This design comes from an exercise in tuning for small area on the open sky130 flow, not from production work.
In this exercise RTL edits were held to simulation tests only and were not proved equivalent to the original.
Not every run is shown, and edits may drop behaviour that the tests do not exercise.
Power figures rest on the tool's default switching activity, not on a simulated workload.

==> run_1/io_fan.png <==
Bar = 200 um.
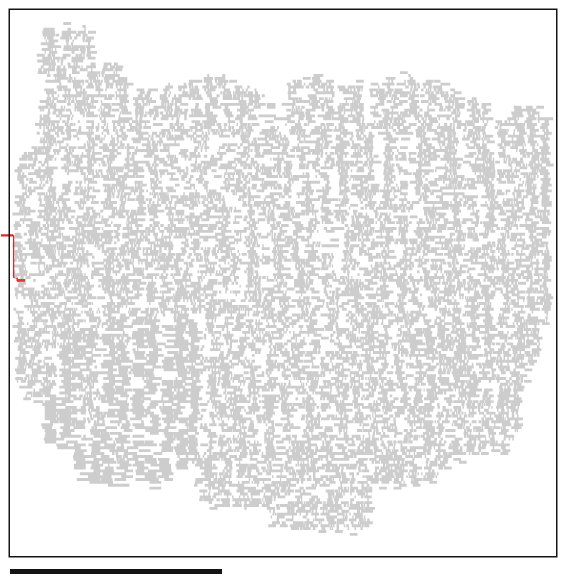
==> run_1/routing.png <==
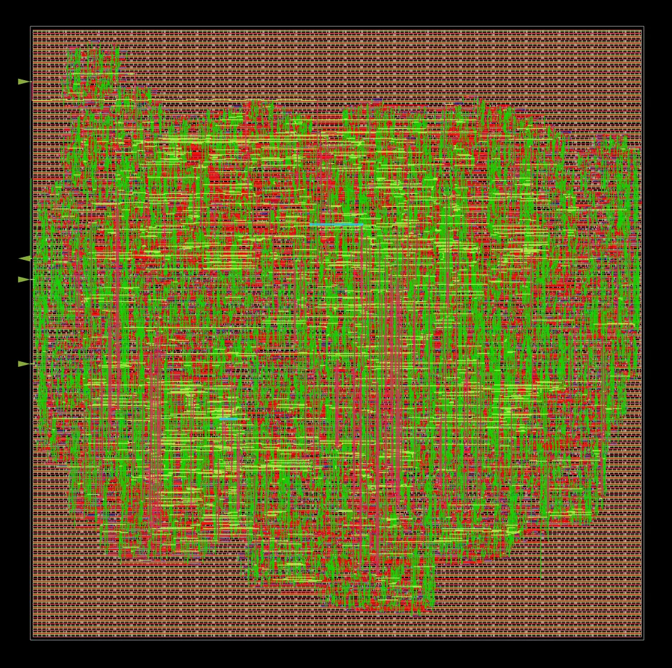
==> run_1/cell_density.png <==
Bar = 200 um. 26 x 26 tiles, from white (low) to dark blue (high), 0 to 100% covered.
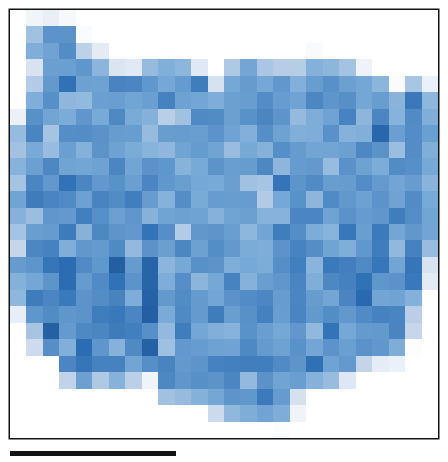
==> design.v <==
module pe (
    input  logic clk,
    input  logic rst,
    input  logic signed [7:0]  a_in,
    input  logic signed [7:0]  b_in,
    output logic signed [7:0]  a_out,
    output logic signed [7:0]  b_out,
    output logic signed [31:0] sum
);
    always_ff @(posedge clk) begin
        if (rst) begin
            sum   <= 32'sd0;
            a_out <= 8'sd0;
            b_out <= 8'sd0;
        end else begin
            sum   <= sum + (a_in * b_in);
            a_out <= a_in;
            b_out <= b_in;
        end
    end
endmodule
module systolic_4x4 (
    input  logic clk,
    input  logic rst,
    input  logic [31:0] a_in_row,    
    input  logic [31:0] b_in_col,    
    output logic [511:0] c_out        
);
    logic signed [7:0]  a_bus [0:3][0:4];  
    logic signed [7:0]  b_bus [0:4][0:3];  
    logic signed [31:0] sum   [0:3][0:3];
    genvar r, c;
    generate
        for (r = 0; r < 4; r++) begin : EDGE_A
            assign a_bus[r][0] = a_in_row[8*r +: 8];
        end
        for (c = 0; c < 4; c++) begin : EDGE_B
            assign b_bus[0][c] = b_in_col[8*c +: 8];
        end
    endgenerate
    generate
        for (r = 0; r < 4; r++) begin : ROW
            for (c = 0; c < 4; c++) begin : COL
                pe u_pe (
                    .clk   (clk),
                    .rst   (rst),
                    .a_in  (a_bus[r][c]),
                    .b_in  (b_bus[r][c]),
                    .a_out (a_bus[r][c+1]),
                    .b_out (b_bus[r+1][c]),
                    .sum   (sum[r][c])
                );
            end
        end
    endgenerate
    always_comb begin
        c_out[0 +: 32] = sum[0][0];
        c_out[32 +: 32] = sum[0][1];
        c_out[64 +: 32] = sum[0][2];
        c_out[96 +: 32] = sum[0][3];
        c_out[128 +: 32] = sum[1][0];
        c_out[160 +: 32] = sum[1][1];
        c_out[192 +: 32] = sum[1][2];
        c_out[224 +: 32] = sum[1][3];
        c_out[256 +: 32] = sum[2][0];
        c_out[288 +: 32] = sum[2][1];
        c_out[320 +: 32] = sum[2][2];
        c_out[352 +: 32] = sum[2][3];
        c_out[384 +: 32] = sum[3][0];
        c_out[416 +: 32] = sum[3][1];
        c_out[448 +: 32] = sum[3][2];
        c_out[480 +: 32] = sum[3][3];
    end
endmodule
module uart_rx #(
    parameter int CLK_HZ = 50_000_000,
    parameter int BAUD   = 115200
)(
    input  logic clk,
    input  logic rst,             
    input  logic rx,              
    output logic [7:0] data_out,
    output logic       data_valid
);
    localparam int CLKS_PER_BIT = (CLK_HZ + (BAUD/2)) / BAUD;
    localparam int HALF_BIT     = CLKS_PER_BIT / 2;
    logic rx_ff1, rx_ff2;
    always_ff @(posedge clk) begin
        rx_ff1 <= rx;
        rx_ff2 <= rx_ff1;
    end
    wire rx_s = rx_ff2;
    typedef enum logic [1:0] { IDLE, START, DATA, STOP } state_t;
    state_t state;
    int unsigned count;
    logic [2:0]  bit_idx;
    logic [7:0]  rx_buf;
    always_ff @(posedge clk) begin
        if (rst) begin
            state      <= IDLE;
            count      <= 0;
            bit_idx    <= 0;
            rx_buf     <= 8'h00;
            data_out   <= 8'h00;
            data_valid <= 1'b0;
        end else begin
            data_valid <= 1'b0;  
            case (state)
                IDLE: begin
                    count   <= 0;
                    bit_idx <= 0;
                    if (rx_s == 1'b0) begin
                        state <= START;
                        count <= 0;
                    end
                end
                START: begin
                    if (count == HALF_BIT) begin
                        if (rx_s == 1'b0) begin
                            state   <= DATA;
                            count   <= 0;
                            bit_idx <= 0;
                        end else begin
                            state <= IDLE;  
                        end
                    end else begin
                        count <= count + 1;
                    end
                end
                DATA: begin
                    if (count == CLKS_PER_BIT-1) begin
                        count <= 0;
                        rx_buf[bit_idx] <= rx_s;
                        if (bit_idx == 3'd7) begin
                            state <= STOP;
                        end else begin
                            bit_idx <= bit_idx + 1;
                        end
                    end else begin
                        count <= count + 1;
                    end
                end
                STOP: begin
                    if (count == CLKS_PER_BIT-1) begin
                        count <= 0;
                        data_out   <= rx_buf;
                        data_valid <= 1'b1;
                        state      <= IDLE;
                    end else begin
                        count <= count + 1;
                    end
                end
            endcase
        end
    end
endmodule
module uart_tx #(
    parameter int CLK_HZ = 50_000_000,
    parameter int BAUD   = 115200
)(
    input  logic clk,
    input  logic rst,          
    input  logic [7:0] data_in,
    input  logic       start,  
    output logic       tx,     
    output logic       busy,   
    output logic       done    
);
    localparam int CLKS_PER_BIT = (CLK_HZ + (BAUD/2)) / BAUD;
    typedef enum logic [1:0] { IDLE, START_BIT, DATA_BITS, STOP_BIT } state_t;
    state_t state;
    int unsigned count;
    logic [2:0]  bit_idx;
    logic [7:0]  shreg;
    always_ff @(posedge clk) begin
        if (rst) begin
            state   <= IDLE;
            tx      <= 1'b1;
            busy    <= 1'b0;
            done    <= 1'b0;
            count   <= 0;
            bit_idx <= 0;
            shreg   <= 8'h00;
        end else begin
            done <= 1'b0;  
            case (state)
                IDLE: begin
                    tx   <= 1'b1;
                    busy <= 1'b0;
                    count <= 0;
                    bit_idx <= 0;
                    if (start) begin
                        shreg <= data_in;
                        busy  <= 1'b1;
                        tx    <= 1'b0;  
                        state <= START_BIT;
                        count <= 0;
                    end
                end
                START_BIT: begin
                    busy <= 1'b1;
                    if (count == CLKS_PER_BIT-1) begin
                        count   <= 0;
                        bit_idx <= 0;
                        tx      <= shreg[0];
                        state   <= DATA_BITS;
                    end else begin
                        count <= count + 1;
                    end
                end
                DATA_BITS: begin
                    busy <= 1'b1;
                    if (count == CLKS_PER_BIT-1) begin
                        count <= 0;
                        if (bit_idx == 3'd7) begin
                            tx    <= 1'b1;    
                            state <= STOP_BIT;
                        end else begin
                            bit_idx <= bit_idx + 1;
                            tx      <= shreg[bit_idx + 1];
                        end
                    end else begin
                        count <= count + 1;
                    end
                end
                STOP_BIT: begin
                    busy <= 1'b1;
                    if (count == CLKS_PER_BIT-1) begin
                        count <= 0;
                        tx    <= 1'b1;
                        busy  <= 1'b0;
                        done  <= 1'b1;   
                        state <= IDLE;
                    end else begin
                        count <= count + 1;
                    end
                end
                default: state <= IDLE;
            endcase
        end
    end
endmodule
module top (
    input  logic CLOCK_50,
    input  logic rst,        
    input  logic uart_rx,    
    output logic uart_tx     
);
    logic [7:0] rx_data;
    logic       rx_valid;
    uart_rx #(
        .CLK_HZ(50_000_000),
        .BAUD  (115200)
    ) u_rx (
        .clk        (CLOCK_50),
        .rst        (rst),
        .rx         (uart_rx),
        .data_out   (rx_data),
        .data_valid (rx_valid)
    );
    logic [7:0] tx_data;
    logic       tx_start;
    logic       tx_busy;
    logic       tx_done;
    uart_tx #(
        .CLK_HZ(50_000_000),
        .BAUD  (115200)
    ) u_tx (
        .clk     (CLOCK_50),
        .rst     (rst),
        .data_in (tx_data),
        .start   (tx_start),
        .tx      (uart_tx),
        .busy    (tx_busy),
        .done    (tx_done)
    );
    logic signed [7:0] A [0:3][0:3];
    logic signed [7:0] B [0:3][0:3];
    logic compute_rst;
    logic [31:0]  a_in_row;    
    logic [31:0]  b_in_col;    
    logic [511:0] c_out;       
    systolic_4x4 u_sys (
        .clk      (CLOCK_50),
        .rst      (compute_rst),
        .a_in_row (a_in_row),
        .b_in_col (b_in_col),
        .c_out    (c_out)
    );
    logic [31:0] compute_cycles;
    typedef enum logic [3:0] {
        WAIT_A5,
        RECV_PAYLOAD,
        RECV_DONE,        
        CLEAR_SYS,        
        WAIT_CLEAR,       
        RUN_SYS,
        SEND_ACK,
        WAIT_ACK_DONE,
        SEND_DATA,
        WAIT_DATA_DONE,
        SEND_CYCLES,
        WAIT_CYCLES_DONE,
        SEND_END,
        WAIT_END_DONE
    } state_t;
    state_t state;
    logic [5:0] rx_idx;     
    logic [3:0] t_cycle;    
    logic [6:0] tx_idx;     
    logic [1:0] cyc_idx;    
    function automatic logic [7:0] get_c_byte(input logic [6:0] byte_index);
        logic [3:0]  word_i;
        logic [1:0]  byte_i;
        logic [31:0] w;
        begin
            word_i = byte_index[6:2];   
            byte_i = byte_index[1:0];   
            w = c_out[32*word_i +: 32];
            case (byte_i)
                2'd0: get_c_byte = w[7:0];
                2'd1: get_c_byte = w[15:8];
                2'd2: get_c_byte = w[23:16];
                default: get_c_byte = w[31:24];
            endcase
        end
    endfunction
    function automatic logic [7:0] get_cycle_byte(input logic [1:0] byte_index);
        case (byte_index)
            2'd0: get_cycle_byte = compute_cycles[7:0];
            2'd1: get_cycle_byte = compute_cycles[15:8];
            2'd2: get_cycle_byte = compute_cycles[23:16];
            default: get_cycle_byte = compute_cycles[31:24];
        endcase
    endfunction
    integer i;
    always_comb begin
        for (i = 0; i < 4; i++) begin
            a_in_row[8*i +: 8] = 8'd0;
            b_in_col[8*i +: 8] = 8'd0;
        end
        if (state == RUN_SYS) begin
            for (i = 0; i < 4; i++) begin
                if ((t_cycle >= i) && ((t_cycle - i) < 4))
                    a_in_row[8*i +: 8] = A[i][t_cycle - i];
            end
            for (i = 0; i < 4; i++) begin
                if ((t_cycle >= i) && ((t_cycle - i) < 4))
                    b_in_col[8*i +: 8] = B[t_cycle - i][i];
            end
        end
    end
    always_ff @(posedge CLOCK_50) begin
        tx_start    <= 1'b0;
        compute_rst <= 1'b0;
        if (rst) begin
            state          <= WAIT_A5;
            rx_idx         <= 6'd0;
            t_cycle        <= 4'd0;
            tx_idx         <= 7'd0;
            cyc_idx        <= 2'd0;
            tx_data        <= 8'h00;
            compute_cycles <= 32'd0;
        end else begin
            case (state)
                WAIT_A5: begin
                    rx_idx       <= 6'd0;
                    if (rx_valid && rx_data == 8'hA5) begin
                        state <= RECV_PAYLOAD;
                    end
                end
                RECV_PAYLOAD: begin
                    if (rx_valid) begin
                        if (rx_idx < 6'd16) begin
                            A[rx_idx[3:2]][rx_idx[1:0]] <= $signed(rx_data);
                        end else begin
                            B[rx_idx[3:2]][rx_idx[1:0]] <= $signed(rx_data);
                        end
                        if (rx_idx == 6'd31) begin
                            state <= RECV_DONE;   
                        end else begin
                            rx_idx <= rx_idx + 6'd1;
                        end
                    end
                end
                RECV_DONE: begin
                    state <= CLEAR_SYS;
                end
                CLEAR_SYS: begin
                    compute_rst    <= 1'b1;
                    t_cycle        <= 4'd0;
                    compute_cycles <= 32'd0;
                    state          <= WAIT_CLEAR;
                end
                WAIT_CLEAR: begin
                    state <= RUN_SYS;
                end
                RUN_SYS: begin
                    compute_cycles <= compute_cycles + 32'd1;
                    if (t_cycle == 4'd9) begin
                        state <= SEND_ACK;
                    end else begin
                        t_cycle <= t_cycle + 4'd1;
                    end
                end
                SEND_ACK: begin
                    if (!tx_busy) begin
                        tx_data      <= 8'h5A;
                        tx_start     <= 1'b1;
                        tx_idx       <= 7'd0;
                        state        <= WAIT_ACK_DONE;
                    end
                end
                WAIT_ACK_DONE: begin
                    if (tx_done) begin
                        state <= SEND_DATA;
                    end
                end
                SEND_DATA: begin
                    tx_data      <= get_c_byte(tx_idx);
                    tx_start     <= 1'b1;
                    state        <= WAIT_DATA_DONE;
                end
                WAIT_DATA_DONE: begin
                    if (tx_done) begin
                        if (tx_idx == 7'd63) begin
                            cyc_idx <= 2'd0;
                            state   <= SEND_CYCLES;
                        end else begin
                            tx_idx <= tx_idx + 7'd1;
                            state  <= SEND_DATA;
                        end
                    end
                end
                SEND_CYCLES: begin
                    tx_data      <= get_cycle_byte(cyc_idx);
                    tx_start     <= 1'b1;
                    state        <= WAIT_CYCLES_DONE;
                end
                WAIT_CYCLES_DONE: begin
                    if (tx_done) begin
                        if (cyc_idx == 2'd3) begin
                            state <= SEND_END;
                        end else begin
                            cyc_idx <= cyc_idx + 2'd1;
                            state   <= SEND_CYCLES;
                        end
                    end
                end
                SEND_END: begin
                    tx_data      <= 8'hA6;
                    tx_start     <= 1'b1;
                    state        <= WAIT_END_DONE;
                end
                WAIT_END_DONE: begin
                    if (tx_done) begin
                        state <= WAIT_A5;
                    end
                end
                default: state <= WAIT_A5;
            endcase
        end
    end
endmodule
==> run.sh <==
#!/bin/bash
# synth_recipe.tcl (not shown) runs the flow's synth.tcl, then flattens the netlist and writes it again
# the make line also repeats each setting of config.mk as NAME=value (left out here)
make -C /OpenROAD-flow-scripts/flow DESIGN_CONFIG=/design/flow/config.mk WORK_HOME=/design/flow/orfs CLKGATE_MAP_FILE= SYNTH_SCRIPT=/design/flow/synth_recipe.tcl finish
==> config.mk <==
export PLATFORM = sky130hd
export DESIGN_NAME = top
export DESIGN_NICKNAME = top
export VERILOG_FILES = /design/flow/design.v
export SDC_FILE = /design/flow/constraint.sdc
export NUM_CORES = 4
export LEC_CHECK = 0
export CAP_MARGIN = 20
export CORE_MARGIN = 2
export CORE_UTILIZATION = 40
export SLEW_MARGIN = 20
==> constraint.sdc <==
create_clock -name core_clock -period 20.0 [get_ports {CLOCK_50}]
set_input_delay 4.0000 -clock core_clock [delete_from_list [all_inputs] [get_ports {CLOCK_50}]]
set_output_delay 4.0000 -clock core_clock [all_outputs]
set_load 0.01 [all_outputs]
==> results.txt, run 1 <==
final setup fails 0; top-count cell post-synth inv_1; synthesis-to-finish area growth 8.39%; post-CTS setup buffer count 0; CTS tree done; synth cell count leaders inv_1 (1340), ha_1 (1006), nor2_1 (970), fa_1 (896), dfxtp_1 (877); initial antenna violation count 30; drt drc 0; clock skew 0.0522 ns; cts repair resizes 0; Max Slew Vio Count 0; PwrDens 59.4 nW/um^2; WL final 297000 um; Leakage 50.4 nW; status no timing/DRC/antenna violations; largest area contributor in the netlist fa_1; # placed instances 14000; Hold Slack 0.332 ns; largest net degree at the start of global routing 141; synthesized flop and latch total 1133; Vias/cell 5.51; asr flop ratio synth 0%; Max Cap Viol 0; nets@finish 12700; fmax 0.0885 GHz; Reg2Reg Depth 31; filler instances 24700; Final min period 11.31 ns; Worst Path Max Fanout 59; clock buffer depth 3; Synth top area share 17.2%; Crit Path Class reg2reg; ys flop type dfxtp_1; Cells after Synth 10900; CP peak stage delay 0.84 ns; Row Count 187; CTS Buf Count 137; Setup crit start kind flop; # hold bufs at CTS 0; synthesized area 104000 sq um; Die Span Y 515 um; post-synthesis cell type count 97; CTS root buf clkbuf_16; Peak VDD IR 91.5 uV; Worst Tran Pin Value 1.18 ns; layout cells sized above 1 6.76%; clk sink count 1133; CP required 20.65 ns; ANT nets after route 0
Back to the opening pictures, io_fan.png:
- uart_rx: red (bits 1; direction input; edge left; end cells 1; buffers 1; wire 47.6 um)
# port buffers: 3
IO Pins: 4

Back to the opening pictures, routing.png:
via count: 78800
met1 WL: 127000 um
DR WL met2: 138000 um
wire per inst: 20.7 um
met3 wire length: 18300 um

Back to the opening pictures, cell_density.png:
- fullest tile: 81%
- tiles over 75% full: 1.8%
- nearly empty tiles: 23%
Starting Density: 40.2%
core area: 259000 sq um

[run 1: through the flow]
stage	worst slack, ns	power, W	cell area, sq um	util [%]
final	8.69	0.00672	113000	43.6
after global routing	8.02	0.00700	113000	43.6
after CTS	8.71	0.00675	113000	43.5
after detailed placement	8.74	0.00407	108000	41.7
after global placement	8.89	0.00404	108000	41.7
after floorplan	9.99	0.00364	104000	-
[run 1: metal layers]
metal	vias up	track usage [%]	share of wire, %
li1	36600	-	-
met2	2286	37.4	47
met1	39400	29.8	43
met3	461	3.07	6.2
met5	-	0	0.019
met4	4	8.80	4.3
[run 1: worst paths after layout]
path / from / to / slack [ns]
min: u_rx.rx_ff1 / u_rx.rx_ff2 / 0.33
max: t_cycle[0] / u_sys.ROW[3].COL[0].u_pe.sum[30] / 8.69
min reg2reg: u_rx.rx_ff1 / u_rx.rx_ff2 / 0.33
max reg2reg: t_cycle[0] / u_sys.ROW[3].COL[0].u_pe.sum[30] / 8.69
[run 1: power breakdown]
group          switching, W  internal, W  total, W
logic              0.000729     0.000523   0.00125
clock network       0.00113      0.00152   0.00265
registers          0.000234      0.00258   0.00281
total               0.00209      0.00463   0.00672
[run 1: cells in the final DEF, fill, tap and decap left out, types with 46 or more instances in the layout]
cell       netlist  final
a211oi_1        69     69
a21o_1         297    297
a21oi_1        545    545
a31oi_1         60     60
and2_1         706    706
and3_1          93     93
buf_4            1     57
clkbuf_16        0    137
dfxtp_1        877    869
edfxtp_1       256    256
fa_1           896    896
ha_1          1006   1005
inv_1         1340   1340
mux4_2         316    316
nand2_1        585    585
nand2b_1       139    139
nand3_1        164    164
nand4_1         76     76
nor2_1         970    969
nor2b_1        266    265
nor3_1         147    143
o21a_1          76     76
o21ai_0        282    282
o21bai_1        85     85
or3_1           47     46
xnor2_1        478    462
xor2_1         264    263
[run 1: registers in the layout, indices dropped and copies added, names as in the netlist, 2 cells and up, named ones only]
register	count
u_sys.ROW.COL.u_pe.sum	512
A	128
B	128
u_sys.ROW.COL.u_pe.a_out	96
u_sys.ROW.COL.u_pe.b_out	96
compute_cycles	32
u_rx.count	32
u_tx.count	32
tx_data	8
u_rx.data_out	8
u_rx.rx_buf	8
u_tx.shreg	8
tx_idx	7
rx_idx	6
state	4
t_cycle	4
u_rx.bit_idx	3
u_tx.bit_idx	3
cyc_idx	2
u_tx.state	2
[run 1: worst max-delay path: cells and delay by family (launching register included)]
kind,cells,cell delay [ns]
XOR/XNOR,3,1.81
buffers and inverters,4,0.88
adder cells (fa/ha/maj),8,3.42
AND/OR/NAND/NOR,6,2.05
flip-flops,1,0.34
AO/OA/AOI/OAI,10,2.57
[run 1: logic make-up (layout without fill, tap and decap cells)]
kind of cell	count (synthesis)	after routing	share of synthesized area (%)
buffers and inverters	1609	1654	5.85
AO/OA/AOI/OAI	1740	1740	10.9
flip-flops	1133	1133	24.2
AND/OR/NAND/NOR	3354	3354	16.2
XOR/XNOR	745	745	6.29
other	0	7	0
adder cells (fa/ha/maj)	1902	1902	29.3
multiplexers	367	367	7.34
[run 1: cell type report]
type	count	area (sq um)	area share (%)
clock buffer	179	3730	3.30
tap	3402	4260	3.77
timing repair buffer	62	508	0.449
antenna	7	17.5	0.0155
clock inverter	70	1020	0.903
sequential	1133	25300	22.3
multi-input combinational	8108	73200	64.8
inverter	1343	5040	4.46
==> run_1/metal_density.png <==
26 x 26 tiles, from white (low) to dark blue (high), scaled to the fullest tile. Values are wire area over tile area, all layers added.
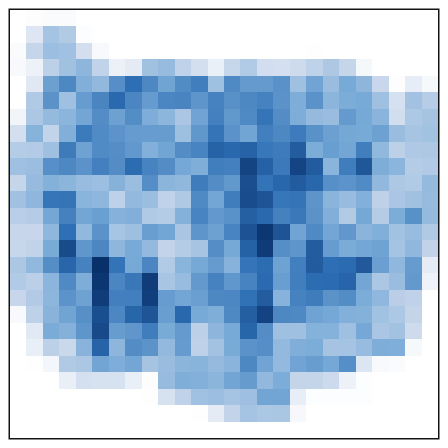

==> run 2, diff against run 1 <==
==> design.v (replaced) <==
module top (
    input  logic CLOCK_50,
    input  logic rst,
    input  logic uart_rx,
    output logic uart_tx
);
    localparam logic [8:0] LAST = 9'd433;    
    localparam logic [1:0] M_WAIT = 2'd0, M_PAY = 2'd1, M_TX = 2'd2;
    logic [127:0] ra, rb;
    logic [6:0]   ph;
    logic [8:0]   timer;
    logic [3:0]   per;       
    logic [6:0]   b;         
    logic [1:0]   mode;
    logic         act;
    logic         match;
    logic [3:0]   s;         
    logic [1:0]   cap;
    logic signed [6:0] acc;
    wire [6:0] ph_n = ph + 7'd1;
    wire [6:0] waddr = b[4] ? {b[1:0], b[3:2] + 2'd1, per[2:0]} : {b[3:0], per[2:0]};
    wire win  = act && (mode != M_TX) && !per[3] && (timer[8:7] == 2'b01) && (ph_n == waddr);
    wire wa   = win && (mode == M_PAY) && !b[4];
    wire wb   = win && (mode == M_PAY) &&  b[4];
    always_ff @(posedge CLOCK_50) begin
        ra <= {ra[126:0], wa ? uart_rx : ra[127]};
        rb <= {rb[126:0], wb ? uart_rx : rb[127]};
    end
    wire [1:0] ma = ph[6:5] - b[5:4];
    wire [1:0] mb = ph[6:5] - b[3:2];
    logic atap, btap;
    always_comb begin
        case (ma)
            2'd0: atap = ra[0];
            2'd1: atap = ra[32];
            2'd2: atap = ra[64];
            default: atap = ra[96];
        endcase
        case (mb)
            2'd0: btap = rb[0];
            2'd1: btap = rb[32];
            2'd2: btap = rb[64];
            default: btap = rb[96];
        endcase
    end
    wire [3:0] c    = per + 4'd1;
    wire       cmp  = !c[3] && !b[1];
    wire [3:0] n    = {b[0], c[2:0]};
    wire       k0   = (ph[4:3] == 2'd0);
    wire [3:0] peff = s - {3'd0, k0};
    wire       uval = k0 ? (s != 4'd0 && s <= 4'd8) : (s <= 4'd7);
    wire [3:0] qsum = {1'b0, ph[2:0]} + peff;
    wire       use_ = cmp && uval && (qsum == n) && cap[~ph[3]] && btap;
    wire       neg  = (peff[2:0] == 3'd7) ^ (ph[2:0] == 3'd7);
    wire       capt = (s <= 4'd7) && (ph[2:0] == s[2:0]);
    logic cbit;
    always_comb begin
        case (b)
            7'd127:  cbit = 8'h5A >> c[2:0];
            7'd64:   cbit = 8'h0A >> c[2:0];
            7'd68:   cbit = 8'hA6 >> c[2:0];
            default: cbit = 1'b0;
        endcase
    end
    wire abit = 8'hA5 >> per[2:0];
    wire wrap = (timer == LAST);
    always_ff @(posedge CLOCK_50) begin
        ph <= rst ? 7'd0 : ph_n;
        if (capt) cap[ph[3]] <= atap;
        if (ph[4:0] == 5'd31 && s != 4'd9) s <= s + 4'd1;
        if (use_) acc <= neg ? acc - 7'sd1 : acc + 7'sd1;
        if (win && mode == M_WAIT) match <= match & (uart_rx == abit);
        timer <= timer + 9'd1;
        if (rst) begin
            mode    <= M_WAIT;
            act     <= 1'b0;
            uart_tx <= 1'b1;
        end else if (!act) begin
            if (!uart_rx) begin
                act   <= 1'b1;
                timer <= 9'd0;
                per   <= 4'hF;
                match <= 1'b1;
                s     <= 4'hF;
                if (mode == M_WAIT) b <= 7'd0;
            end
        end else begin
            if (per == 4'd8 && b[1:0] == 2'd3) acc <= 7'sd0;
            if (wrap) begin
                timer <= 9'd0;
                per   <= per + 4'd1;
                s     <= 4'hF;
                if (mode == M_TX) begin
                    if (per == 4'd8) begin
                        per <= 4'hF;
                        if (b == 7'd68) begin
                            mode <= M_WAIT;
                            act  <= 1'b0;
                        end else begin
                            b       <= b + 7'd1;
                            uart_tx <= 1'b0;
                        end
                    end else if (per == 4'd7) begin
                        uart_tx <= 1'b1;
                    end else begin
                        uart_tx <= b[6] ? cbit : acc[0];
                        acc     <= acc >>> 1;
                    end
                end else if (per == 4'd7) begin
                    if (mode == M_WAIT) begin
                        act <= 1'b0;
                        if (match) mode <= M_PAY;
                    end else if (b == 7'd31) begin
                        mode <= M_TX;
                        b    <= 7'd126;
                    end else begin
                        act <= 1'b0;
                        b   <= b + 7'd1;
                    end
                end
            end
        end
    end
endmodule
--- a/config.mk
+++ b/config.mk
@@ -9,3 +9,5 @@
 export CORE_MARGIN = 2
-export CORE_UTILIZATION = 40
+export CORE_UTILIZATION = 60
+export CTS_BUF_LIST = sky130_fd_sc_hd__clkbuf_4
+export CTS_CLUSTER_SIZE = 30
 export SLEW_MARGIN = 20
==> run_2/metal_density.png <==
24 x 24 tiles, from white (low) to dark blue (high), scaled to the fullest tile. Values are wire area over tile area, all layers added.
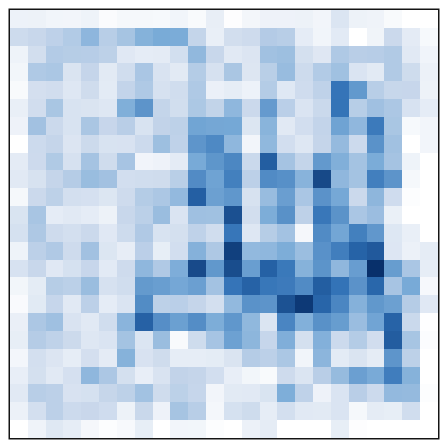
- nearly empty tiles: 5.6%
- mean over tiles: 0.13
- densest ninth of the die: middle
- tiles over half the peak: 16%
via count: 4282
WL final: 12300 um
wire per inst: 13.7 um
GRT Resource Usage Total: 18.5%

==> results.txt, run 2 <==
status no timing/DRC/antenna violations; M2 GR Usage 26.8%; Setup crit start kind primary input; Die Span Y 122 um; asr flop ratio synth 0%; clock skew 0.0295 ns; IO Pins 4; Worst Tran Pin Value 0.862 ns; CP peak stage delay 0.87 ns; PwrDens 119 nW/um^2; cts repair resizes 0; nets@finish 703; core area 13700 sq um; Worst R2R End acc[6]; area of the multi-input gates 1960 sq um; CP required 20.41 ns; filler instances 1023; layout cells sized above 1 16.8%; Final min period 5.80 ns; Leakage 3.85 nW; synthesized flop and latch total 301; CTS root buf clkbuf_4; CP delay by family, top simple AND/OR/NAND/NOR gates; post-CTS setup buffer count 0; Cells after Synth 605; reg2reg start ph[3]; fmax 0.172 GHz; synth cell count leaders dfxtp_1 (287), nor2_1 (34), xnor2_1 (32), inv_1 (31), ha_1 (27); clk sink count 301; Starting Density 60.6%; Reg2Reg Depth 14; ant diodes 0; Synth top area share 69.1%; GR Util met1 24.5%; Vias/cell 4.75; clock buffer depth 3; commonest non-fill, non-tap cell in the layout dfxtp_1; Worst Hold End ra[93]; final setup fails 0; hold path startpoint ra[92]; Row Count 43; drt drc 0; CTS tree done; post-synthesis cell type count 58; top-count cell post-synth dfxtp_1; Power, Total 0.00112 W; initial antenna violation count 0; Peak VDD IR 99.2 uV; Register Area 6170 sq um; WP buf/inv 1; largest area contributor in the netlist dfxtp_1
==> run_2/io_fan.png <==
Bar = 20 um.
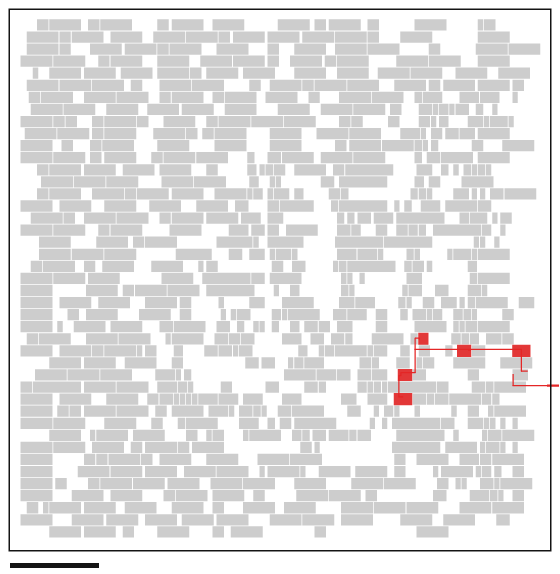
- uart_rx: red (bits 1; direction input; edge right; end cells 5; buffers 1; wire 60.1 um)

-- run 2: cell types whose count changed in the layout (fill, tap and decap cells not counted), moves of 562 or more --
cell	delta
inv_1	-1309
ha_1	-978
nor2_1	-935
fa_1	-894
and2_1	-706
dfxtp_1	-582
nand2_1	-562
-- run 2: power by group --
part           switching (W)  internal (W)  total (W)
sequential        0.00000869      0.000610   0.000619
combinational      0.0000156     0.0000147  0.0000303
clock               0.000219      0.000254   0.000473
-- run 2: final cells by class --
type,count,area share [%]
multi-input combinational,262,20.9
clock buffer,105,8.38
tap,180,2.39
inverter,32,1.28
sequential,301,65.6
timing repair buffer,3,0.319
clock inverter,19,1.18
-- run 2: how the worst max path moves through the flow --
stage / from / to / slack (ns) / depth (start not counted)
after global placement: rst / acc[6] / 13.63 / 5
after detailed placement: rst / acc[6] / 13.58 / 5
final: rst / acc[6] / 14.20 / 5
after global routing: rst / acc[6] / 14.15 / 5
after CTS: rst / acc[6] / 14.28 / 5
after floorplan: rst / acc[6] / 14.60 / 4
-- run 2: cell families (layout without fill, tap and decap cells) --
family	after synthesis	in the layout	share of synthesized area [%]
adder cells (fa/ha/maj)	29	29	4.55
multiplexers	16	16	2.14
flip-flops	301	301	74.2
buffers and inverters	42	159	2.18
AND/OR/NAND/NOR	118	118	7.38
AO/OA/AOI/OAI	52	52	4.06
XOR/XNOR	47	47	5.50
-- run 2: metal layers --
layer  vias up  wire length (um)
met2        68              5580
met4         0               239
met5         -                 0
met3        28               540
met1      2006              5990
li1       2180                 -
-- run 2: worst reg2reg max path, stage by stage, from the launching register on --
cell	delay, ns
dfxtp_1	0.47
nor2_1	0.10
ha_1	0.20
ha_1	0.32
inv_1	0.09
nand3_1	0.11
xnor2_1	0.67
inv_1	0.14
fa_1	0.43
nor2b_1	0.17
o31a_1	0.16
o21ai_0	0.10
and3_1	0.19
o21ai_0	0.21
mux2_2	0.36
-- run 2: per-stage QoR --
step | utilization [%] | setup WS, ns | cell area (sq um) | cells | hold WS [ns]
finish | 68.5 | 14.20 | 9400 | 902 | 0.312
detailed placement | 62.0 | 13.58 | 8500 | 778 | 0.312
global route | 68.5 | 14.15 | 9400 | 902 | 0.318
floorplan | - | 14.60 | 8310 | 605 | 0.310
CTS | 68.5 | 14.28 | 9400 | 902 | 0.311
global placement | 62.0 | 13.63 | 8500 | 778 | 0.309
==> run_2/routing.png <==
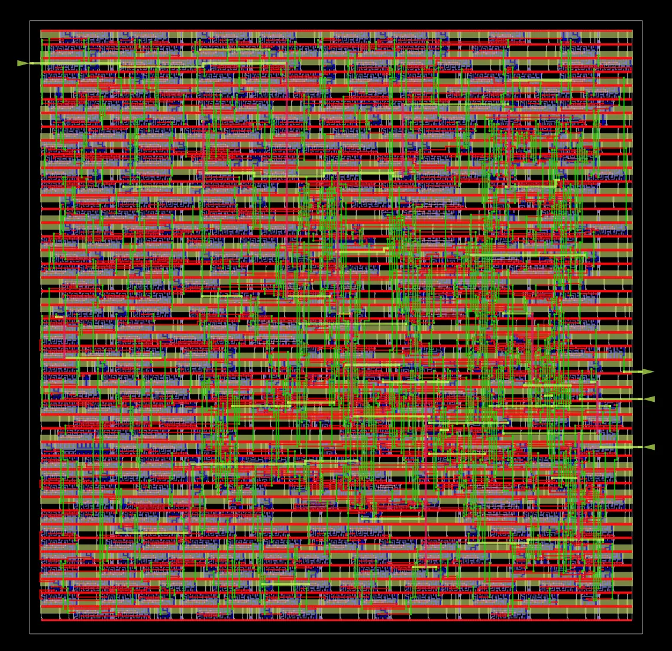

==> run 3, diff against run 2 <==
--- a/config.mk
+++ b/config.mk
@@ -10,4 +10,4 @@
 export CORE_UTILIZATION = 60
-export CTS_BUF_LIST = sky130_fd_sc_hd__clkbuf_4
-export CTS_CLUSTER_SIZE = 30
+export CTS_BUF_LIST = sky130_fd_sc_hd__clkbuf_2 sky130_fd_sc_hd__clkbuf_4
+export CTS_CLUSTER_SIZE = 20
 export SLEW_MARGIN = 20
==> run_3/routing.png <==
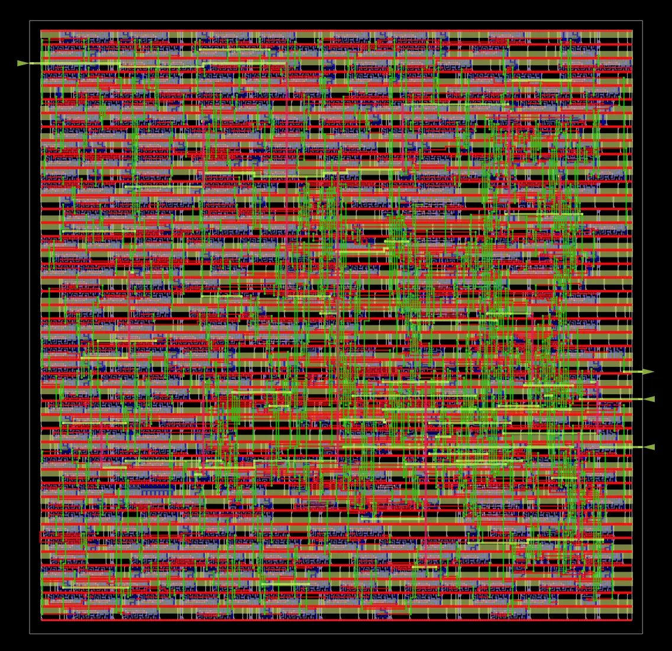
DR WL met2: 5590 um
WL final: 12400 um
met3 wire length: 674 um
Top Layer Used: met4

==> run_3/cell_density.png <==
Bar = 20 um. 12 x 12 tiles, from white (low) to dark blue (high), 0 to 100% covered.
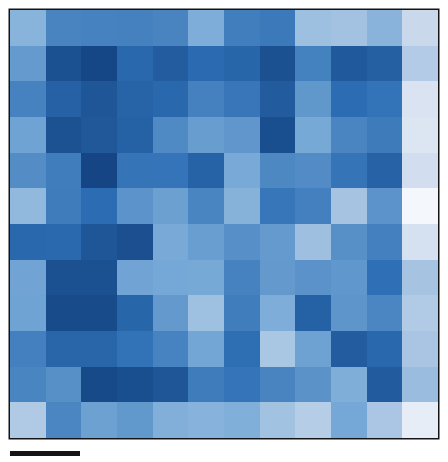
Starting Density: 60.6%
core area: 13700 sq um
Final Util: 68.5%

==> results.txt, run 3 <==
via count 4343; area of the multi-input gates 1960 sq um; ys flop type dfxtp_1; Power, Total 0.00112 W; CP delay by family, top simple AND/OR/NAND/NOR gates; synthesis-to-finish area growth 13.2%; Area after DPL 8500 sq um; ANT nets after route 0; # port buffers 3; mux contribution to synthesized area 2.14%; commonest non-fill, non-tap cell in the layout dfxtp_1; drt drc 0; Final min period 5.82 ns; main combinational cell family by area after synthesis simple AND/OR/NAND/NOR gates; CP required 20.40 ns; layout cells sized above 1 16.9%; post-CTS setup buffer count 0; XOR/XNOR Fraction of Synth Area 5.50%; Crit Path Class in2reg; Row Count 43; GRT Resource Usage Total 18.5%; filler instances 1019; wire per inst 13.8 um; Post-Synth Simple-Gate Area 7.38%; status no timing/DRC/antenna violations; post-synthesis cell type count 58
==> run 3: cell counts after synthesis <==
No cell type changed its count.
==> run 3: worst reg2reg max path, cell delays in order, from the launching register on <==
cell and delay (ns):
dfxtp_1 0.47, nor2_1 0.10, ha_1 0.20, ha_1 0.32, inv_1 0.09, nand3_1 0.11
xnor2_1 0.67, inv_1 0.14, fa_1 0.44, nor2b_1 0.17, o31a_1 0.16, o21ai_0 0.10
and3_1 0.19, o21ai_0 0.21, mux2_2 0.36
==> run 3: cell families (layout without fill, tap and decap cells) <==
logic type | Yosys count | count (layout)
adder cells (fa/ha/maj) | 29 | 29
AO/OA/AOI/OAI | 52 | 52
AND/OR/NAND/NOR | 118 | 118
XOR/XNOR | 47 | 47
multiplexers | 16 | 16
buffers and inverters | 42 | 159
flip-flops | 301 | 301
==> run 3: layout make-up <==
| type | instances | share of cell area (%) |
|---|---|---|
| sequential | 301 | 65.6 |
| inverter | 32 | 1.28 |
| clock inverter | 19 | 1.18 |
| multi-input combinational | 262 | 20.9 |
| tap | 180 | 2.39 |
| clock buffer | 105 | 8.38 |
| timing repair buffer | 3 | 0.319 |
==> run 3: worst paths after layout <==
kind             to  depth (start not counted)  startpoint
min          ra[48]                          0      ra[47]
max reg2reg  acc[6]                         14       ph[3]
max          acc[6]                          5         rst
min reg2reg  ra[48]                          0      ra[47]
==> run 3: stage by stage <==
step	hold slack, ns	setup WS [ns]
global placement	0.309	13.63
CTS	0.311	14.27
finish	0.314	14.18
floorplan	0.310	14.60
global route	0.319	14.15
detailed placement	0.312	13.58
==> run 3: where the power goes <==
part,internal [W],switching [W]
Sequential,0.000610,0.00000869
Clock,0.000255,0.000220
Combinational,0.0000147,0.0000157
==> run 3: per-layer routing <==
metal	GRT usage [%]	vias to the layer above
met1	24.6	2037
met3	6.93	32
li1	-	2181
met2	27.0	93
met4	8.98	0
met5	0	-
==> run_3/sizes.png <==
Bar = 20 um.
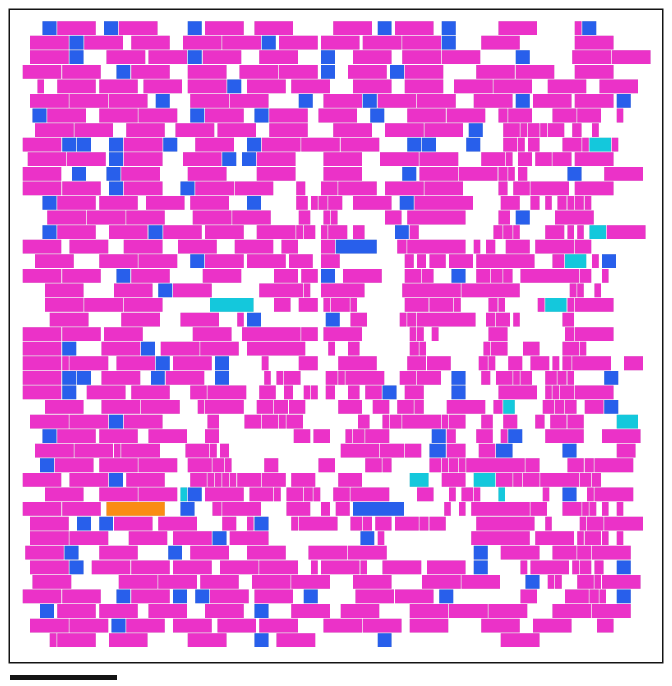

==> run 4, diff against run 3 <==
--- a/config.mk
+++ b/config.mk
@@ -9,5 +9,3 @@
 export CORE_MARGIN = 2
-export CORE_UTILIZATION = 60
-export CTS_BUF_LIST = sky130_fd_sc_hd__clkbuf_2 sky130_fd_sc_hd__clkbuf_4
-export CTS_CLUSTER_SIZE = 20
+export CORE_UTILIZATION = 40
 export SLEW_MARGIN = 20
==> run_4/sizes.png <==
Bar = 50 um.
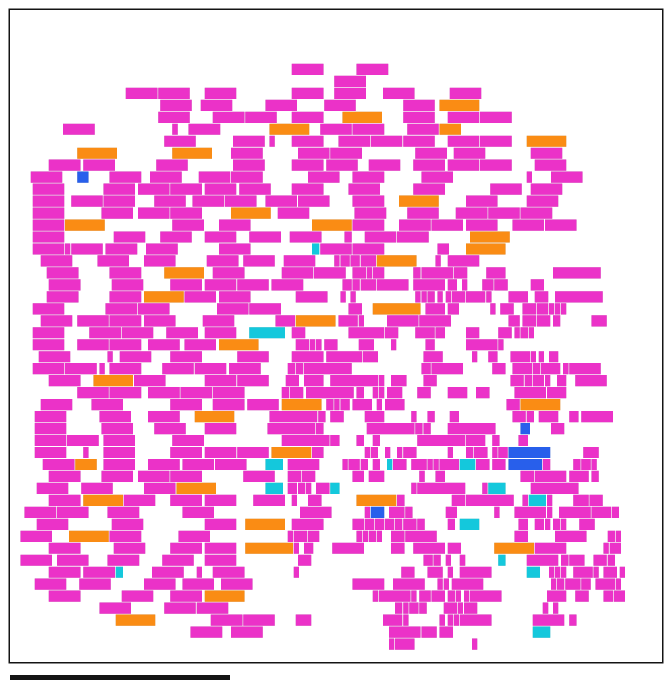
- _2 cells: cyan (cells 14)
- _6 and larger: orange (cells 34)
- _3 and _4 cells: blue (cells 5)
- _0 and _1 cells: magenta (cells 593)

==> results.txt, run 4 <==
status no timing/DRC/antenna violations; Psw 0.000236 W; ant diodes 0; Power, Total 0.00116 W; CP delay by family, top buffers and inverters; commonest non-fill, non-tap cell in the layout dfxtp_1; Synth top area share 69.1%; Leakage 3.76 nW; layout cells sized above 1 8.20%; Cells after Synth 605; CTS root buf clkbuf_16; # port buffers 3; Crit Path Class in2reg; clock skew 0.00822 ns; Final Non-Filler Cells 916; asr flop ratio synth 0%; # placed instances 868; Peak VDD IR 67.5 uV; Die Span Y 148 um; CP peak stage delay 0.79 ns; synth cell count leaders dfxtp_1 (287), nor2_1 (34), xnor2_1 (32), inv_1 (31), ha_1 (27); WP buf/inv 1; clk sink count 301; Max Slew Vio Count 0; drt drc 0; post-CTS setup buffer count 0; CTS tree done; IO Pins 4; Logic pwr share 2.6%; most frequent cells in the layout dfxtp_1 (287), nor2_1 (34), xnor2_1 (32), inv_1 (31), clkbuf_16 (30); cts repair resizes 0; largest net degree at the start of global routing 16; initial antenna violation count 0
==> run_4/routing.png <==
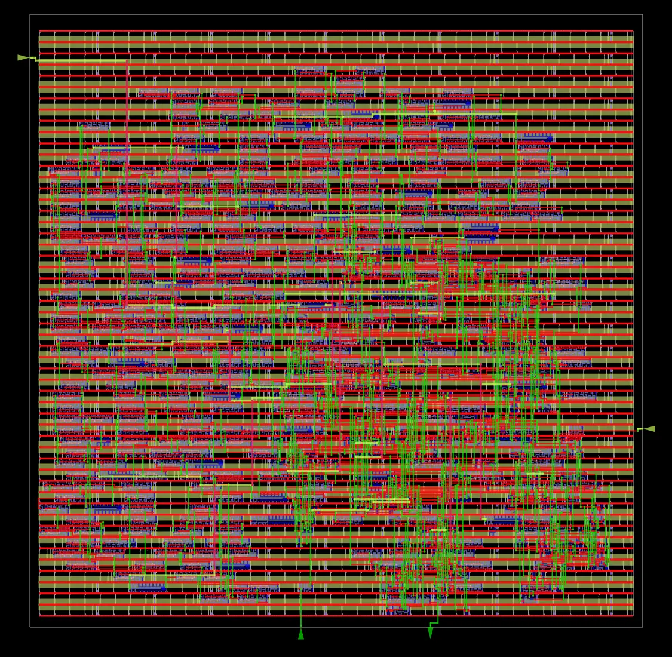
met1 WL: 6010 um
GRT Resource Usage Total: 11.5%
wire per inst: 13.1 um
met3 wire length: 519 um
DR WL met2: 5130 um

run 4: cell types whose count changed in the layout (fill, tap and decap cells not counted):
cell and delta:
nor4_2 +1, clkinv_16 +1, inv_4 +1, clkinv_2 +3, clkinv_1 -14, nor4_1 -1
clkbuf_1 +8, clkinv_4 -1, clkbuf_16 +30, clkbuf_4 -105, clkbuf_8 +2, inv_2 -1
run 4: layer usage:
metal | track usage (%) | part of all wire, %
met1 | 16.0 | 50
met2 | 17.2 | 43
met3 | 2.67 | 4.3
met4 | 4.71 | 3.0
met5 | 0 | 0
run 4: cell type report:
| type | instances | area, sq um |
|---|---|---|
| Timing Repair Buffer | 3 | 30.0 |
| Tap cell | 270 | 338 |
| Multi-Input combinational cell | 262 | 1970 |
| Sequential cell | 301 | 6170 |
| Fill cell | 1801 | 10800 |
| Clock inverter | 8 | 97.6 |
| Inverter | 32 | 120 |
| Clock buffer | 40 | 808 |
run 4: cells by family after synthesis:
family                   after synthesis  share of synthesized area (%)
AO/OA/AOI/OAI                         52                           4.06
XOR/XNOR                              47                           5.50
adder cells (fa/ha/maj)               29                           4.55
buffers and inverters                 42                           2.18
flip-flops                           301                           74.2
multiplexers                          16                           2.14
AND/OR/NAND/NOR                      118                           7.38
run 4: power groups by stage:
| stage | Sequential (W) | Combinational (W) | Clock [W] |
|---|---|---|---|
| 2_1_floorplan | 0.000629 | 0.0000259 | 0 |
| 6_report | 0.000619 | 0.0000305 | 0.000507 |
| 3_5_place_dp | 0.000632 | 0.0000306 | 0 |
| 5_1_grt | 0.000620 | 0.0000348 | 0.000545 |
| 3_3_place_gp | 0.000632 | 0.0000290 | 0 |
| 4_1_cts | 0.000619 | 0.0000310 | 0.000521 |
run 4: per-stage QoR:
step | utilization, % | setup slack [ns] | hold WS, ns
2_1_floorplan | - | 14.60 | 0.310
3_3_place_gp | 42.4 | 13.58 | 0.312
3_5_place_dp | 42.4 | 13.37 | 0.312
4_1_cts | 46.9 | 13.94 | 0.324
5_1_grt | 46.9 | 14.01 | 0.329
6_report | 46.9 | 14.19 | 0.322
run 4: final timing paths:
check              start      to  slack (ns)  depth (start not counted)
hold / removal    ra[57]  ra[58]        0.32                          0
hold reg to reg   ra[57]  ra[58]        0.32                          0
setup / recovery     rst  acc[6]       14.19                          5
setup reg to reg    s[0]  acc[6]       16.19                         14
run 4: worst reg2reg max path: cells and delay by family (launching register included):
| family | cells | cell delay, ns |
|---|---|---|
| adder cells (fa/ha/maj) | 3 | 0.86 |
| multiplexers | 1 | 0.35 |
| buffers and inverters | 2 | 0.24 |
| XOR/XNOR | 2 | 0.74 |
| flip-flops | 1 | 0.43 |
| AND/OR/NAND/NOR | 3 | 0.49 |
| AO/OA/AOI/OAI | 3 | 0.45 |
==> run_4/metal_density.png <==
30 x 30 tiles, from white (low) to dark blue (high), scaled to the fullest tile. Values are wire area over tile area, all layers added.
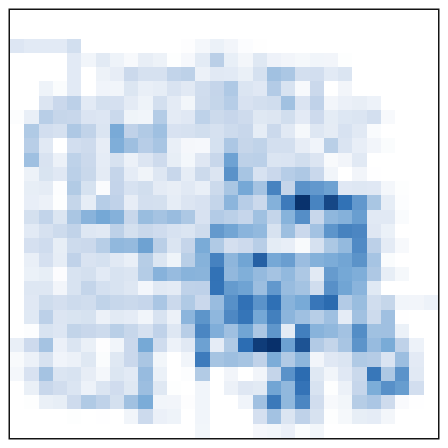

==> run 5, diff against run 4 <==
--- a/design.v
+++ b/design.v
@@ -67,3 +67,3 @@
     always_ff @(posedge CLOCK_50) begin
-        ph <= rst ? 7'd0 : ph_n;
+        ph <= ph_n;
         if (capt) cap[ph[3]] <= atap;
@@ -84,6 +84,6 @@
                 s     <= 4'hF;
-                if (mode == M_WAIT) b <= 7'd0;
+                if (mode == M_WAIT) b <= 7'd96;
             end
         end else begin
-            if (per == 4'd8 && b[1:0] == 2'd3) acc <= 7'sd0;
+            if (per == 4'd8 && b[1:0] == 2'd0) acc <= 7'sd0;
             if (wrap) begin
@@ -94,3 +94,6 @@
                     if (per == 4'd8) begin
-                        per <= 4'hF;
+                        per     <= 4'hF;
+                        uart_tx <= 1'b0;
+                    end else if (per == 4'd7) begin
+                        uart_tx <= 1'b1;
                         if (b == 7'd68) begin
@@ -99,7 +102,4 @@
                         end else begin
-                            b       <= b + 7'd1;
-                            uart_tx <= 1'b0;
+                            b <= b + 7'd1;
                         end
-                    end else if (per == 4'd7) begin
-                        uart_tx <= 1'b1;
                     end else begin
@@ -112,5 +112,4 @@
                         if (match) mode <= M_PAY;
-                    end else if (b == 7'd31) begin
+                    end else if (b == 7'd127) begin
                         mode <= M_TX;
-                        b    <= 7'd126;
                     end else begin
==> flow/run.sh (new file) <==
#!/bin/bash
# Standard layout (standard.sh) with a smaller clock tree: clkbuf_4 only,
# sink clusters of up to 12 flip-flops within 40 um, and no dummy loads.
set -euo pipefail
export CTS_ARGS="-sink_clustering_enable -repair_clock_nets -dont_use_dummy_load -sink_clustering_size 12 -sink_clustering_max_diameter 40 -buf_list sky130_fd_sc_hd__clkbuf_4"
bash standard.sh > standard_flow.log 2>&1
==> standard.sh (new file) <==
#!/bin/bash
# synth_recipe.tcl (not shown) runs the flow's synth.tcl, then flattens the netlist and writes it again
# the make line also repeats each setting of config.mk as NAME=value (left out here)
make -C /OpenROAD-flow-scripts/flow DESIGN_CONFIG=/design/flow/config.mk WORK_HOME=/design/flow/orfs CLKGATE_MAP_FILE= SYNTH_SCRIPT=/design/flow/synth_recipe.tcl "${@:-finish}"
--- a/config.mk
+++ b/config.mk
@@ -9,3 +9,3 @@
 export CORE_MARGIN = 2
-export CORE_UTILIZATION = 40
+export CORE_UTILIZATION = 60
 export SLEW_MARGIN = 20
removed: run.sh
==> run_5/metal_density.png <==
24 x 24 tiles, from white (low) to dark blue (high), scaled to the fullest tile. Values are wire area over tile area, all layers added.
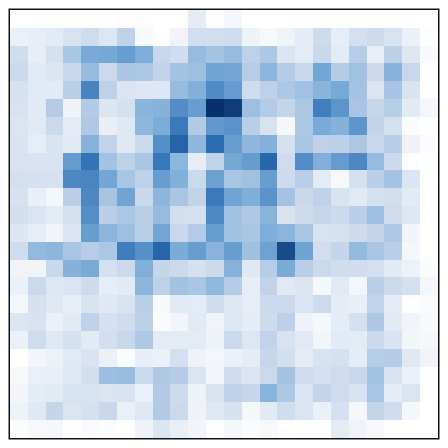
- nearly empty tiles: 9.0%
- tiles over half the peak: 9.7%
- densest ninth of the die: middle
- fullest tile: 0.49
- mean over tiles: 0.12
wire per inst: 13.9 um
WL final: 11100 um
via count: 3982

==> run_5/sizes.png <==
Bar = 20 um.
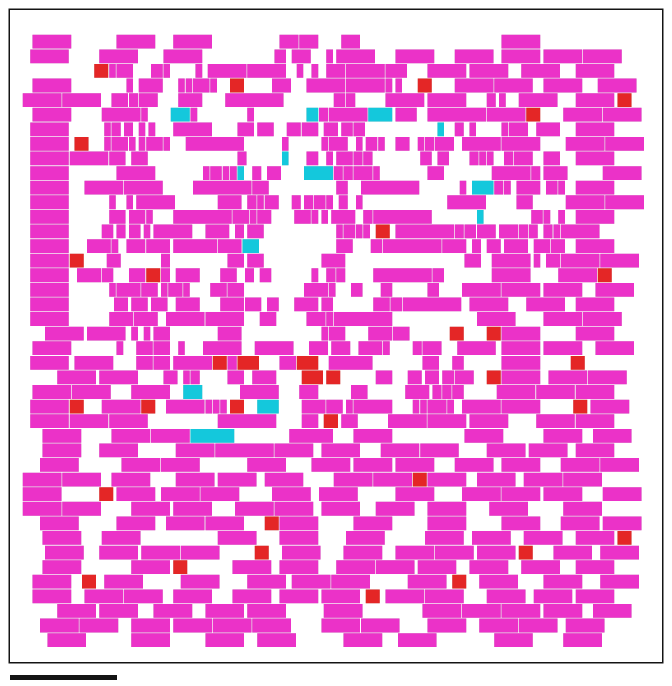
- _3 and _4 cells: red (cells 34)
- _2 cells: cyan (cells 13)
- _0 and _1 cells: magenta (cells 573)

==> results.txt, run 5 <==
Crit Path Class reg2out; post-layout instance area 8730 sq um; GRT Resource Usage Total 16.0%; CP required 16.00 ns; synth cell count leaders dfxtp_1 (287), nor2_1 (30), nand2_1 (29), ha_1 (28), xnor2_1 (23); Peak VDD IR 66.7 uV; commonest non-fill, non-tap cell in the layout dfxtp_1; status no timing/DRC/antenna violations; Synth top area share 69.3%; Worst Path Max Fanout 2; nets@finish 655; Final Non-Filler Cells 797; largest net degree at the start of global routing 16; CP peak stage delay 0.53 ns; Final min period 5.47 ns; synthesized flop and latch total 301; # hold bufs at CTS 0; Max Slew Vio Count 0; PwrDens 98.8 nW/um^2; synthesis-to-finish area growth 5.35%; WP buf/inv 1; Area after DPL 8490 sq um; clk sink count 301; CTS tree done; cts repair resizes 0; Setup crit start kind flop; post-synthesis cell type count 58; core area 13300 sq um; layout cells sized above 1 7.58%; Leakage 3.50 nW; Die Span Y 122 um; synthesized area 8290 sq um; # placed instances 765; asr flop ratio synth 0%; post-CTS setup buffer count 0; fmax 0.183 GHz; ys flop type dfxtp_1; Row Count 42; clock skew 0.0544 ns; drt drc 0; largest area contributor in the netlist dfxtp_1; Max Cap Viol 0; Worst Tran Pin Value 0.757 ns; ANT nets after route 0; # port buffers 3; Starting Density 62.1%
run 5: cell count changes after synthesis, sizes merged, moves of 5 or more:
cell / previous run / this run
xnor2: 32 / 23
inv: 32 / 23
a21oi: 17 / 12
and2: 0 / 5
xor2: 12 / 20
nand3: 13 / 8
nand2: 23 / 29
run 5: through the flow:
step                hold slack, ns  utilization [%]  setup slack, ns
CTS                          0.302             65.4            14.45
detailed placement           0.312             63.6            13.98
global route                 0.294             65.4            14.43
finish                       0.299             65.4            14.53
global placement             0.311             63.6            14.06
floorplan                    0.310                -            14.78
run 5: routing by layer:
| layer | share of wire, % | up-vias | global-route usage [%] |
|---|---|---|---|
| li1 | - | 2007 | - |
| met1 | 50 | 1897 | 22.3 |
| met2 | 43 | 59 | 24.5 |
| met3 | 3.3 | 19 | 3.62 |
| met4 | 2.9 | 0 | 6.68 |
| met5 | 0 | - | 0 |
run 5: worst paths after layout:
kind	start	end	slack (ns)	cells after the start
setup / recovery	uart_tx	uart_tx	14.53	1
hold / removal	ra[35]	ra[36]	0.30	0
hold reg to reg	ra[35]	ra[36]	0.30	0
setup reg to reg	s[0]	acc[6]	16.26	13
run 5: cell families (layout without fill, tap and decap cells):
group                    count (synthesis)  in the layout  synth area share (%)
flip-flops                             301            301                  74.4
AND/OR/NAND/NOR                        120            120                  7.78
AO/OA/AOI/OAI                           47             47                  3.67
XOR/XNOR                                46             46                  5.36
buffers and inverters                   33             57                  1.56
adder cells (fa/ha/maj)                 30             30                  4.71
multiplexers                            19             19                  2.51
other                                    0              1                     0
run 5: layout make-up:
cell class / instances / area (sq um)
fill: 1026 / 4620
sequential: 301 / 6170
multi-input combinational: 262 / 1990
clock buffer: 31 / 233
inverter: 23 / 86.3
timing repair buffer: 3 / 30.0
tap: 176 / 220
antenna: 1 / 2.50
run 5: power breakdown:
| group | internal [W] | leakage (nW) | total (W) | switching [W] |
|---|---|---|---|---|
| clock network | 0.0000712 | 0.143 | 0.000227 | 0.000156 |
| registers | 0.000609 | 2.45 | 0.000615 | 0.00000621 |
| logic | 0.00000997 | 0.913 | 0.0000202 | 0.0000102 |
==> run_5/io_fan.png <==
Bar = 20 um.
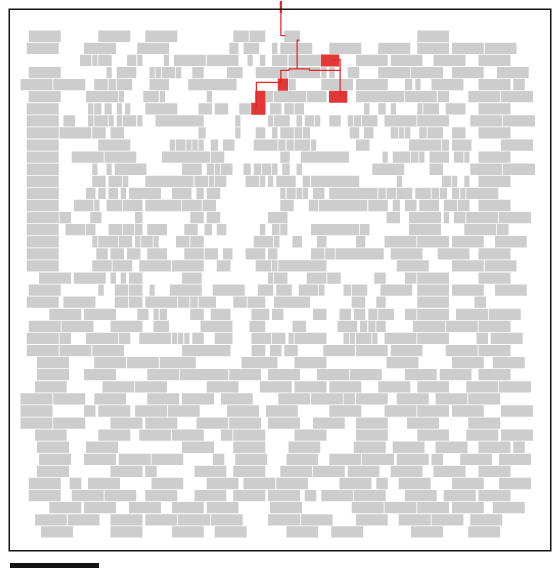

==> run 6, diff against run 5 <==
--- a/design.v
+++ b/design.v
@@ -6,3 +6,2 @@
 );
-    localparam logic [8:0] LAST = 9'd433;    
     localparam logic [1:0] M_WAIT = 2'd0, M_PAY = 2'd1, M_TX = 2'd2;
@@ -10,3 +9,3 @@
     logic [6:0]   ph;
-    logic [8:0]   timer;
+    logic [8:0]   timer;     
     logic [3:0]   per;       
@@ -18,6 +17,6 @@
     logic [1:0]   cap;
-    logic signed [6:0] acc;
+    logic [5:0]   acc;       
     wire [6:0] ph_n = ph + 7'd1;
     wire [6:0] waddr = b[4] ? {b[1:0], b[3:2] + 2'd1, per[2:0]} : {b[3:0], per[2:0]};
-    wire win  = act && (mode != M_TX) && !per[3] && (timer[8:7] == 2'b01) && (ph_n == waddr);
+    wire win  = act && (mode != M_TX) && !per[3] && !wrap && (ph_n == waddr);
     wire wa   = win && (mode == M_PAY) && !b[4];
@@ -52,4 +51,7 @@
     wire [3:0] qsum = {1'b0, ph[2:0]} + peff;
-    wire       use_ = cmp && uval && (qsum == n) && cap[~ph[3]] && btap;
     wire       neg  = (peff[2:0] == 3'd7) ^ (ph[2:0] == 3'd7);
+    wire       term = cmp && uval && (qsum == n) && ((cap[~ph[3]] & btap) ^ neg);
+    wire [4:0] n5   = {b[1:0], c[2:0]};
+    wire       kbit = !c[3] && (n5 == 5'd10 || n5 >= 5'd17);
+    wire       kinc = kbit && (s == 4'hF) && (ph[4:0] == 5'd31);
     wire       capt = (s <= 4'd7) && (ph[2:0] == s[2:0]);
@@ -57,11 +59,9 @@
     always_comb begin
-        case (b)
-            7'd127:  cbit = 8'h5A >> c[2:0];
-            7'd64:   cbit = 8'h0A >> c[2:0];
-            7'd68:   cbit = 8'hA6 >> c[2:0];
-            default: cbit = 1'b0;
-        endcase
+        if (b[5])                cbit = 8'h5A >> c[2:0];    
+        else if (b[2])           cbit = 8'hA6 >> c[2:0];    
+        else if (b[1:0] == 2'd0) cbit = 8'h0A >> c[2:0];    
+        else                     cbit = 1'b0;               
     end
     wire abit = 8'hA5 >> per[2:0];
-    wire wrap = (timer == LAST);
+    wire wrap = (timer == 9'd182);
     always_ff @(posedge CLOCK_50) begin
@@ -69,6 +69,6 @@
         if (capt) cap[ph[3]] <= atap;
-        if (ph[4:0] == 5'd31 && s != 4'd9) s <= s + 4'd1;
-        if (use_) acc <= neg ? acc - 7'sd1 : acc + 7'sd1;
+        if (ph[4:0] == 5'd31) s <= s + 4'd1;
+        if (term || kinc) acc <= acc + 6'd1;
         if (win && mode == M_WAIT) match <= match & (uart_rx == abit);
-        timer <= timer + 9'd1;
+        timer <= {timer[7:0], ~(timer[8] ^ timer[4])};
         if (rst) begin
@@ -87,3 +87,3 @@
         end else begin
-            if (per == 4'd8 && b[1:0] == 2'd0) acc <= 7'sd0;
+            if (per == 4'd8 && b[1:0] == 2'd0) acc <= 6'd0;
             if (wrap) begin
@@ -98,3 +98,3 @@
                         uart_tx <= 1'b1;
-                        if (b == 7'd68) begin
+                        if (b[6] && !b[5] && b[2]) begin    
                             mode <= M_WAIT;
@@ -106,3 +106,3 @@
                         uart_tx <= b[6] ? cbit : acc[0];
-                        acc     <= acc >>> 1;
+                        acc     <= acc >> 1;
                     end
@@ -112,3 +112,3 @@
                         if (match) mode <= M_PAY;
-                    end else if (b == 7'd127) begin
+                    end else if (b[4:0] == 5'd31) begin    
                         mode <= M_TX;
==> run_6/io_fan.png <==
Bar = 20 um.
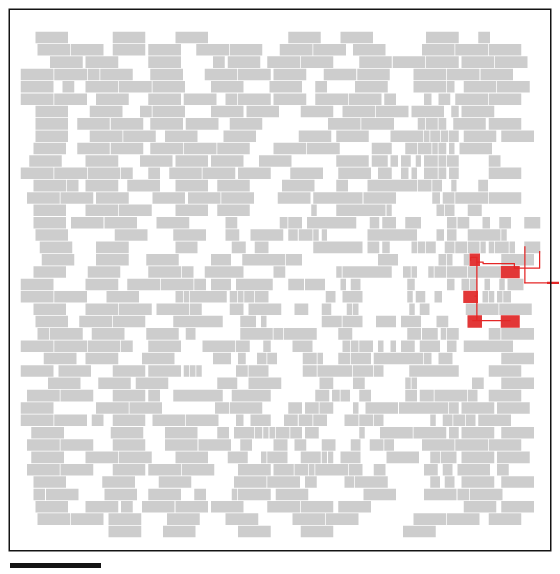
- uart_rx: red (bits 1; direction input; edge right; end cells 5; buffers 1; wire 56.5 um)

==> run_6/metal_density.png <==
24 x 24 tiles, from white (low) to dark blue (high), scaled to the fullest tile. Values are wire area over tile area, all layers added.
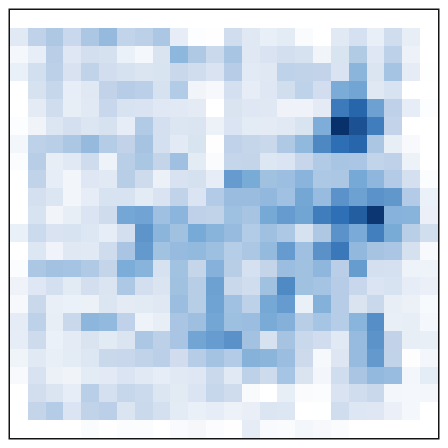
- fullest tile: 0.52
- tiles over half the peak: 8.0%
- nearly empty tiles: 12%
- mean over tiles: 0.12
- densest ninth of the die: right middle

==> results.txt, run 6 <==
ant diodes 0; Final Non-Filler Cells 745; filler instances 940; # placed instances 710; top-count cell post-synth dfxtp_1; Hold Slack 0.247 ns; Row Count 41; wire per inst 14.0 um; fmax 0.176 GHz; Die Span Y 119 um; CTS Buf Count 35; post-CTS setup buffer count 0; status no timing/DRC/antenna violations; final setup fails 0; Max Slew Vio Count 0; GRT Resource Usage Total 16.0%; Vias/cell 4.91; clock buffer depth 3; WL final 10400 um; CTS tree done; CP required 20.49 ns; # port buffers 3; Crit Path Class in2reg; post-synthesis cell type count 51; ANT nets after route 0; cts repair resizes 0; via count 3660; commonest non-fill, non-tap cell in the layout dfxtp_1; core area 12800 sq um
run 6: changes by cell type after synthesis, sizes merged, moves of 3 or more:
cell	before	now
nand2b	3	6
clkbuf	8	11
o21a	3	0
nand2	29	17
nand3	8	14
nor2b	8	12
ha	28	23
nor3	8	3
nor2	30	18
inv	23	17
xnor2	23	15
mux2i	14	6
o21ai	14	7
run 6: logic make-up (layout without fill, tap and decap cells):
kind of cell	Yosys count	in the layout	share of synthesized area (%)
simple gates	105	105	7.31
mux	10	10	1.47
xor+xnor	39	39	5.08
buf+inv	30	56	1.45
flops	300	300	77.4
compound gates	39	39	3.36
fa+ha+maj	24	24	3.88
run 6: final cells by class:
class                           count  area, sq um  share of cell area, %
Inverter                           17         63.8                  0.760
Clock buffer                       35          263                   3.13
Tap cell                          172          215                   2.56
Sequential cell                   300         6140                   73.1
Timing Repair Buffer                4         37.5                  0.447
Multi-Input combinational cell    217         1680                   20.0
run 6: through the flow:
stage          worst slack, ns  utilization, %
3_5_place_dp             13.81            63.6
3_3_place_gp             13.88            63.6
6_report                 14.33            65.7
4_1_cts                  14.46            65.7
2_1_floorplan            14.70               -
5_1_grt                  14.22            65.7
run 6: routing by layer:
| layer | vias to the layer above | global-route usage [%] | routed length (um) |
|---|---|---|---|
| met5 | - | 0 | 0 |
| met2 | 67 | 23.1 | 4420 |
| met4 | 0 | 7.96 | 281 |
| met1 | 1721 | 22.4 | 5250 |
| li1 | 1848 | - | - |
| met3 | 24 | 4.41 | 482 |
run 6: final timing paths:
| path | startpoint | endpoint | cells after the start |
|---|---|---|---|
| setup / recovery | rst | acc[3] | 8 |
| hold / removal | ra[24] | ra[25] | 0 |
| setup reg to reg | ph[3] | acc[2] | 11 |
| hold reg to reg | ra[24] | ra[25] | 0 |
run 6: report_power, final:
| part | total, W | internal (W) | switching (W) |
|---|---|---|---|
| logic | 0.0000167 | 0.00000859 | 0.00000806 |
| clock network | 0.000244 | 0.0000812 | 0.000163 |
| registers | 0.000613 | 0.000607 | 0.00000508 |
| total | 0.000873 | 0.000697 | 0.000176 |
run 6: worst reg2reg max path, stage by stage, from the launching register on:
cell,delay [ns]
dfxtp_1,0.49
nor2_1,0.10
ha_1,0.20
ha_1,0.27
inv_1,0.07
fa_1,0.53
xnor2_1,0.12
nand4_1,0.10
nor3_1,0.33
a31oi_4,0.23
or4_2,0.59
nand3_1,0.09
==> run_6/sizes.png <==
Bar = 20 um.
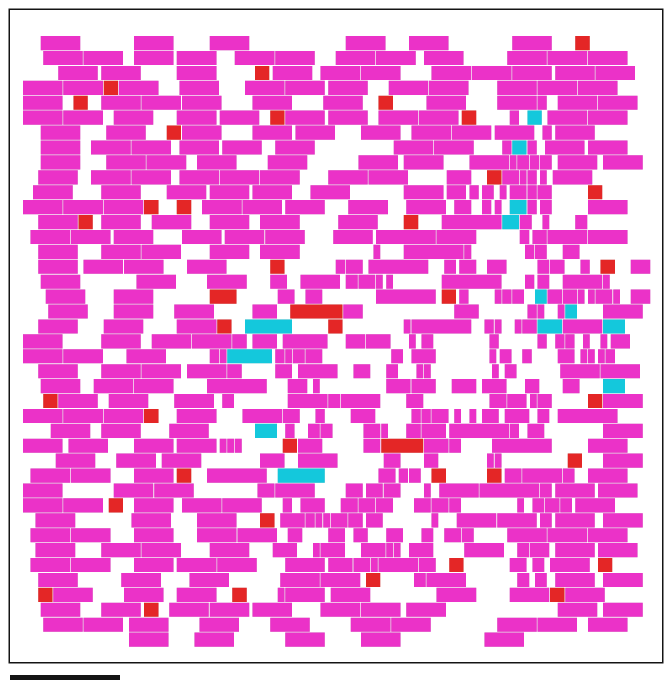

==> run 7: a larger rewrite; changed files in full <==
==> design.v <==
module top (
    input  logic CLOCK_50,
    input  logic rst,
    input  logic uart_rx,
    output logic uart_tx
);
    logic [127:0] ra, rb;
    logic [6:0]   ph;
    logic [8:0]   timer;     
    logic [3:0]   per;       
    logic [6:0]   b;         
    logic         pay;       
    logic         txm;       
    logic         act;
    logic         match;
    logic [3:0]   s;         
    logic         cap0, cap1;    
    logic [5:0]   acc;       
    wire [6:0] ph_n = ph + 7'd1;
    wire [6:0] waddr = b[4] ? {b[1:0], b[3:2] + 2'd1, per[2:0]} : {b[3:0], per[2:0]};
    wire win  = !per[3] && !wrap && (ph_n == waddr);
    wire wa   = win && pay && !b[4];
    wire wb   = win && pay &&  b[4];
    always_ff @(posedge CLOCK_50) begin
        ra <= {ra[126:0], wa ? uart_rx : ra[127]};
        rb <= {rb[126:0], wb ? uart_rx : rb[127]};
    end
    wire [1:0] ma = ph[6:5] - b[5:4];
    wire [1:0] mb = ph[6:5] - b[3:2];
    logic atap, btap;
    always_comb begin
        case (ma)
            2'd0: atap = ra[0];
            2'd1: atap = ra[32];
            2'd2: atap = ra[64];
            default: atap = ra[96];
        endcase
        case (mb)
            2'd0: btap = rb[0];
            2'd1: btap = rb[32];
            2'd2: btap = rb[64];
            default: btap = rb[96];
        endcase
    end
    wire [3:0] c    = per + 4'd1;
    wire       p7   = !per[3] && (per[2:0] == 3'd7);
    wire       p8   = per[3] && !per[0];       
    wire       cmp  = !p7 && !p8 && !b[1];
    wire [3:0] n    = {b[0], c[2:0]};
    wire       k0   = (ph[4:3] == 2'd0);
    wire [3:0] peff = s - {3'd0, k0};
    wire       uval = k0 ? ((!s[3] && s[2:0] != 3'd0) || s == 4'd8) : !s[3];
    wire [3:0] qsum = {1'b0, ph[2:0]} + peff;
    wire       neg  = (peff[2:0] == 3'd7) ^ (ph[2:0] == 3'd7);
    wire       term = cmp && uval && (qsum == n) && (((ph[3] ? cap0 : cap1) & btap) ^ neg);
    wire [4:0] n5   = {b[1:0], c[2:0]};
    wire       kbit = !p7 && !p8 && (n5 == 5'd10 || n5 >= 5'd17);
    wire       kinc = kbit && (s == 4'hF) && (ph[4:0] == 5'd31);
    wire       capt = !s[3] && (ph[2:0] == s[2:0]);
    logic cbit;
    always_comb begin
        if (b[5])                cbit = 8'h5A >> c[2:0];    
        else if (b[2])           cbit = 8'hA6 >> c[2:0];    
        else if (b[1:0] == 2'd0) cbit = 8'h0A >> c[2:0];    
        else                     cbit = 1'b0;               
    end
    wire abit = 8'hA5 >> per[2:0];
    wire wrap = (timer == 9'd182);
    always_ff @(posedge CLOCK_50) begin
        ph <= ph_n;
        if (capt && !ph[3]) cap0 <= atap;
        if (capt &&  ph[3]) cap1 <= atap;
        if (ph[4:0] == 5'd31) s <= s + 4'd1;
        if (term || kinc) acc <= acc + 6'd1;
        if (win && !pay) match <= match & (uart_rx == abit);
        timer <= {timer[7:0], ~(timer[8] ^ timer[4])};
        if (rst) begin
            pay     <= 1'b0;
            txm     <= 1'b0;
            act     <= 1'b0;
            uart_tx <= 1'b1;
        end else if (!act) begin
            if (!uart_rx) begin
                act   <= 1'b1;
                timer <= 9'd0;
                per   <= 4'hF;
                match <= 1'b1;
                s     <= 4'hF;
                if (!pay) b <= 7'd96;
            end
        end else begin
            if (p8 && b[1:0] == 2'd0) acc <= 6'd0;
            if (wrap) begin
                timer <= 9'd0;
                per   <= per + 4'd1;
                s     <= 4'hF;
                if (txm) begin
                    if (p8) begin
                        per     <= 4'hF;
                        uart_tx <= 1'b0;
                    end else if (p7) begin
                        uart_tx <= 1'b1;
                        if (b[6] && !b[5] && b[2]) begin    
                            txm <= 1'b0;
                            act <= 1'b0;
                        end else begin
                            b <= b + 7'd1;
                        end
                    end else begin
                        uart_tx <= b[6] ? cbit : acc[0];
                        acc     <= acc >> 1;
                    end
                end else if (p7) begin
                    if (!pay) begin
                        act <= 1'b0;
                        if (match) pay <= 1'b1;
                    end else if (b[4:0] == 5'd31) begin    
                        pay <= 1'b0;
                        txm <= 1'b1;
                    end else begin
                        act <= 1'b0;
                        b   <= b + 7'd1;
                    end
                end
            end
        end
    end
endmodule
==> flow/run.sh <==
#!/bin/bash
# The standard layout (standard.sh) with two changes:
#  1. synthesis maps the logic with an area-oriented ABC script (flow/abc_area.script)
#     in place of ORFS's delay-oriented one; everything else in synthesis is unchanged,
#     so the registers are the standard synthesis's;
#  2. a smaller clock tree: clkbuf_4 only, sink clusters of up to 11 flip-flops within
#     35 um, and no dummy loads.
set -euo pipefail
cp -r "$FLOW_HOME/scripts" scripts_area
cp flow/abc_area.script scripts_area/abc_speed.script
SCRIPTS_DIR="$PWD/scripts_area" bash standard.sh synth > synth_flow.log 2>&1
export CTS_ARGS="-sink_clustering_enable -repair_clock_nets -dont_use_dummy_load -sink_clustering_size 11 -sink_clustering_max_diameter 35 -buf_list sky130_fd_sc_hd__clkbuf_4"
bash standard.sh > standard_flow.log 2>&1
==> flow/abc_area.script <==
&get -n
&st
&syn2
&dch -f
&nf -R 1000 -p
&put
topo
dnsize
==> run_7/sizes.png <==
Bar = 20 um.
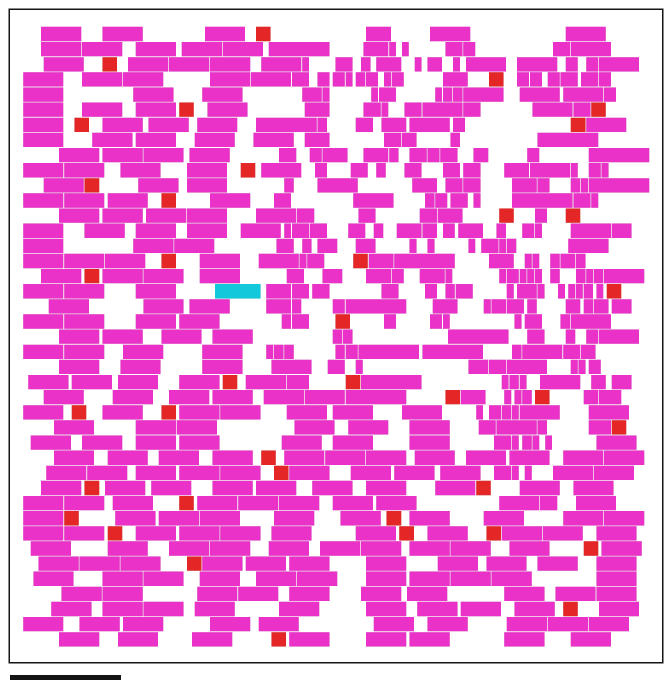
- _0 and _1 cells: magenta (cells 524)
- _3 and _4 cells: red (cells 38)
- _2 cells: cyan (cells 1)

==> run_7/metal_density.png <==
23 x 23 tiles, from white (low) to dark blue (high), scaled to the fullest tile. Values are wire area over tile area, all layers added.
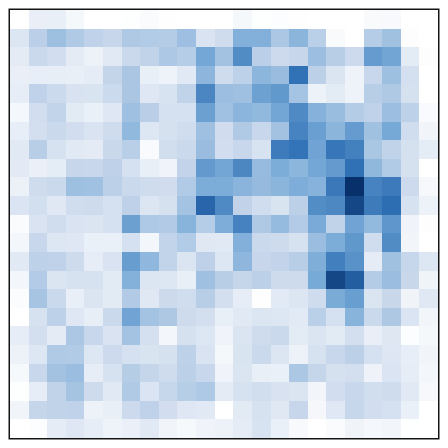
- fullest tile: 0.46
- densest ninth of the die: right middle
- nearly empty tiles: 6.8%
- tiles over half the peak: 9.5%

==> results.txt, run 7 <==
status no timing/DRC/antenna violations; CP peak stage delay 0.73 ns; layout cells sized above 1 6.93%; fmax 0.178 GHz; ANT nets after route 0; Peak VDD IR 71.2 uV; CP required 20.23 ns; Final min period 5.62 ns; Setup crit start kind primary input; largest area contributor in the netlist dfxtp_1; Vias/cell 4.75; reg2reg start s[0]; Cells after Synth 522; synthesized flop and latch total 300; asr flop ratio synth 0%; Leakage 3.24 nW; initial antenna violation count 0; filler instances 954; final setup fails 0; Starting Density 61.2%; clock skew 0.0530 ns; clock buffer depth 3; synthesized area 7690 sq um; synthesis-to-finish area growth 6.90%; core area 12600 sq um; commonest non-fill, non-tap cell in the layout dfxtp_1; Max Cap Viol 0; top-count cell post-synth dfxtp_1; Final Non-Filler Cells 735; Hold Slack 0.303 ns; # port buffers 3; Die Span Y 117 um; PnR worst setup slack 14.38 ns; CTS root buf clkbuf_4; CTS tree done; # hold bufs at CTS 0; post-CTS setup buffer count 0; most frequent cells in the layout dfxtp_1 (287), clkbuf_4 (37), nand2_1 (23), ha_1 (23), xnor2_1 (21); # placed instances 698; synth cell count leaders dfxtp_1 (287), ha_1 (23), nand2_1 (23), xnor2_1 (21), xor2_1 (19); via count 3494
## run 7: changes by cell type after synthesis, sizes merged, moves of 7 or more
cell | previous run | this run
and2 | 4 | 12
clkbuf | 11 | 0
clkinv | 0 | 15
inv | 17 | 0
nor2b | 12 | 5
## run 7: worst max-delay path: cells and delay by family
family                 cells  cell delay (ns)
AND/OR/NAND/NOR            1             0.12
buffers and inverters      2             0.98
AO/OA/AOI/OAI              1             0.73
## run 7: worst paths after layout
| check | endpoint | slack [ns] | cells after the start |
|---|---|---|---|
| setup reg to reg | acc[5] | 16.56 | 13 |
| hold / removal | rb[87] | 0.30 | 0 |
| setup / recovery | per[2] | 14.38 | 4 |
| hold reg to reg | rb[87] | 0.30 | 0 |
## run 7: cell type report
cell class / count / area (sq um) / area share [%]
timing repair buffer: 4 / 37.5 / 0.457
sequential: 300 / 6140 / 74.7
multi-input combinational: 207 / 1500 / 18.2
inverter: 15 / 56.3 / 0.685
tap: 172 / 215 / 2.62
clock buffer: 37 / 278 / 3.38
## run 7: kinds of logic after synthesis
kind of cell / Yosys count / synth area share, %
DFF: 300 / 79.8
adders and majority gates: 24 / 4.00
buffers and inverters: 15 / 0.732
and+or+nand+nor: 102 / 7.03
muxes: 9 / 1.38
xor gates and xnor gates: 40 / 4.56
AOI/OAI and AO/OA: 32 / 2.49
## run 7: per-layer routing
metal	share of wire, %	track usage, %	up-vias	wire length (um)
li1	-	-	1802	-
met1	52	21.5	1625	5110
met2	42	22.5	49	4110
met3	4.1	4.33	18	407
met4	2.5	8.71	0	246
met5	0	0	-	0
## run 7: per-stage QoR
step	util, %	area, sq um
2_1_floorplan	-	7690
3_3_place_gp	63.2	7940
3_5_place_dp	63.2	7940
4_1_cts	65.4	8220
5_1_grt	65.4	8220
6_report	65.4	8220
## run 7: power breakdown
group | switching (W) | internal (W) | total (W)
Clock | 0.000163 | 0.0000858 | 0.000249
Sequential | 0.00000789 | 0.000610 | 0.000618
Combinational | 0.00000785 | 0.00000907 | 0.0000169
==> run_7/cell_density.png <==
Bar = 20 um. 12 x 12 tiles, from white (low) to dark blue (high), 0 to 100% covered.
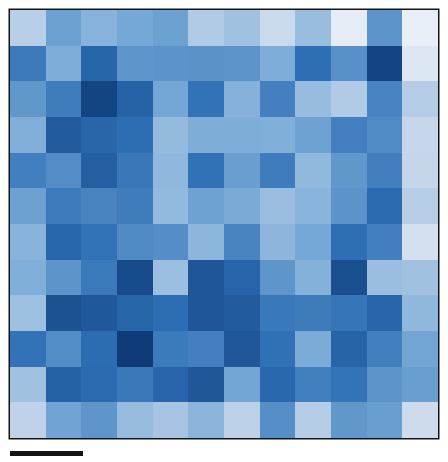

==> run 8, diff against run 7 <==
==> flow/run.sh (replaced) <==
#!/bin/bash
# The standard layout (standard.sh) with these changes:
#  1. synthesis maps the logic with an area-oriented ABC script (flow/abc_area.script)
#     in place of ORFS's delay-oriented one, and leaves adders to ABC instead of
#     extracting them into full/half-adder cells (ADDER_MAP_FILE empty); everything else
#     in synthesis is unchanged, so the registers are the standard synthesis's;
#  2. a smaller clock tree: clkbuf_4 only, sink clusters of up to 12 flip-flops within
#     35 um, and no dummy loads.
set -euo pipefail
cp -r "$FLOW_HOME/scripts" scripts_area
cp flow/abc_area.script scripts_area/abc_speed.script
ADDER_MAP_FILE= SCRIPTS_DIR="$PWD/scripts_area" bash standard.sh synth > synth_flow.log 2>&1
export CTS_ARGS="-sink_clustering_enable -repair_clock_nets -dont_use_dummy_load -sink_clustering_size 12 -sink_clustering_max_diameter 35 -buf_list sky130_fd_sc_hd__clkbuf_4"
bash standard.sh > standard_flow.log 2>&1
==> flow/abc_area.script (replaced) <==
&get -n
&st
&deepsyn -T 30
&dch -f
&nf -R 1000 -p
&put
topo
dnsize
--- a/config.mk
+++ b/config.mk
@@ -9,3 +9,4 @@
 export CORE_MARGIN = 2
-export CORE_UTILIZATION = 60
+export CORE_UTILIZATION = 70
+export PLACE_DENSITY = 0.8
 export SLEW_MARGIN = 20
==> run_8/cell_density.png <==
Bar = 20 um. 11 x 11 tiles, from white (low) to dark blue (high), 0 to 100% covered.
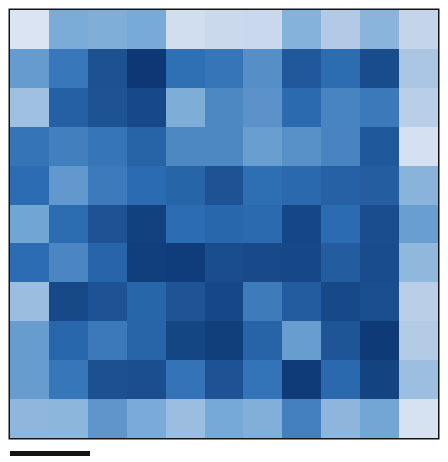
Final Util: 76.3%
core area: 10300 sq um
Starting Density: 72.1%

==> run_8/io_fan.png <==
Bar = 20 um.
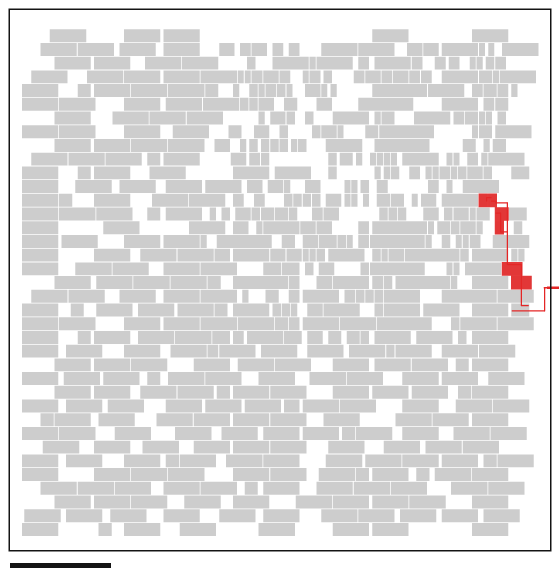
- uart_rx: red (bits 1; direction input; edge right; end cells 6; buffers 1; wire 47.4 um)

==> results.txt, run 8 <==
status no timing/DRC/antenna violations; clock buffer depth 3; # port buffers 3; ys flop type dfxtp_1; clock skew 0.0750 ns; post-CTS setup buffer count 0; layout cells sized above 1 5.57%; ANT nets after route 0; Peak VDD IR 71.5 uV; cts repair resizes 0; drt drc 0; PwrDens 109 nW/um^2; top-count cell post-synth dfxtp_1; asr flop ratio synth 0%; largest area contributor in the netlist dfxtp_1; Max Cap Viol 0; synthesized flop and latch total 300; initial antenna violation count 0; PnR worst setup slack 14.52 ns; wire per inst 15.6 um; most frequent cells in the layout dfxtp_1 (287), nand2_1 (32), clkbuf_4 (31), nor2_1 (26), a21oi_1 (24); Setup crit start kind flop; Worst Hold End ra[32]; GRT Resource Usage Total 19.9%; Hold Slack 0.269 ns; WL final 10800 um; reg2reg start ph[1]; Hold Path Depth 0; Reg2Reg Depth 12; dpl ws 14.06 ns; IO Pins 4; synth cell count leaders dfxtp_1 (287), nand2_1 (32), nor2_1 (26), a21oi_1 (24), o21ai_0 (20); CTS root buf clkbuf_4; Worst R2R End acc[4]; largest net degree at the start of global routing 16; synthesis-to-finish area growth 5.82%; WP buf/inv 1; synthesized area 7440 sq um; Worst Tran Pin Value 0.842 ns; CTS Buf Count 31; Crit Path Class reg2out; reg2reg setup slack 16.95 ns; CTS tree done; Power, Total 0.000861 W
-- run 8: changes by cell type after synthesis, sizes merged, moves of 6 or more --
cell	previous run	this run
ha	23	0
a21oi	12	24
nand2	23	32
o21ai	8	20
nand3	10	4
xnor2	21	12
nor2	17	26
clkinv	15	7
-- run 8: metrics by stage --
step | util, % | instance area, sq um
6_report | 76.3 | 7870
3_3_place_gp | 74.0 | 7640
2_1_floorplan | - | 7440
3_5_place_dp | 74.0 | 7640
5_1_grt | 76.3 | 7870
4_1_cts | 76.3 | 7870
-- run 8: final cells by class --
type                       instances  area, sq um
multi-input combinational        216         1280
sequential                       300         6140
clock buffer                      31          233
timing repair buffer               3         30.0
fill                             598         2450
inverter                           7         26.3
tap                              136          170
-- run 8: worst max path at each step --
stage / startpoint / to / slack (ns) / depth (start not counted)
6_report: uart_tx / uart_tx / 14.52 / 1
5_1_grt: uart_tx / uart_tx / 14.44 / 1
4_1_cts: uart_tx / uart_tx / 14.48 / 1
3_5_place_dp: rst / per[1] / 14.06 / 4
3_3_place_gp: rst / per[0] / 14.14 / 4
2_1_floorplan: rst / b[0] / 14.92 / 5
-- run 8: report_power, final --
group | internal [W] | switching [W]
sequential | 0.000609 | 0.00000724
combinational | 0.00000731 | 0.00000780
clock | 0.0000713 | 0.000158
total | 0.000688 | 0.000173
-- run 8: cell families after synthesis --
family	after synthesis	share of synthesized area [%]
flip-flops	300	82.5
AND/OR/NAND/NOR	112	7.40
AO/OA/AOI/OAI	71	5.77
XOR/XNOR	27	3.18
buffers and inverters	7	0.353
multiplexers	6	0.841
-- run 8: per-layer routing --
metal  share of wire, %  track usage (%)  wire [um]
met2                 47             31.4       5080
met5                  0                0          0
met3                5.1             4.68        550
met1                 46             27.4       4980
met4                1.8             6.77        194

## Gallery

Nets reached from selected ports.
Plate I
Bar = 20 um.
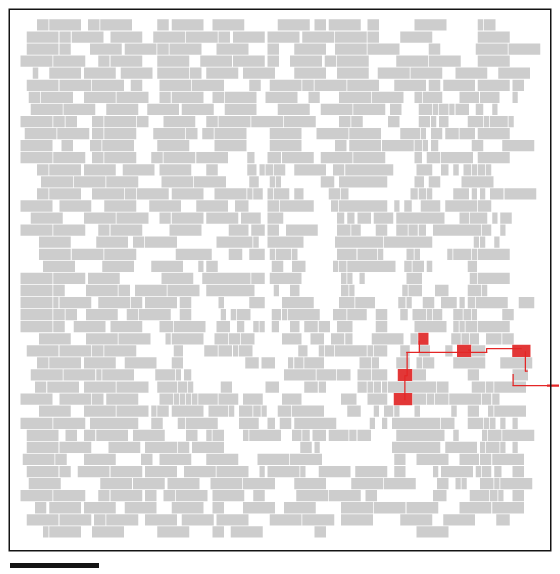
Plate II
Bar = 20 um.
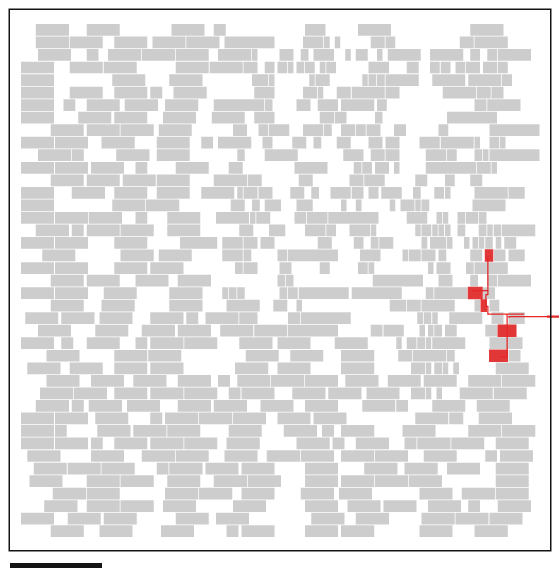
Plate III
Bar = 50 um.
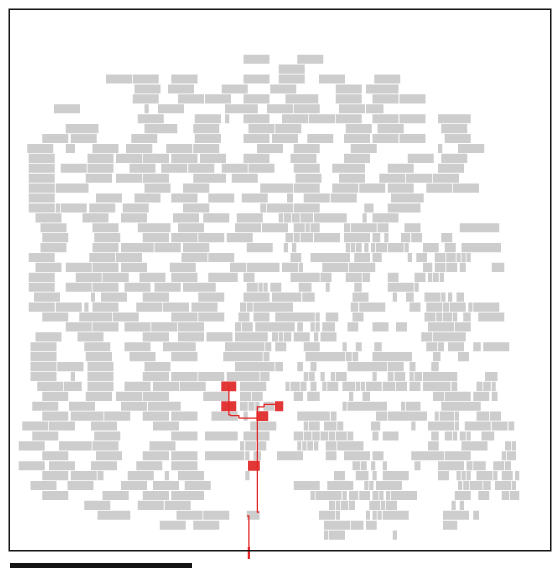
- fewest cells: Plate II
For run 3, see Plate I.
For run 4, see Plate III.
For run 7, see Plate II.

Key to Plate III:
- uart_rx: red (bits 1; direction input; edge bottom; end cells 5; buffers 1; wire 61.7 um)


==> gallery <==
Cell density map.
(a)
Bar = 20 um. 12 x 12 tiles, from white (low) to dark blue (high), 0 to 100% covered.
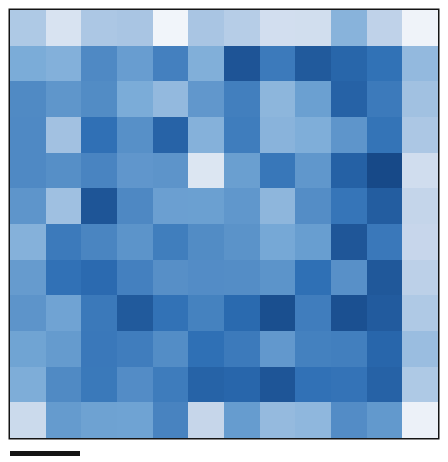
(b)
Bar = 20 um. 12 x 12 tiles, from white (low) to dark blue (high), 0 to 100% covered.
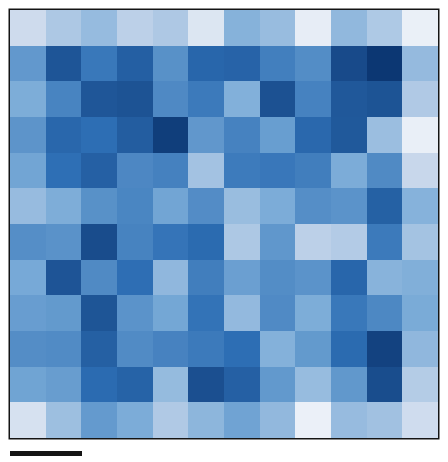
(c)
Bar = 20 um. 12 x 12 tiles, from white (low) to dark blue (high), 0 to 100% covered.
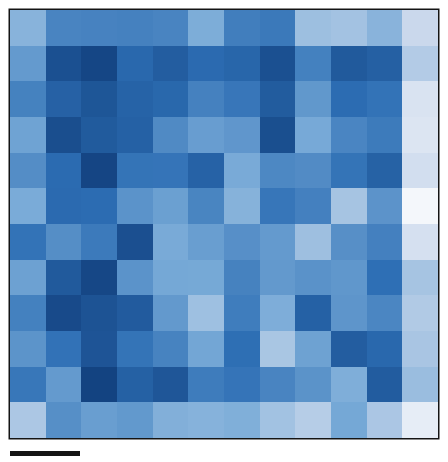
(d)
Bar = 50 um. 15 x 15 tiles, from white (low) to dark blue (high), 0 to 100% covered.
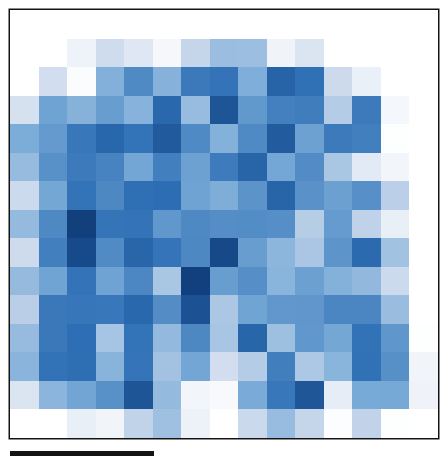
For run 5, see (a).
For run 4, see (d).
For run 2, see (c).
For run 6, see (b).
Of these, largest die: (d)

Key to (d):
- nearly empty tiles: 18%
- tiles over 75% full: 8.9%
- fullest tile: 94%

-- separate check: timing with driven ports --
How much do the figures lean on ideal ports? The routed layouts below were timed once more, with nothing changed but the port constraints.
Step 1 sets driving cells, clkbuf_16 on the clock port and buf_2 on the other inputs (assumed; they add their load-dependent delay and slew).
Step 2 adds t to the input delays and takes it off the output delays; t is the mean of the earliest and latest rising clock arrival at the registers after step 1. Input paths then give back, and output paths get back, about the clock's delay inside the block.
Slacks: ideal / step 1 / step 2; pairs: ideal / step 1.
run | t (ns) | setup WS [ns] | hold slack, ns | clock arrival spread, ns
run 1 | 0.887 | 8.694 / 8.694 / 8.694 | 0.332 / 0.332 / 0.332 | 0.053 / 0.053
run 2 | 0.671 | 14.196 / 14.200 / 13.530 | 0.312 / 0.312 / 0.312 | 0.031 / 0.031
run 3 | 0.663 | 14.184 / 14.188 / 13.526 | 0.314 / 0.314 / 0.314 | 0.031 / 0.031
run 4 | 0.577 | 14.193 / 14.206 / 13.630 | 0.322 / 0.322 / 0.322 | 0.009 / 0.009
run 5 | 0.647 | 14.531 / 14.496 / 13.969 | 0.299 / 0.299 / 0.299 | 0.054 / 0.055
run 6 | 0.608 | 14.327 / 14.335 / 13.727 | 0.247 / 0.247 / 0.247 | 0.103 / 0.102
run 7 | 0.608 | 14.383 / 14.392 / 13.784 | 0.303 / 0.303 / 0.303 | 0.074 / 0.074
run 8 | 0.621 | 14.524 / 14.494 / 14.042 | 0.269 / 0.269 / 0.269 | 0.075 / 0.075
After both steps setup and hold are still met in every run listed. For run 2, which loses most, drivers alone change the setup slack by +0.004 ns; drivers and shift together by -0.666 ns.
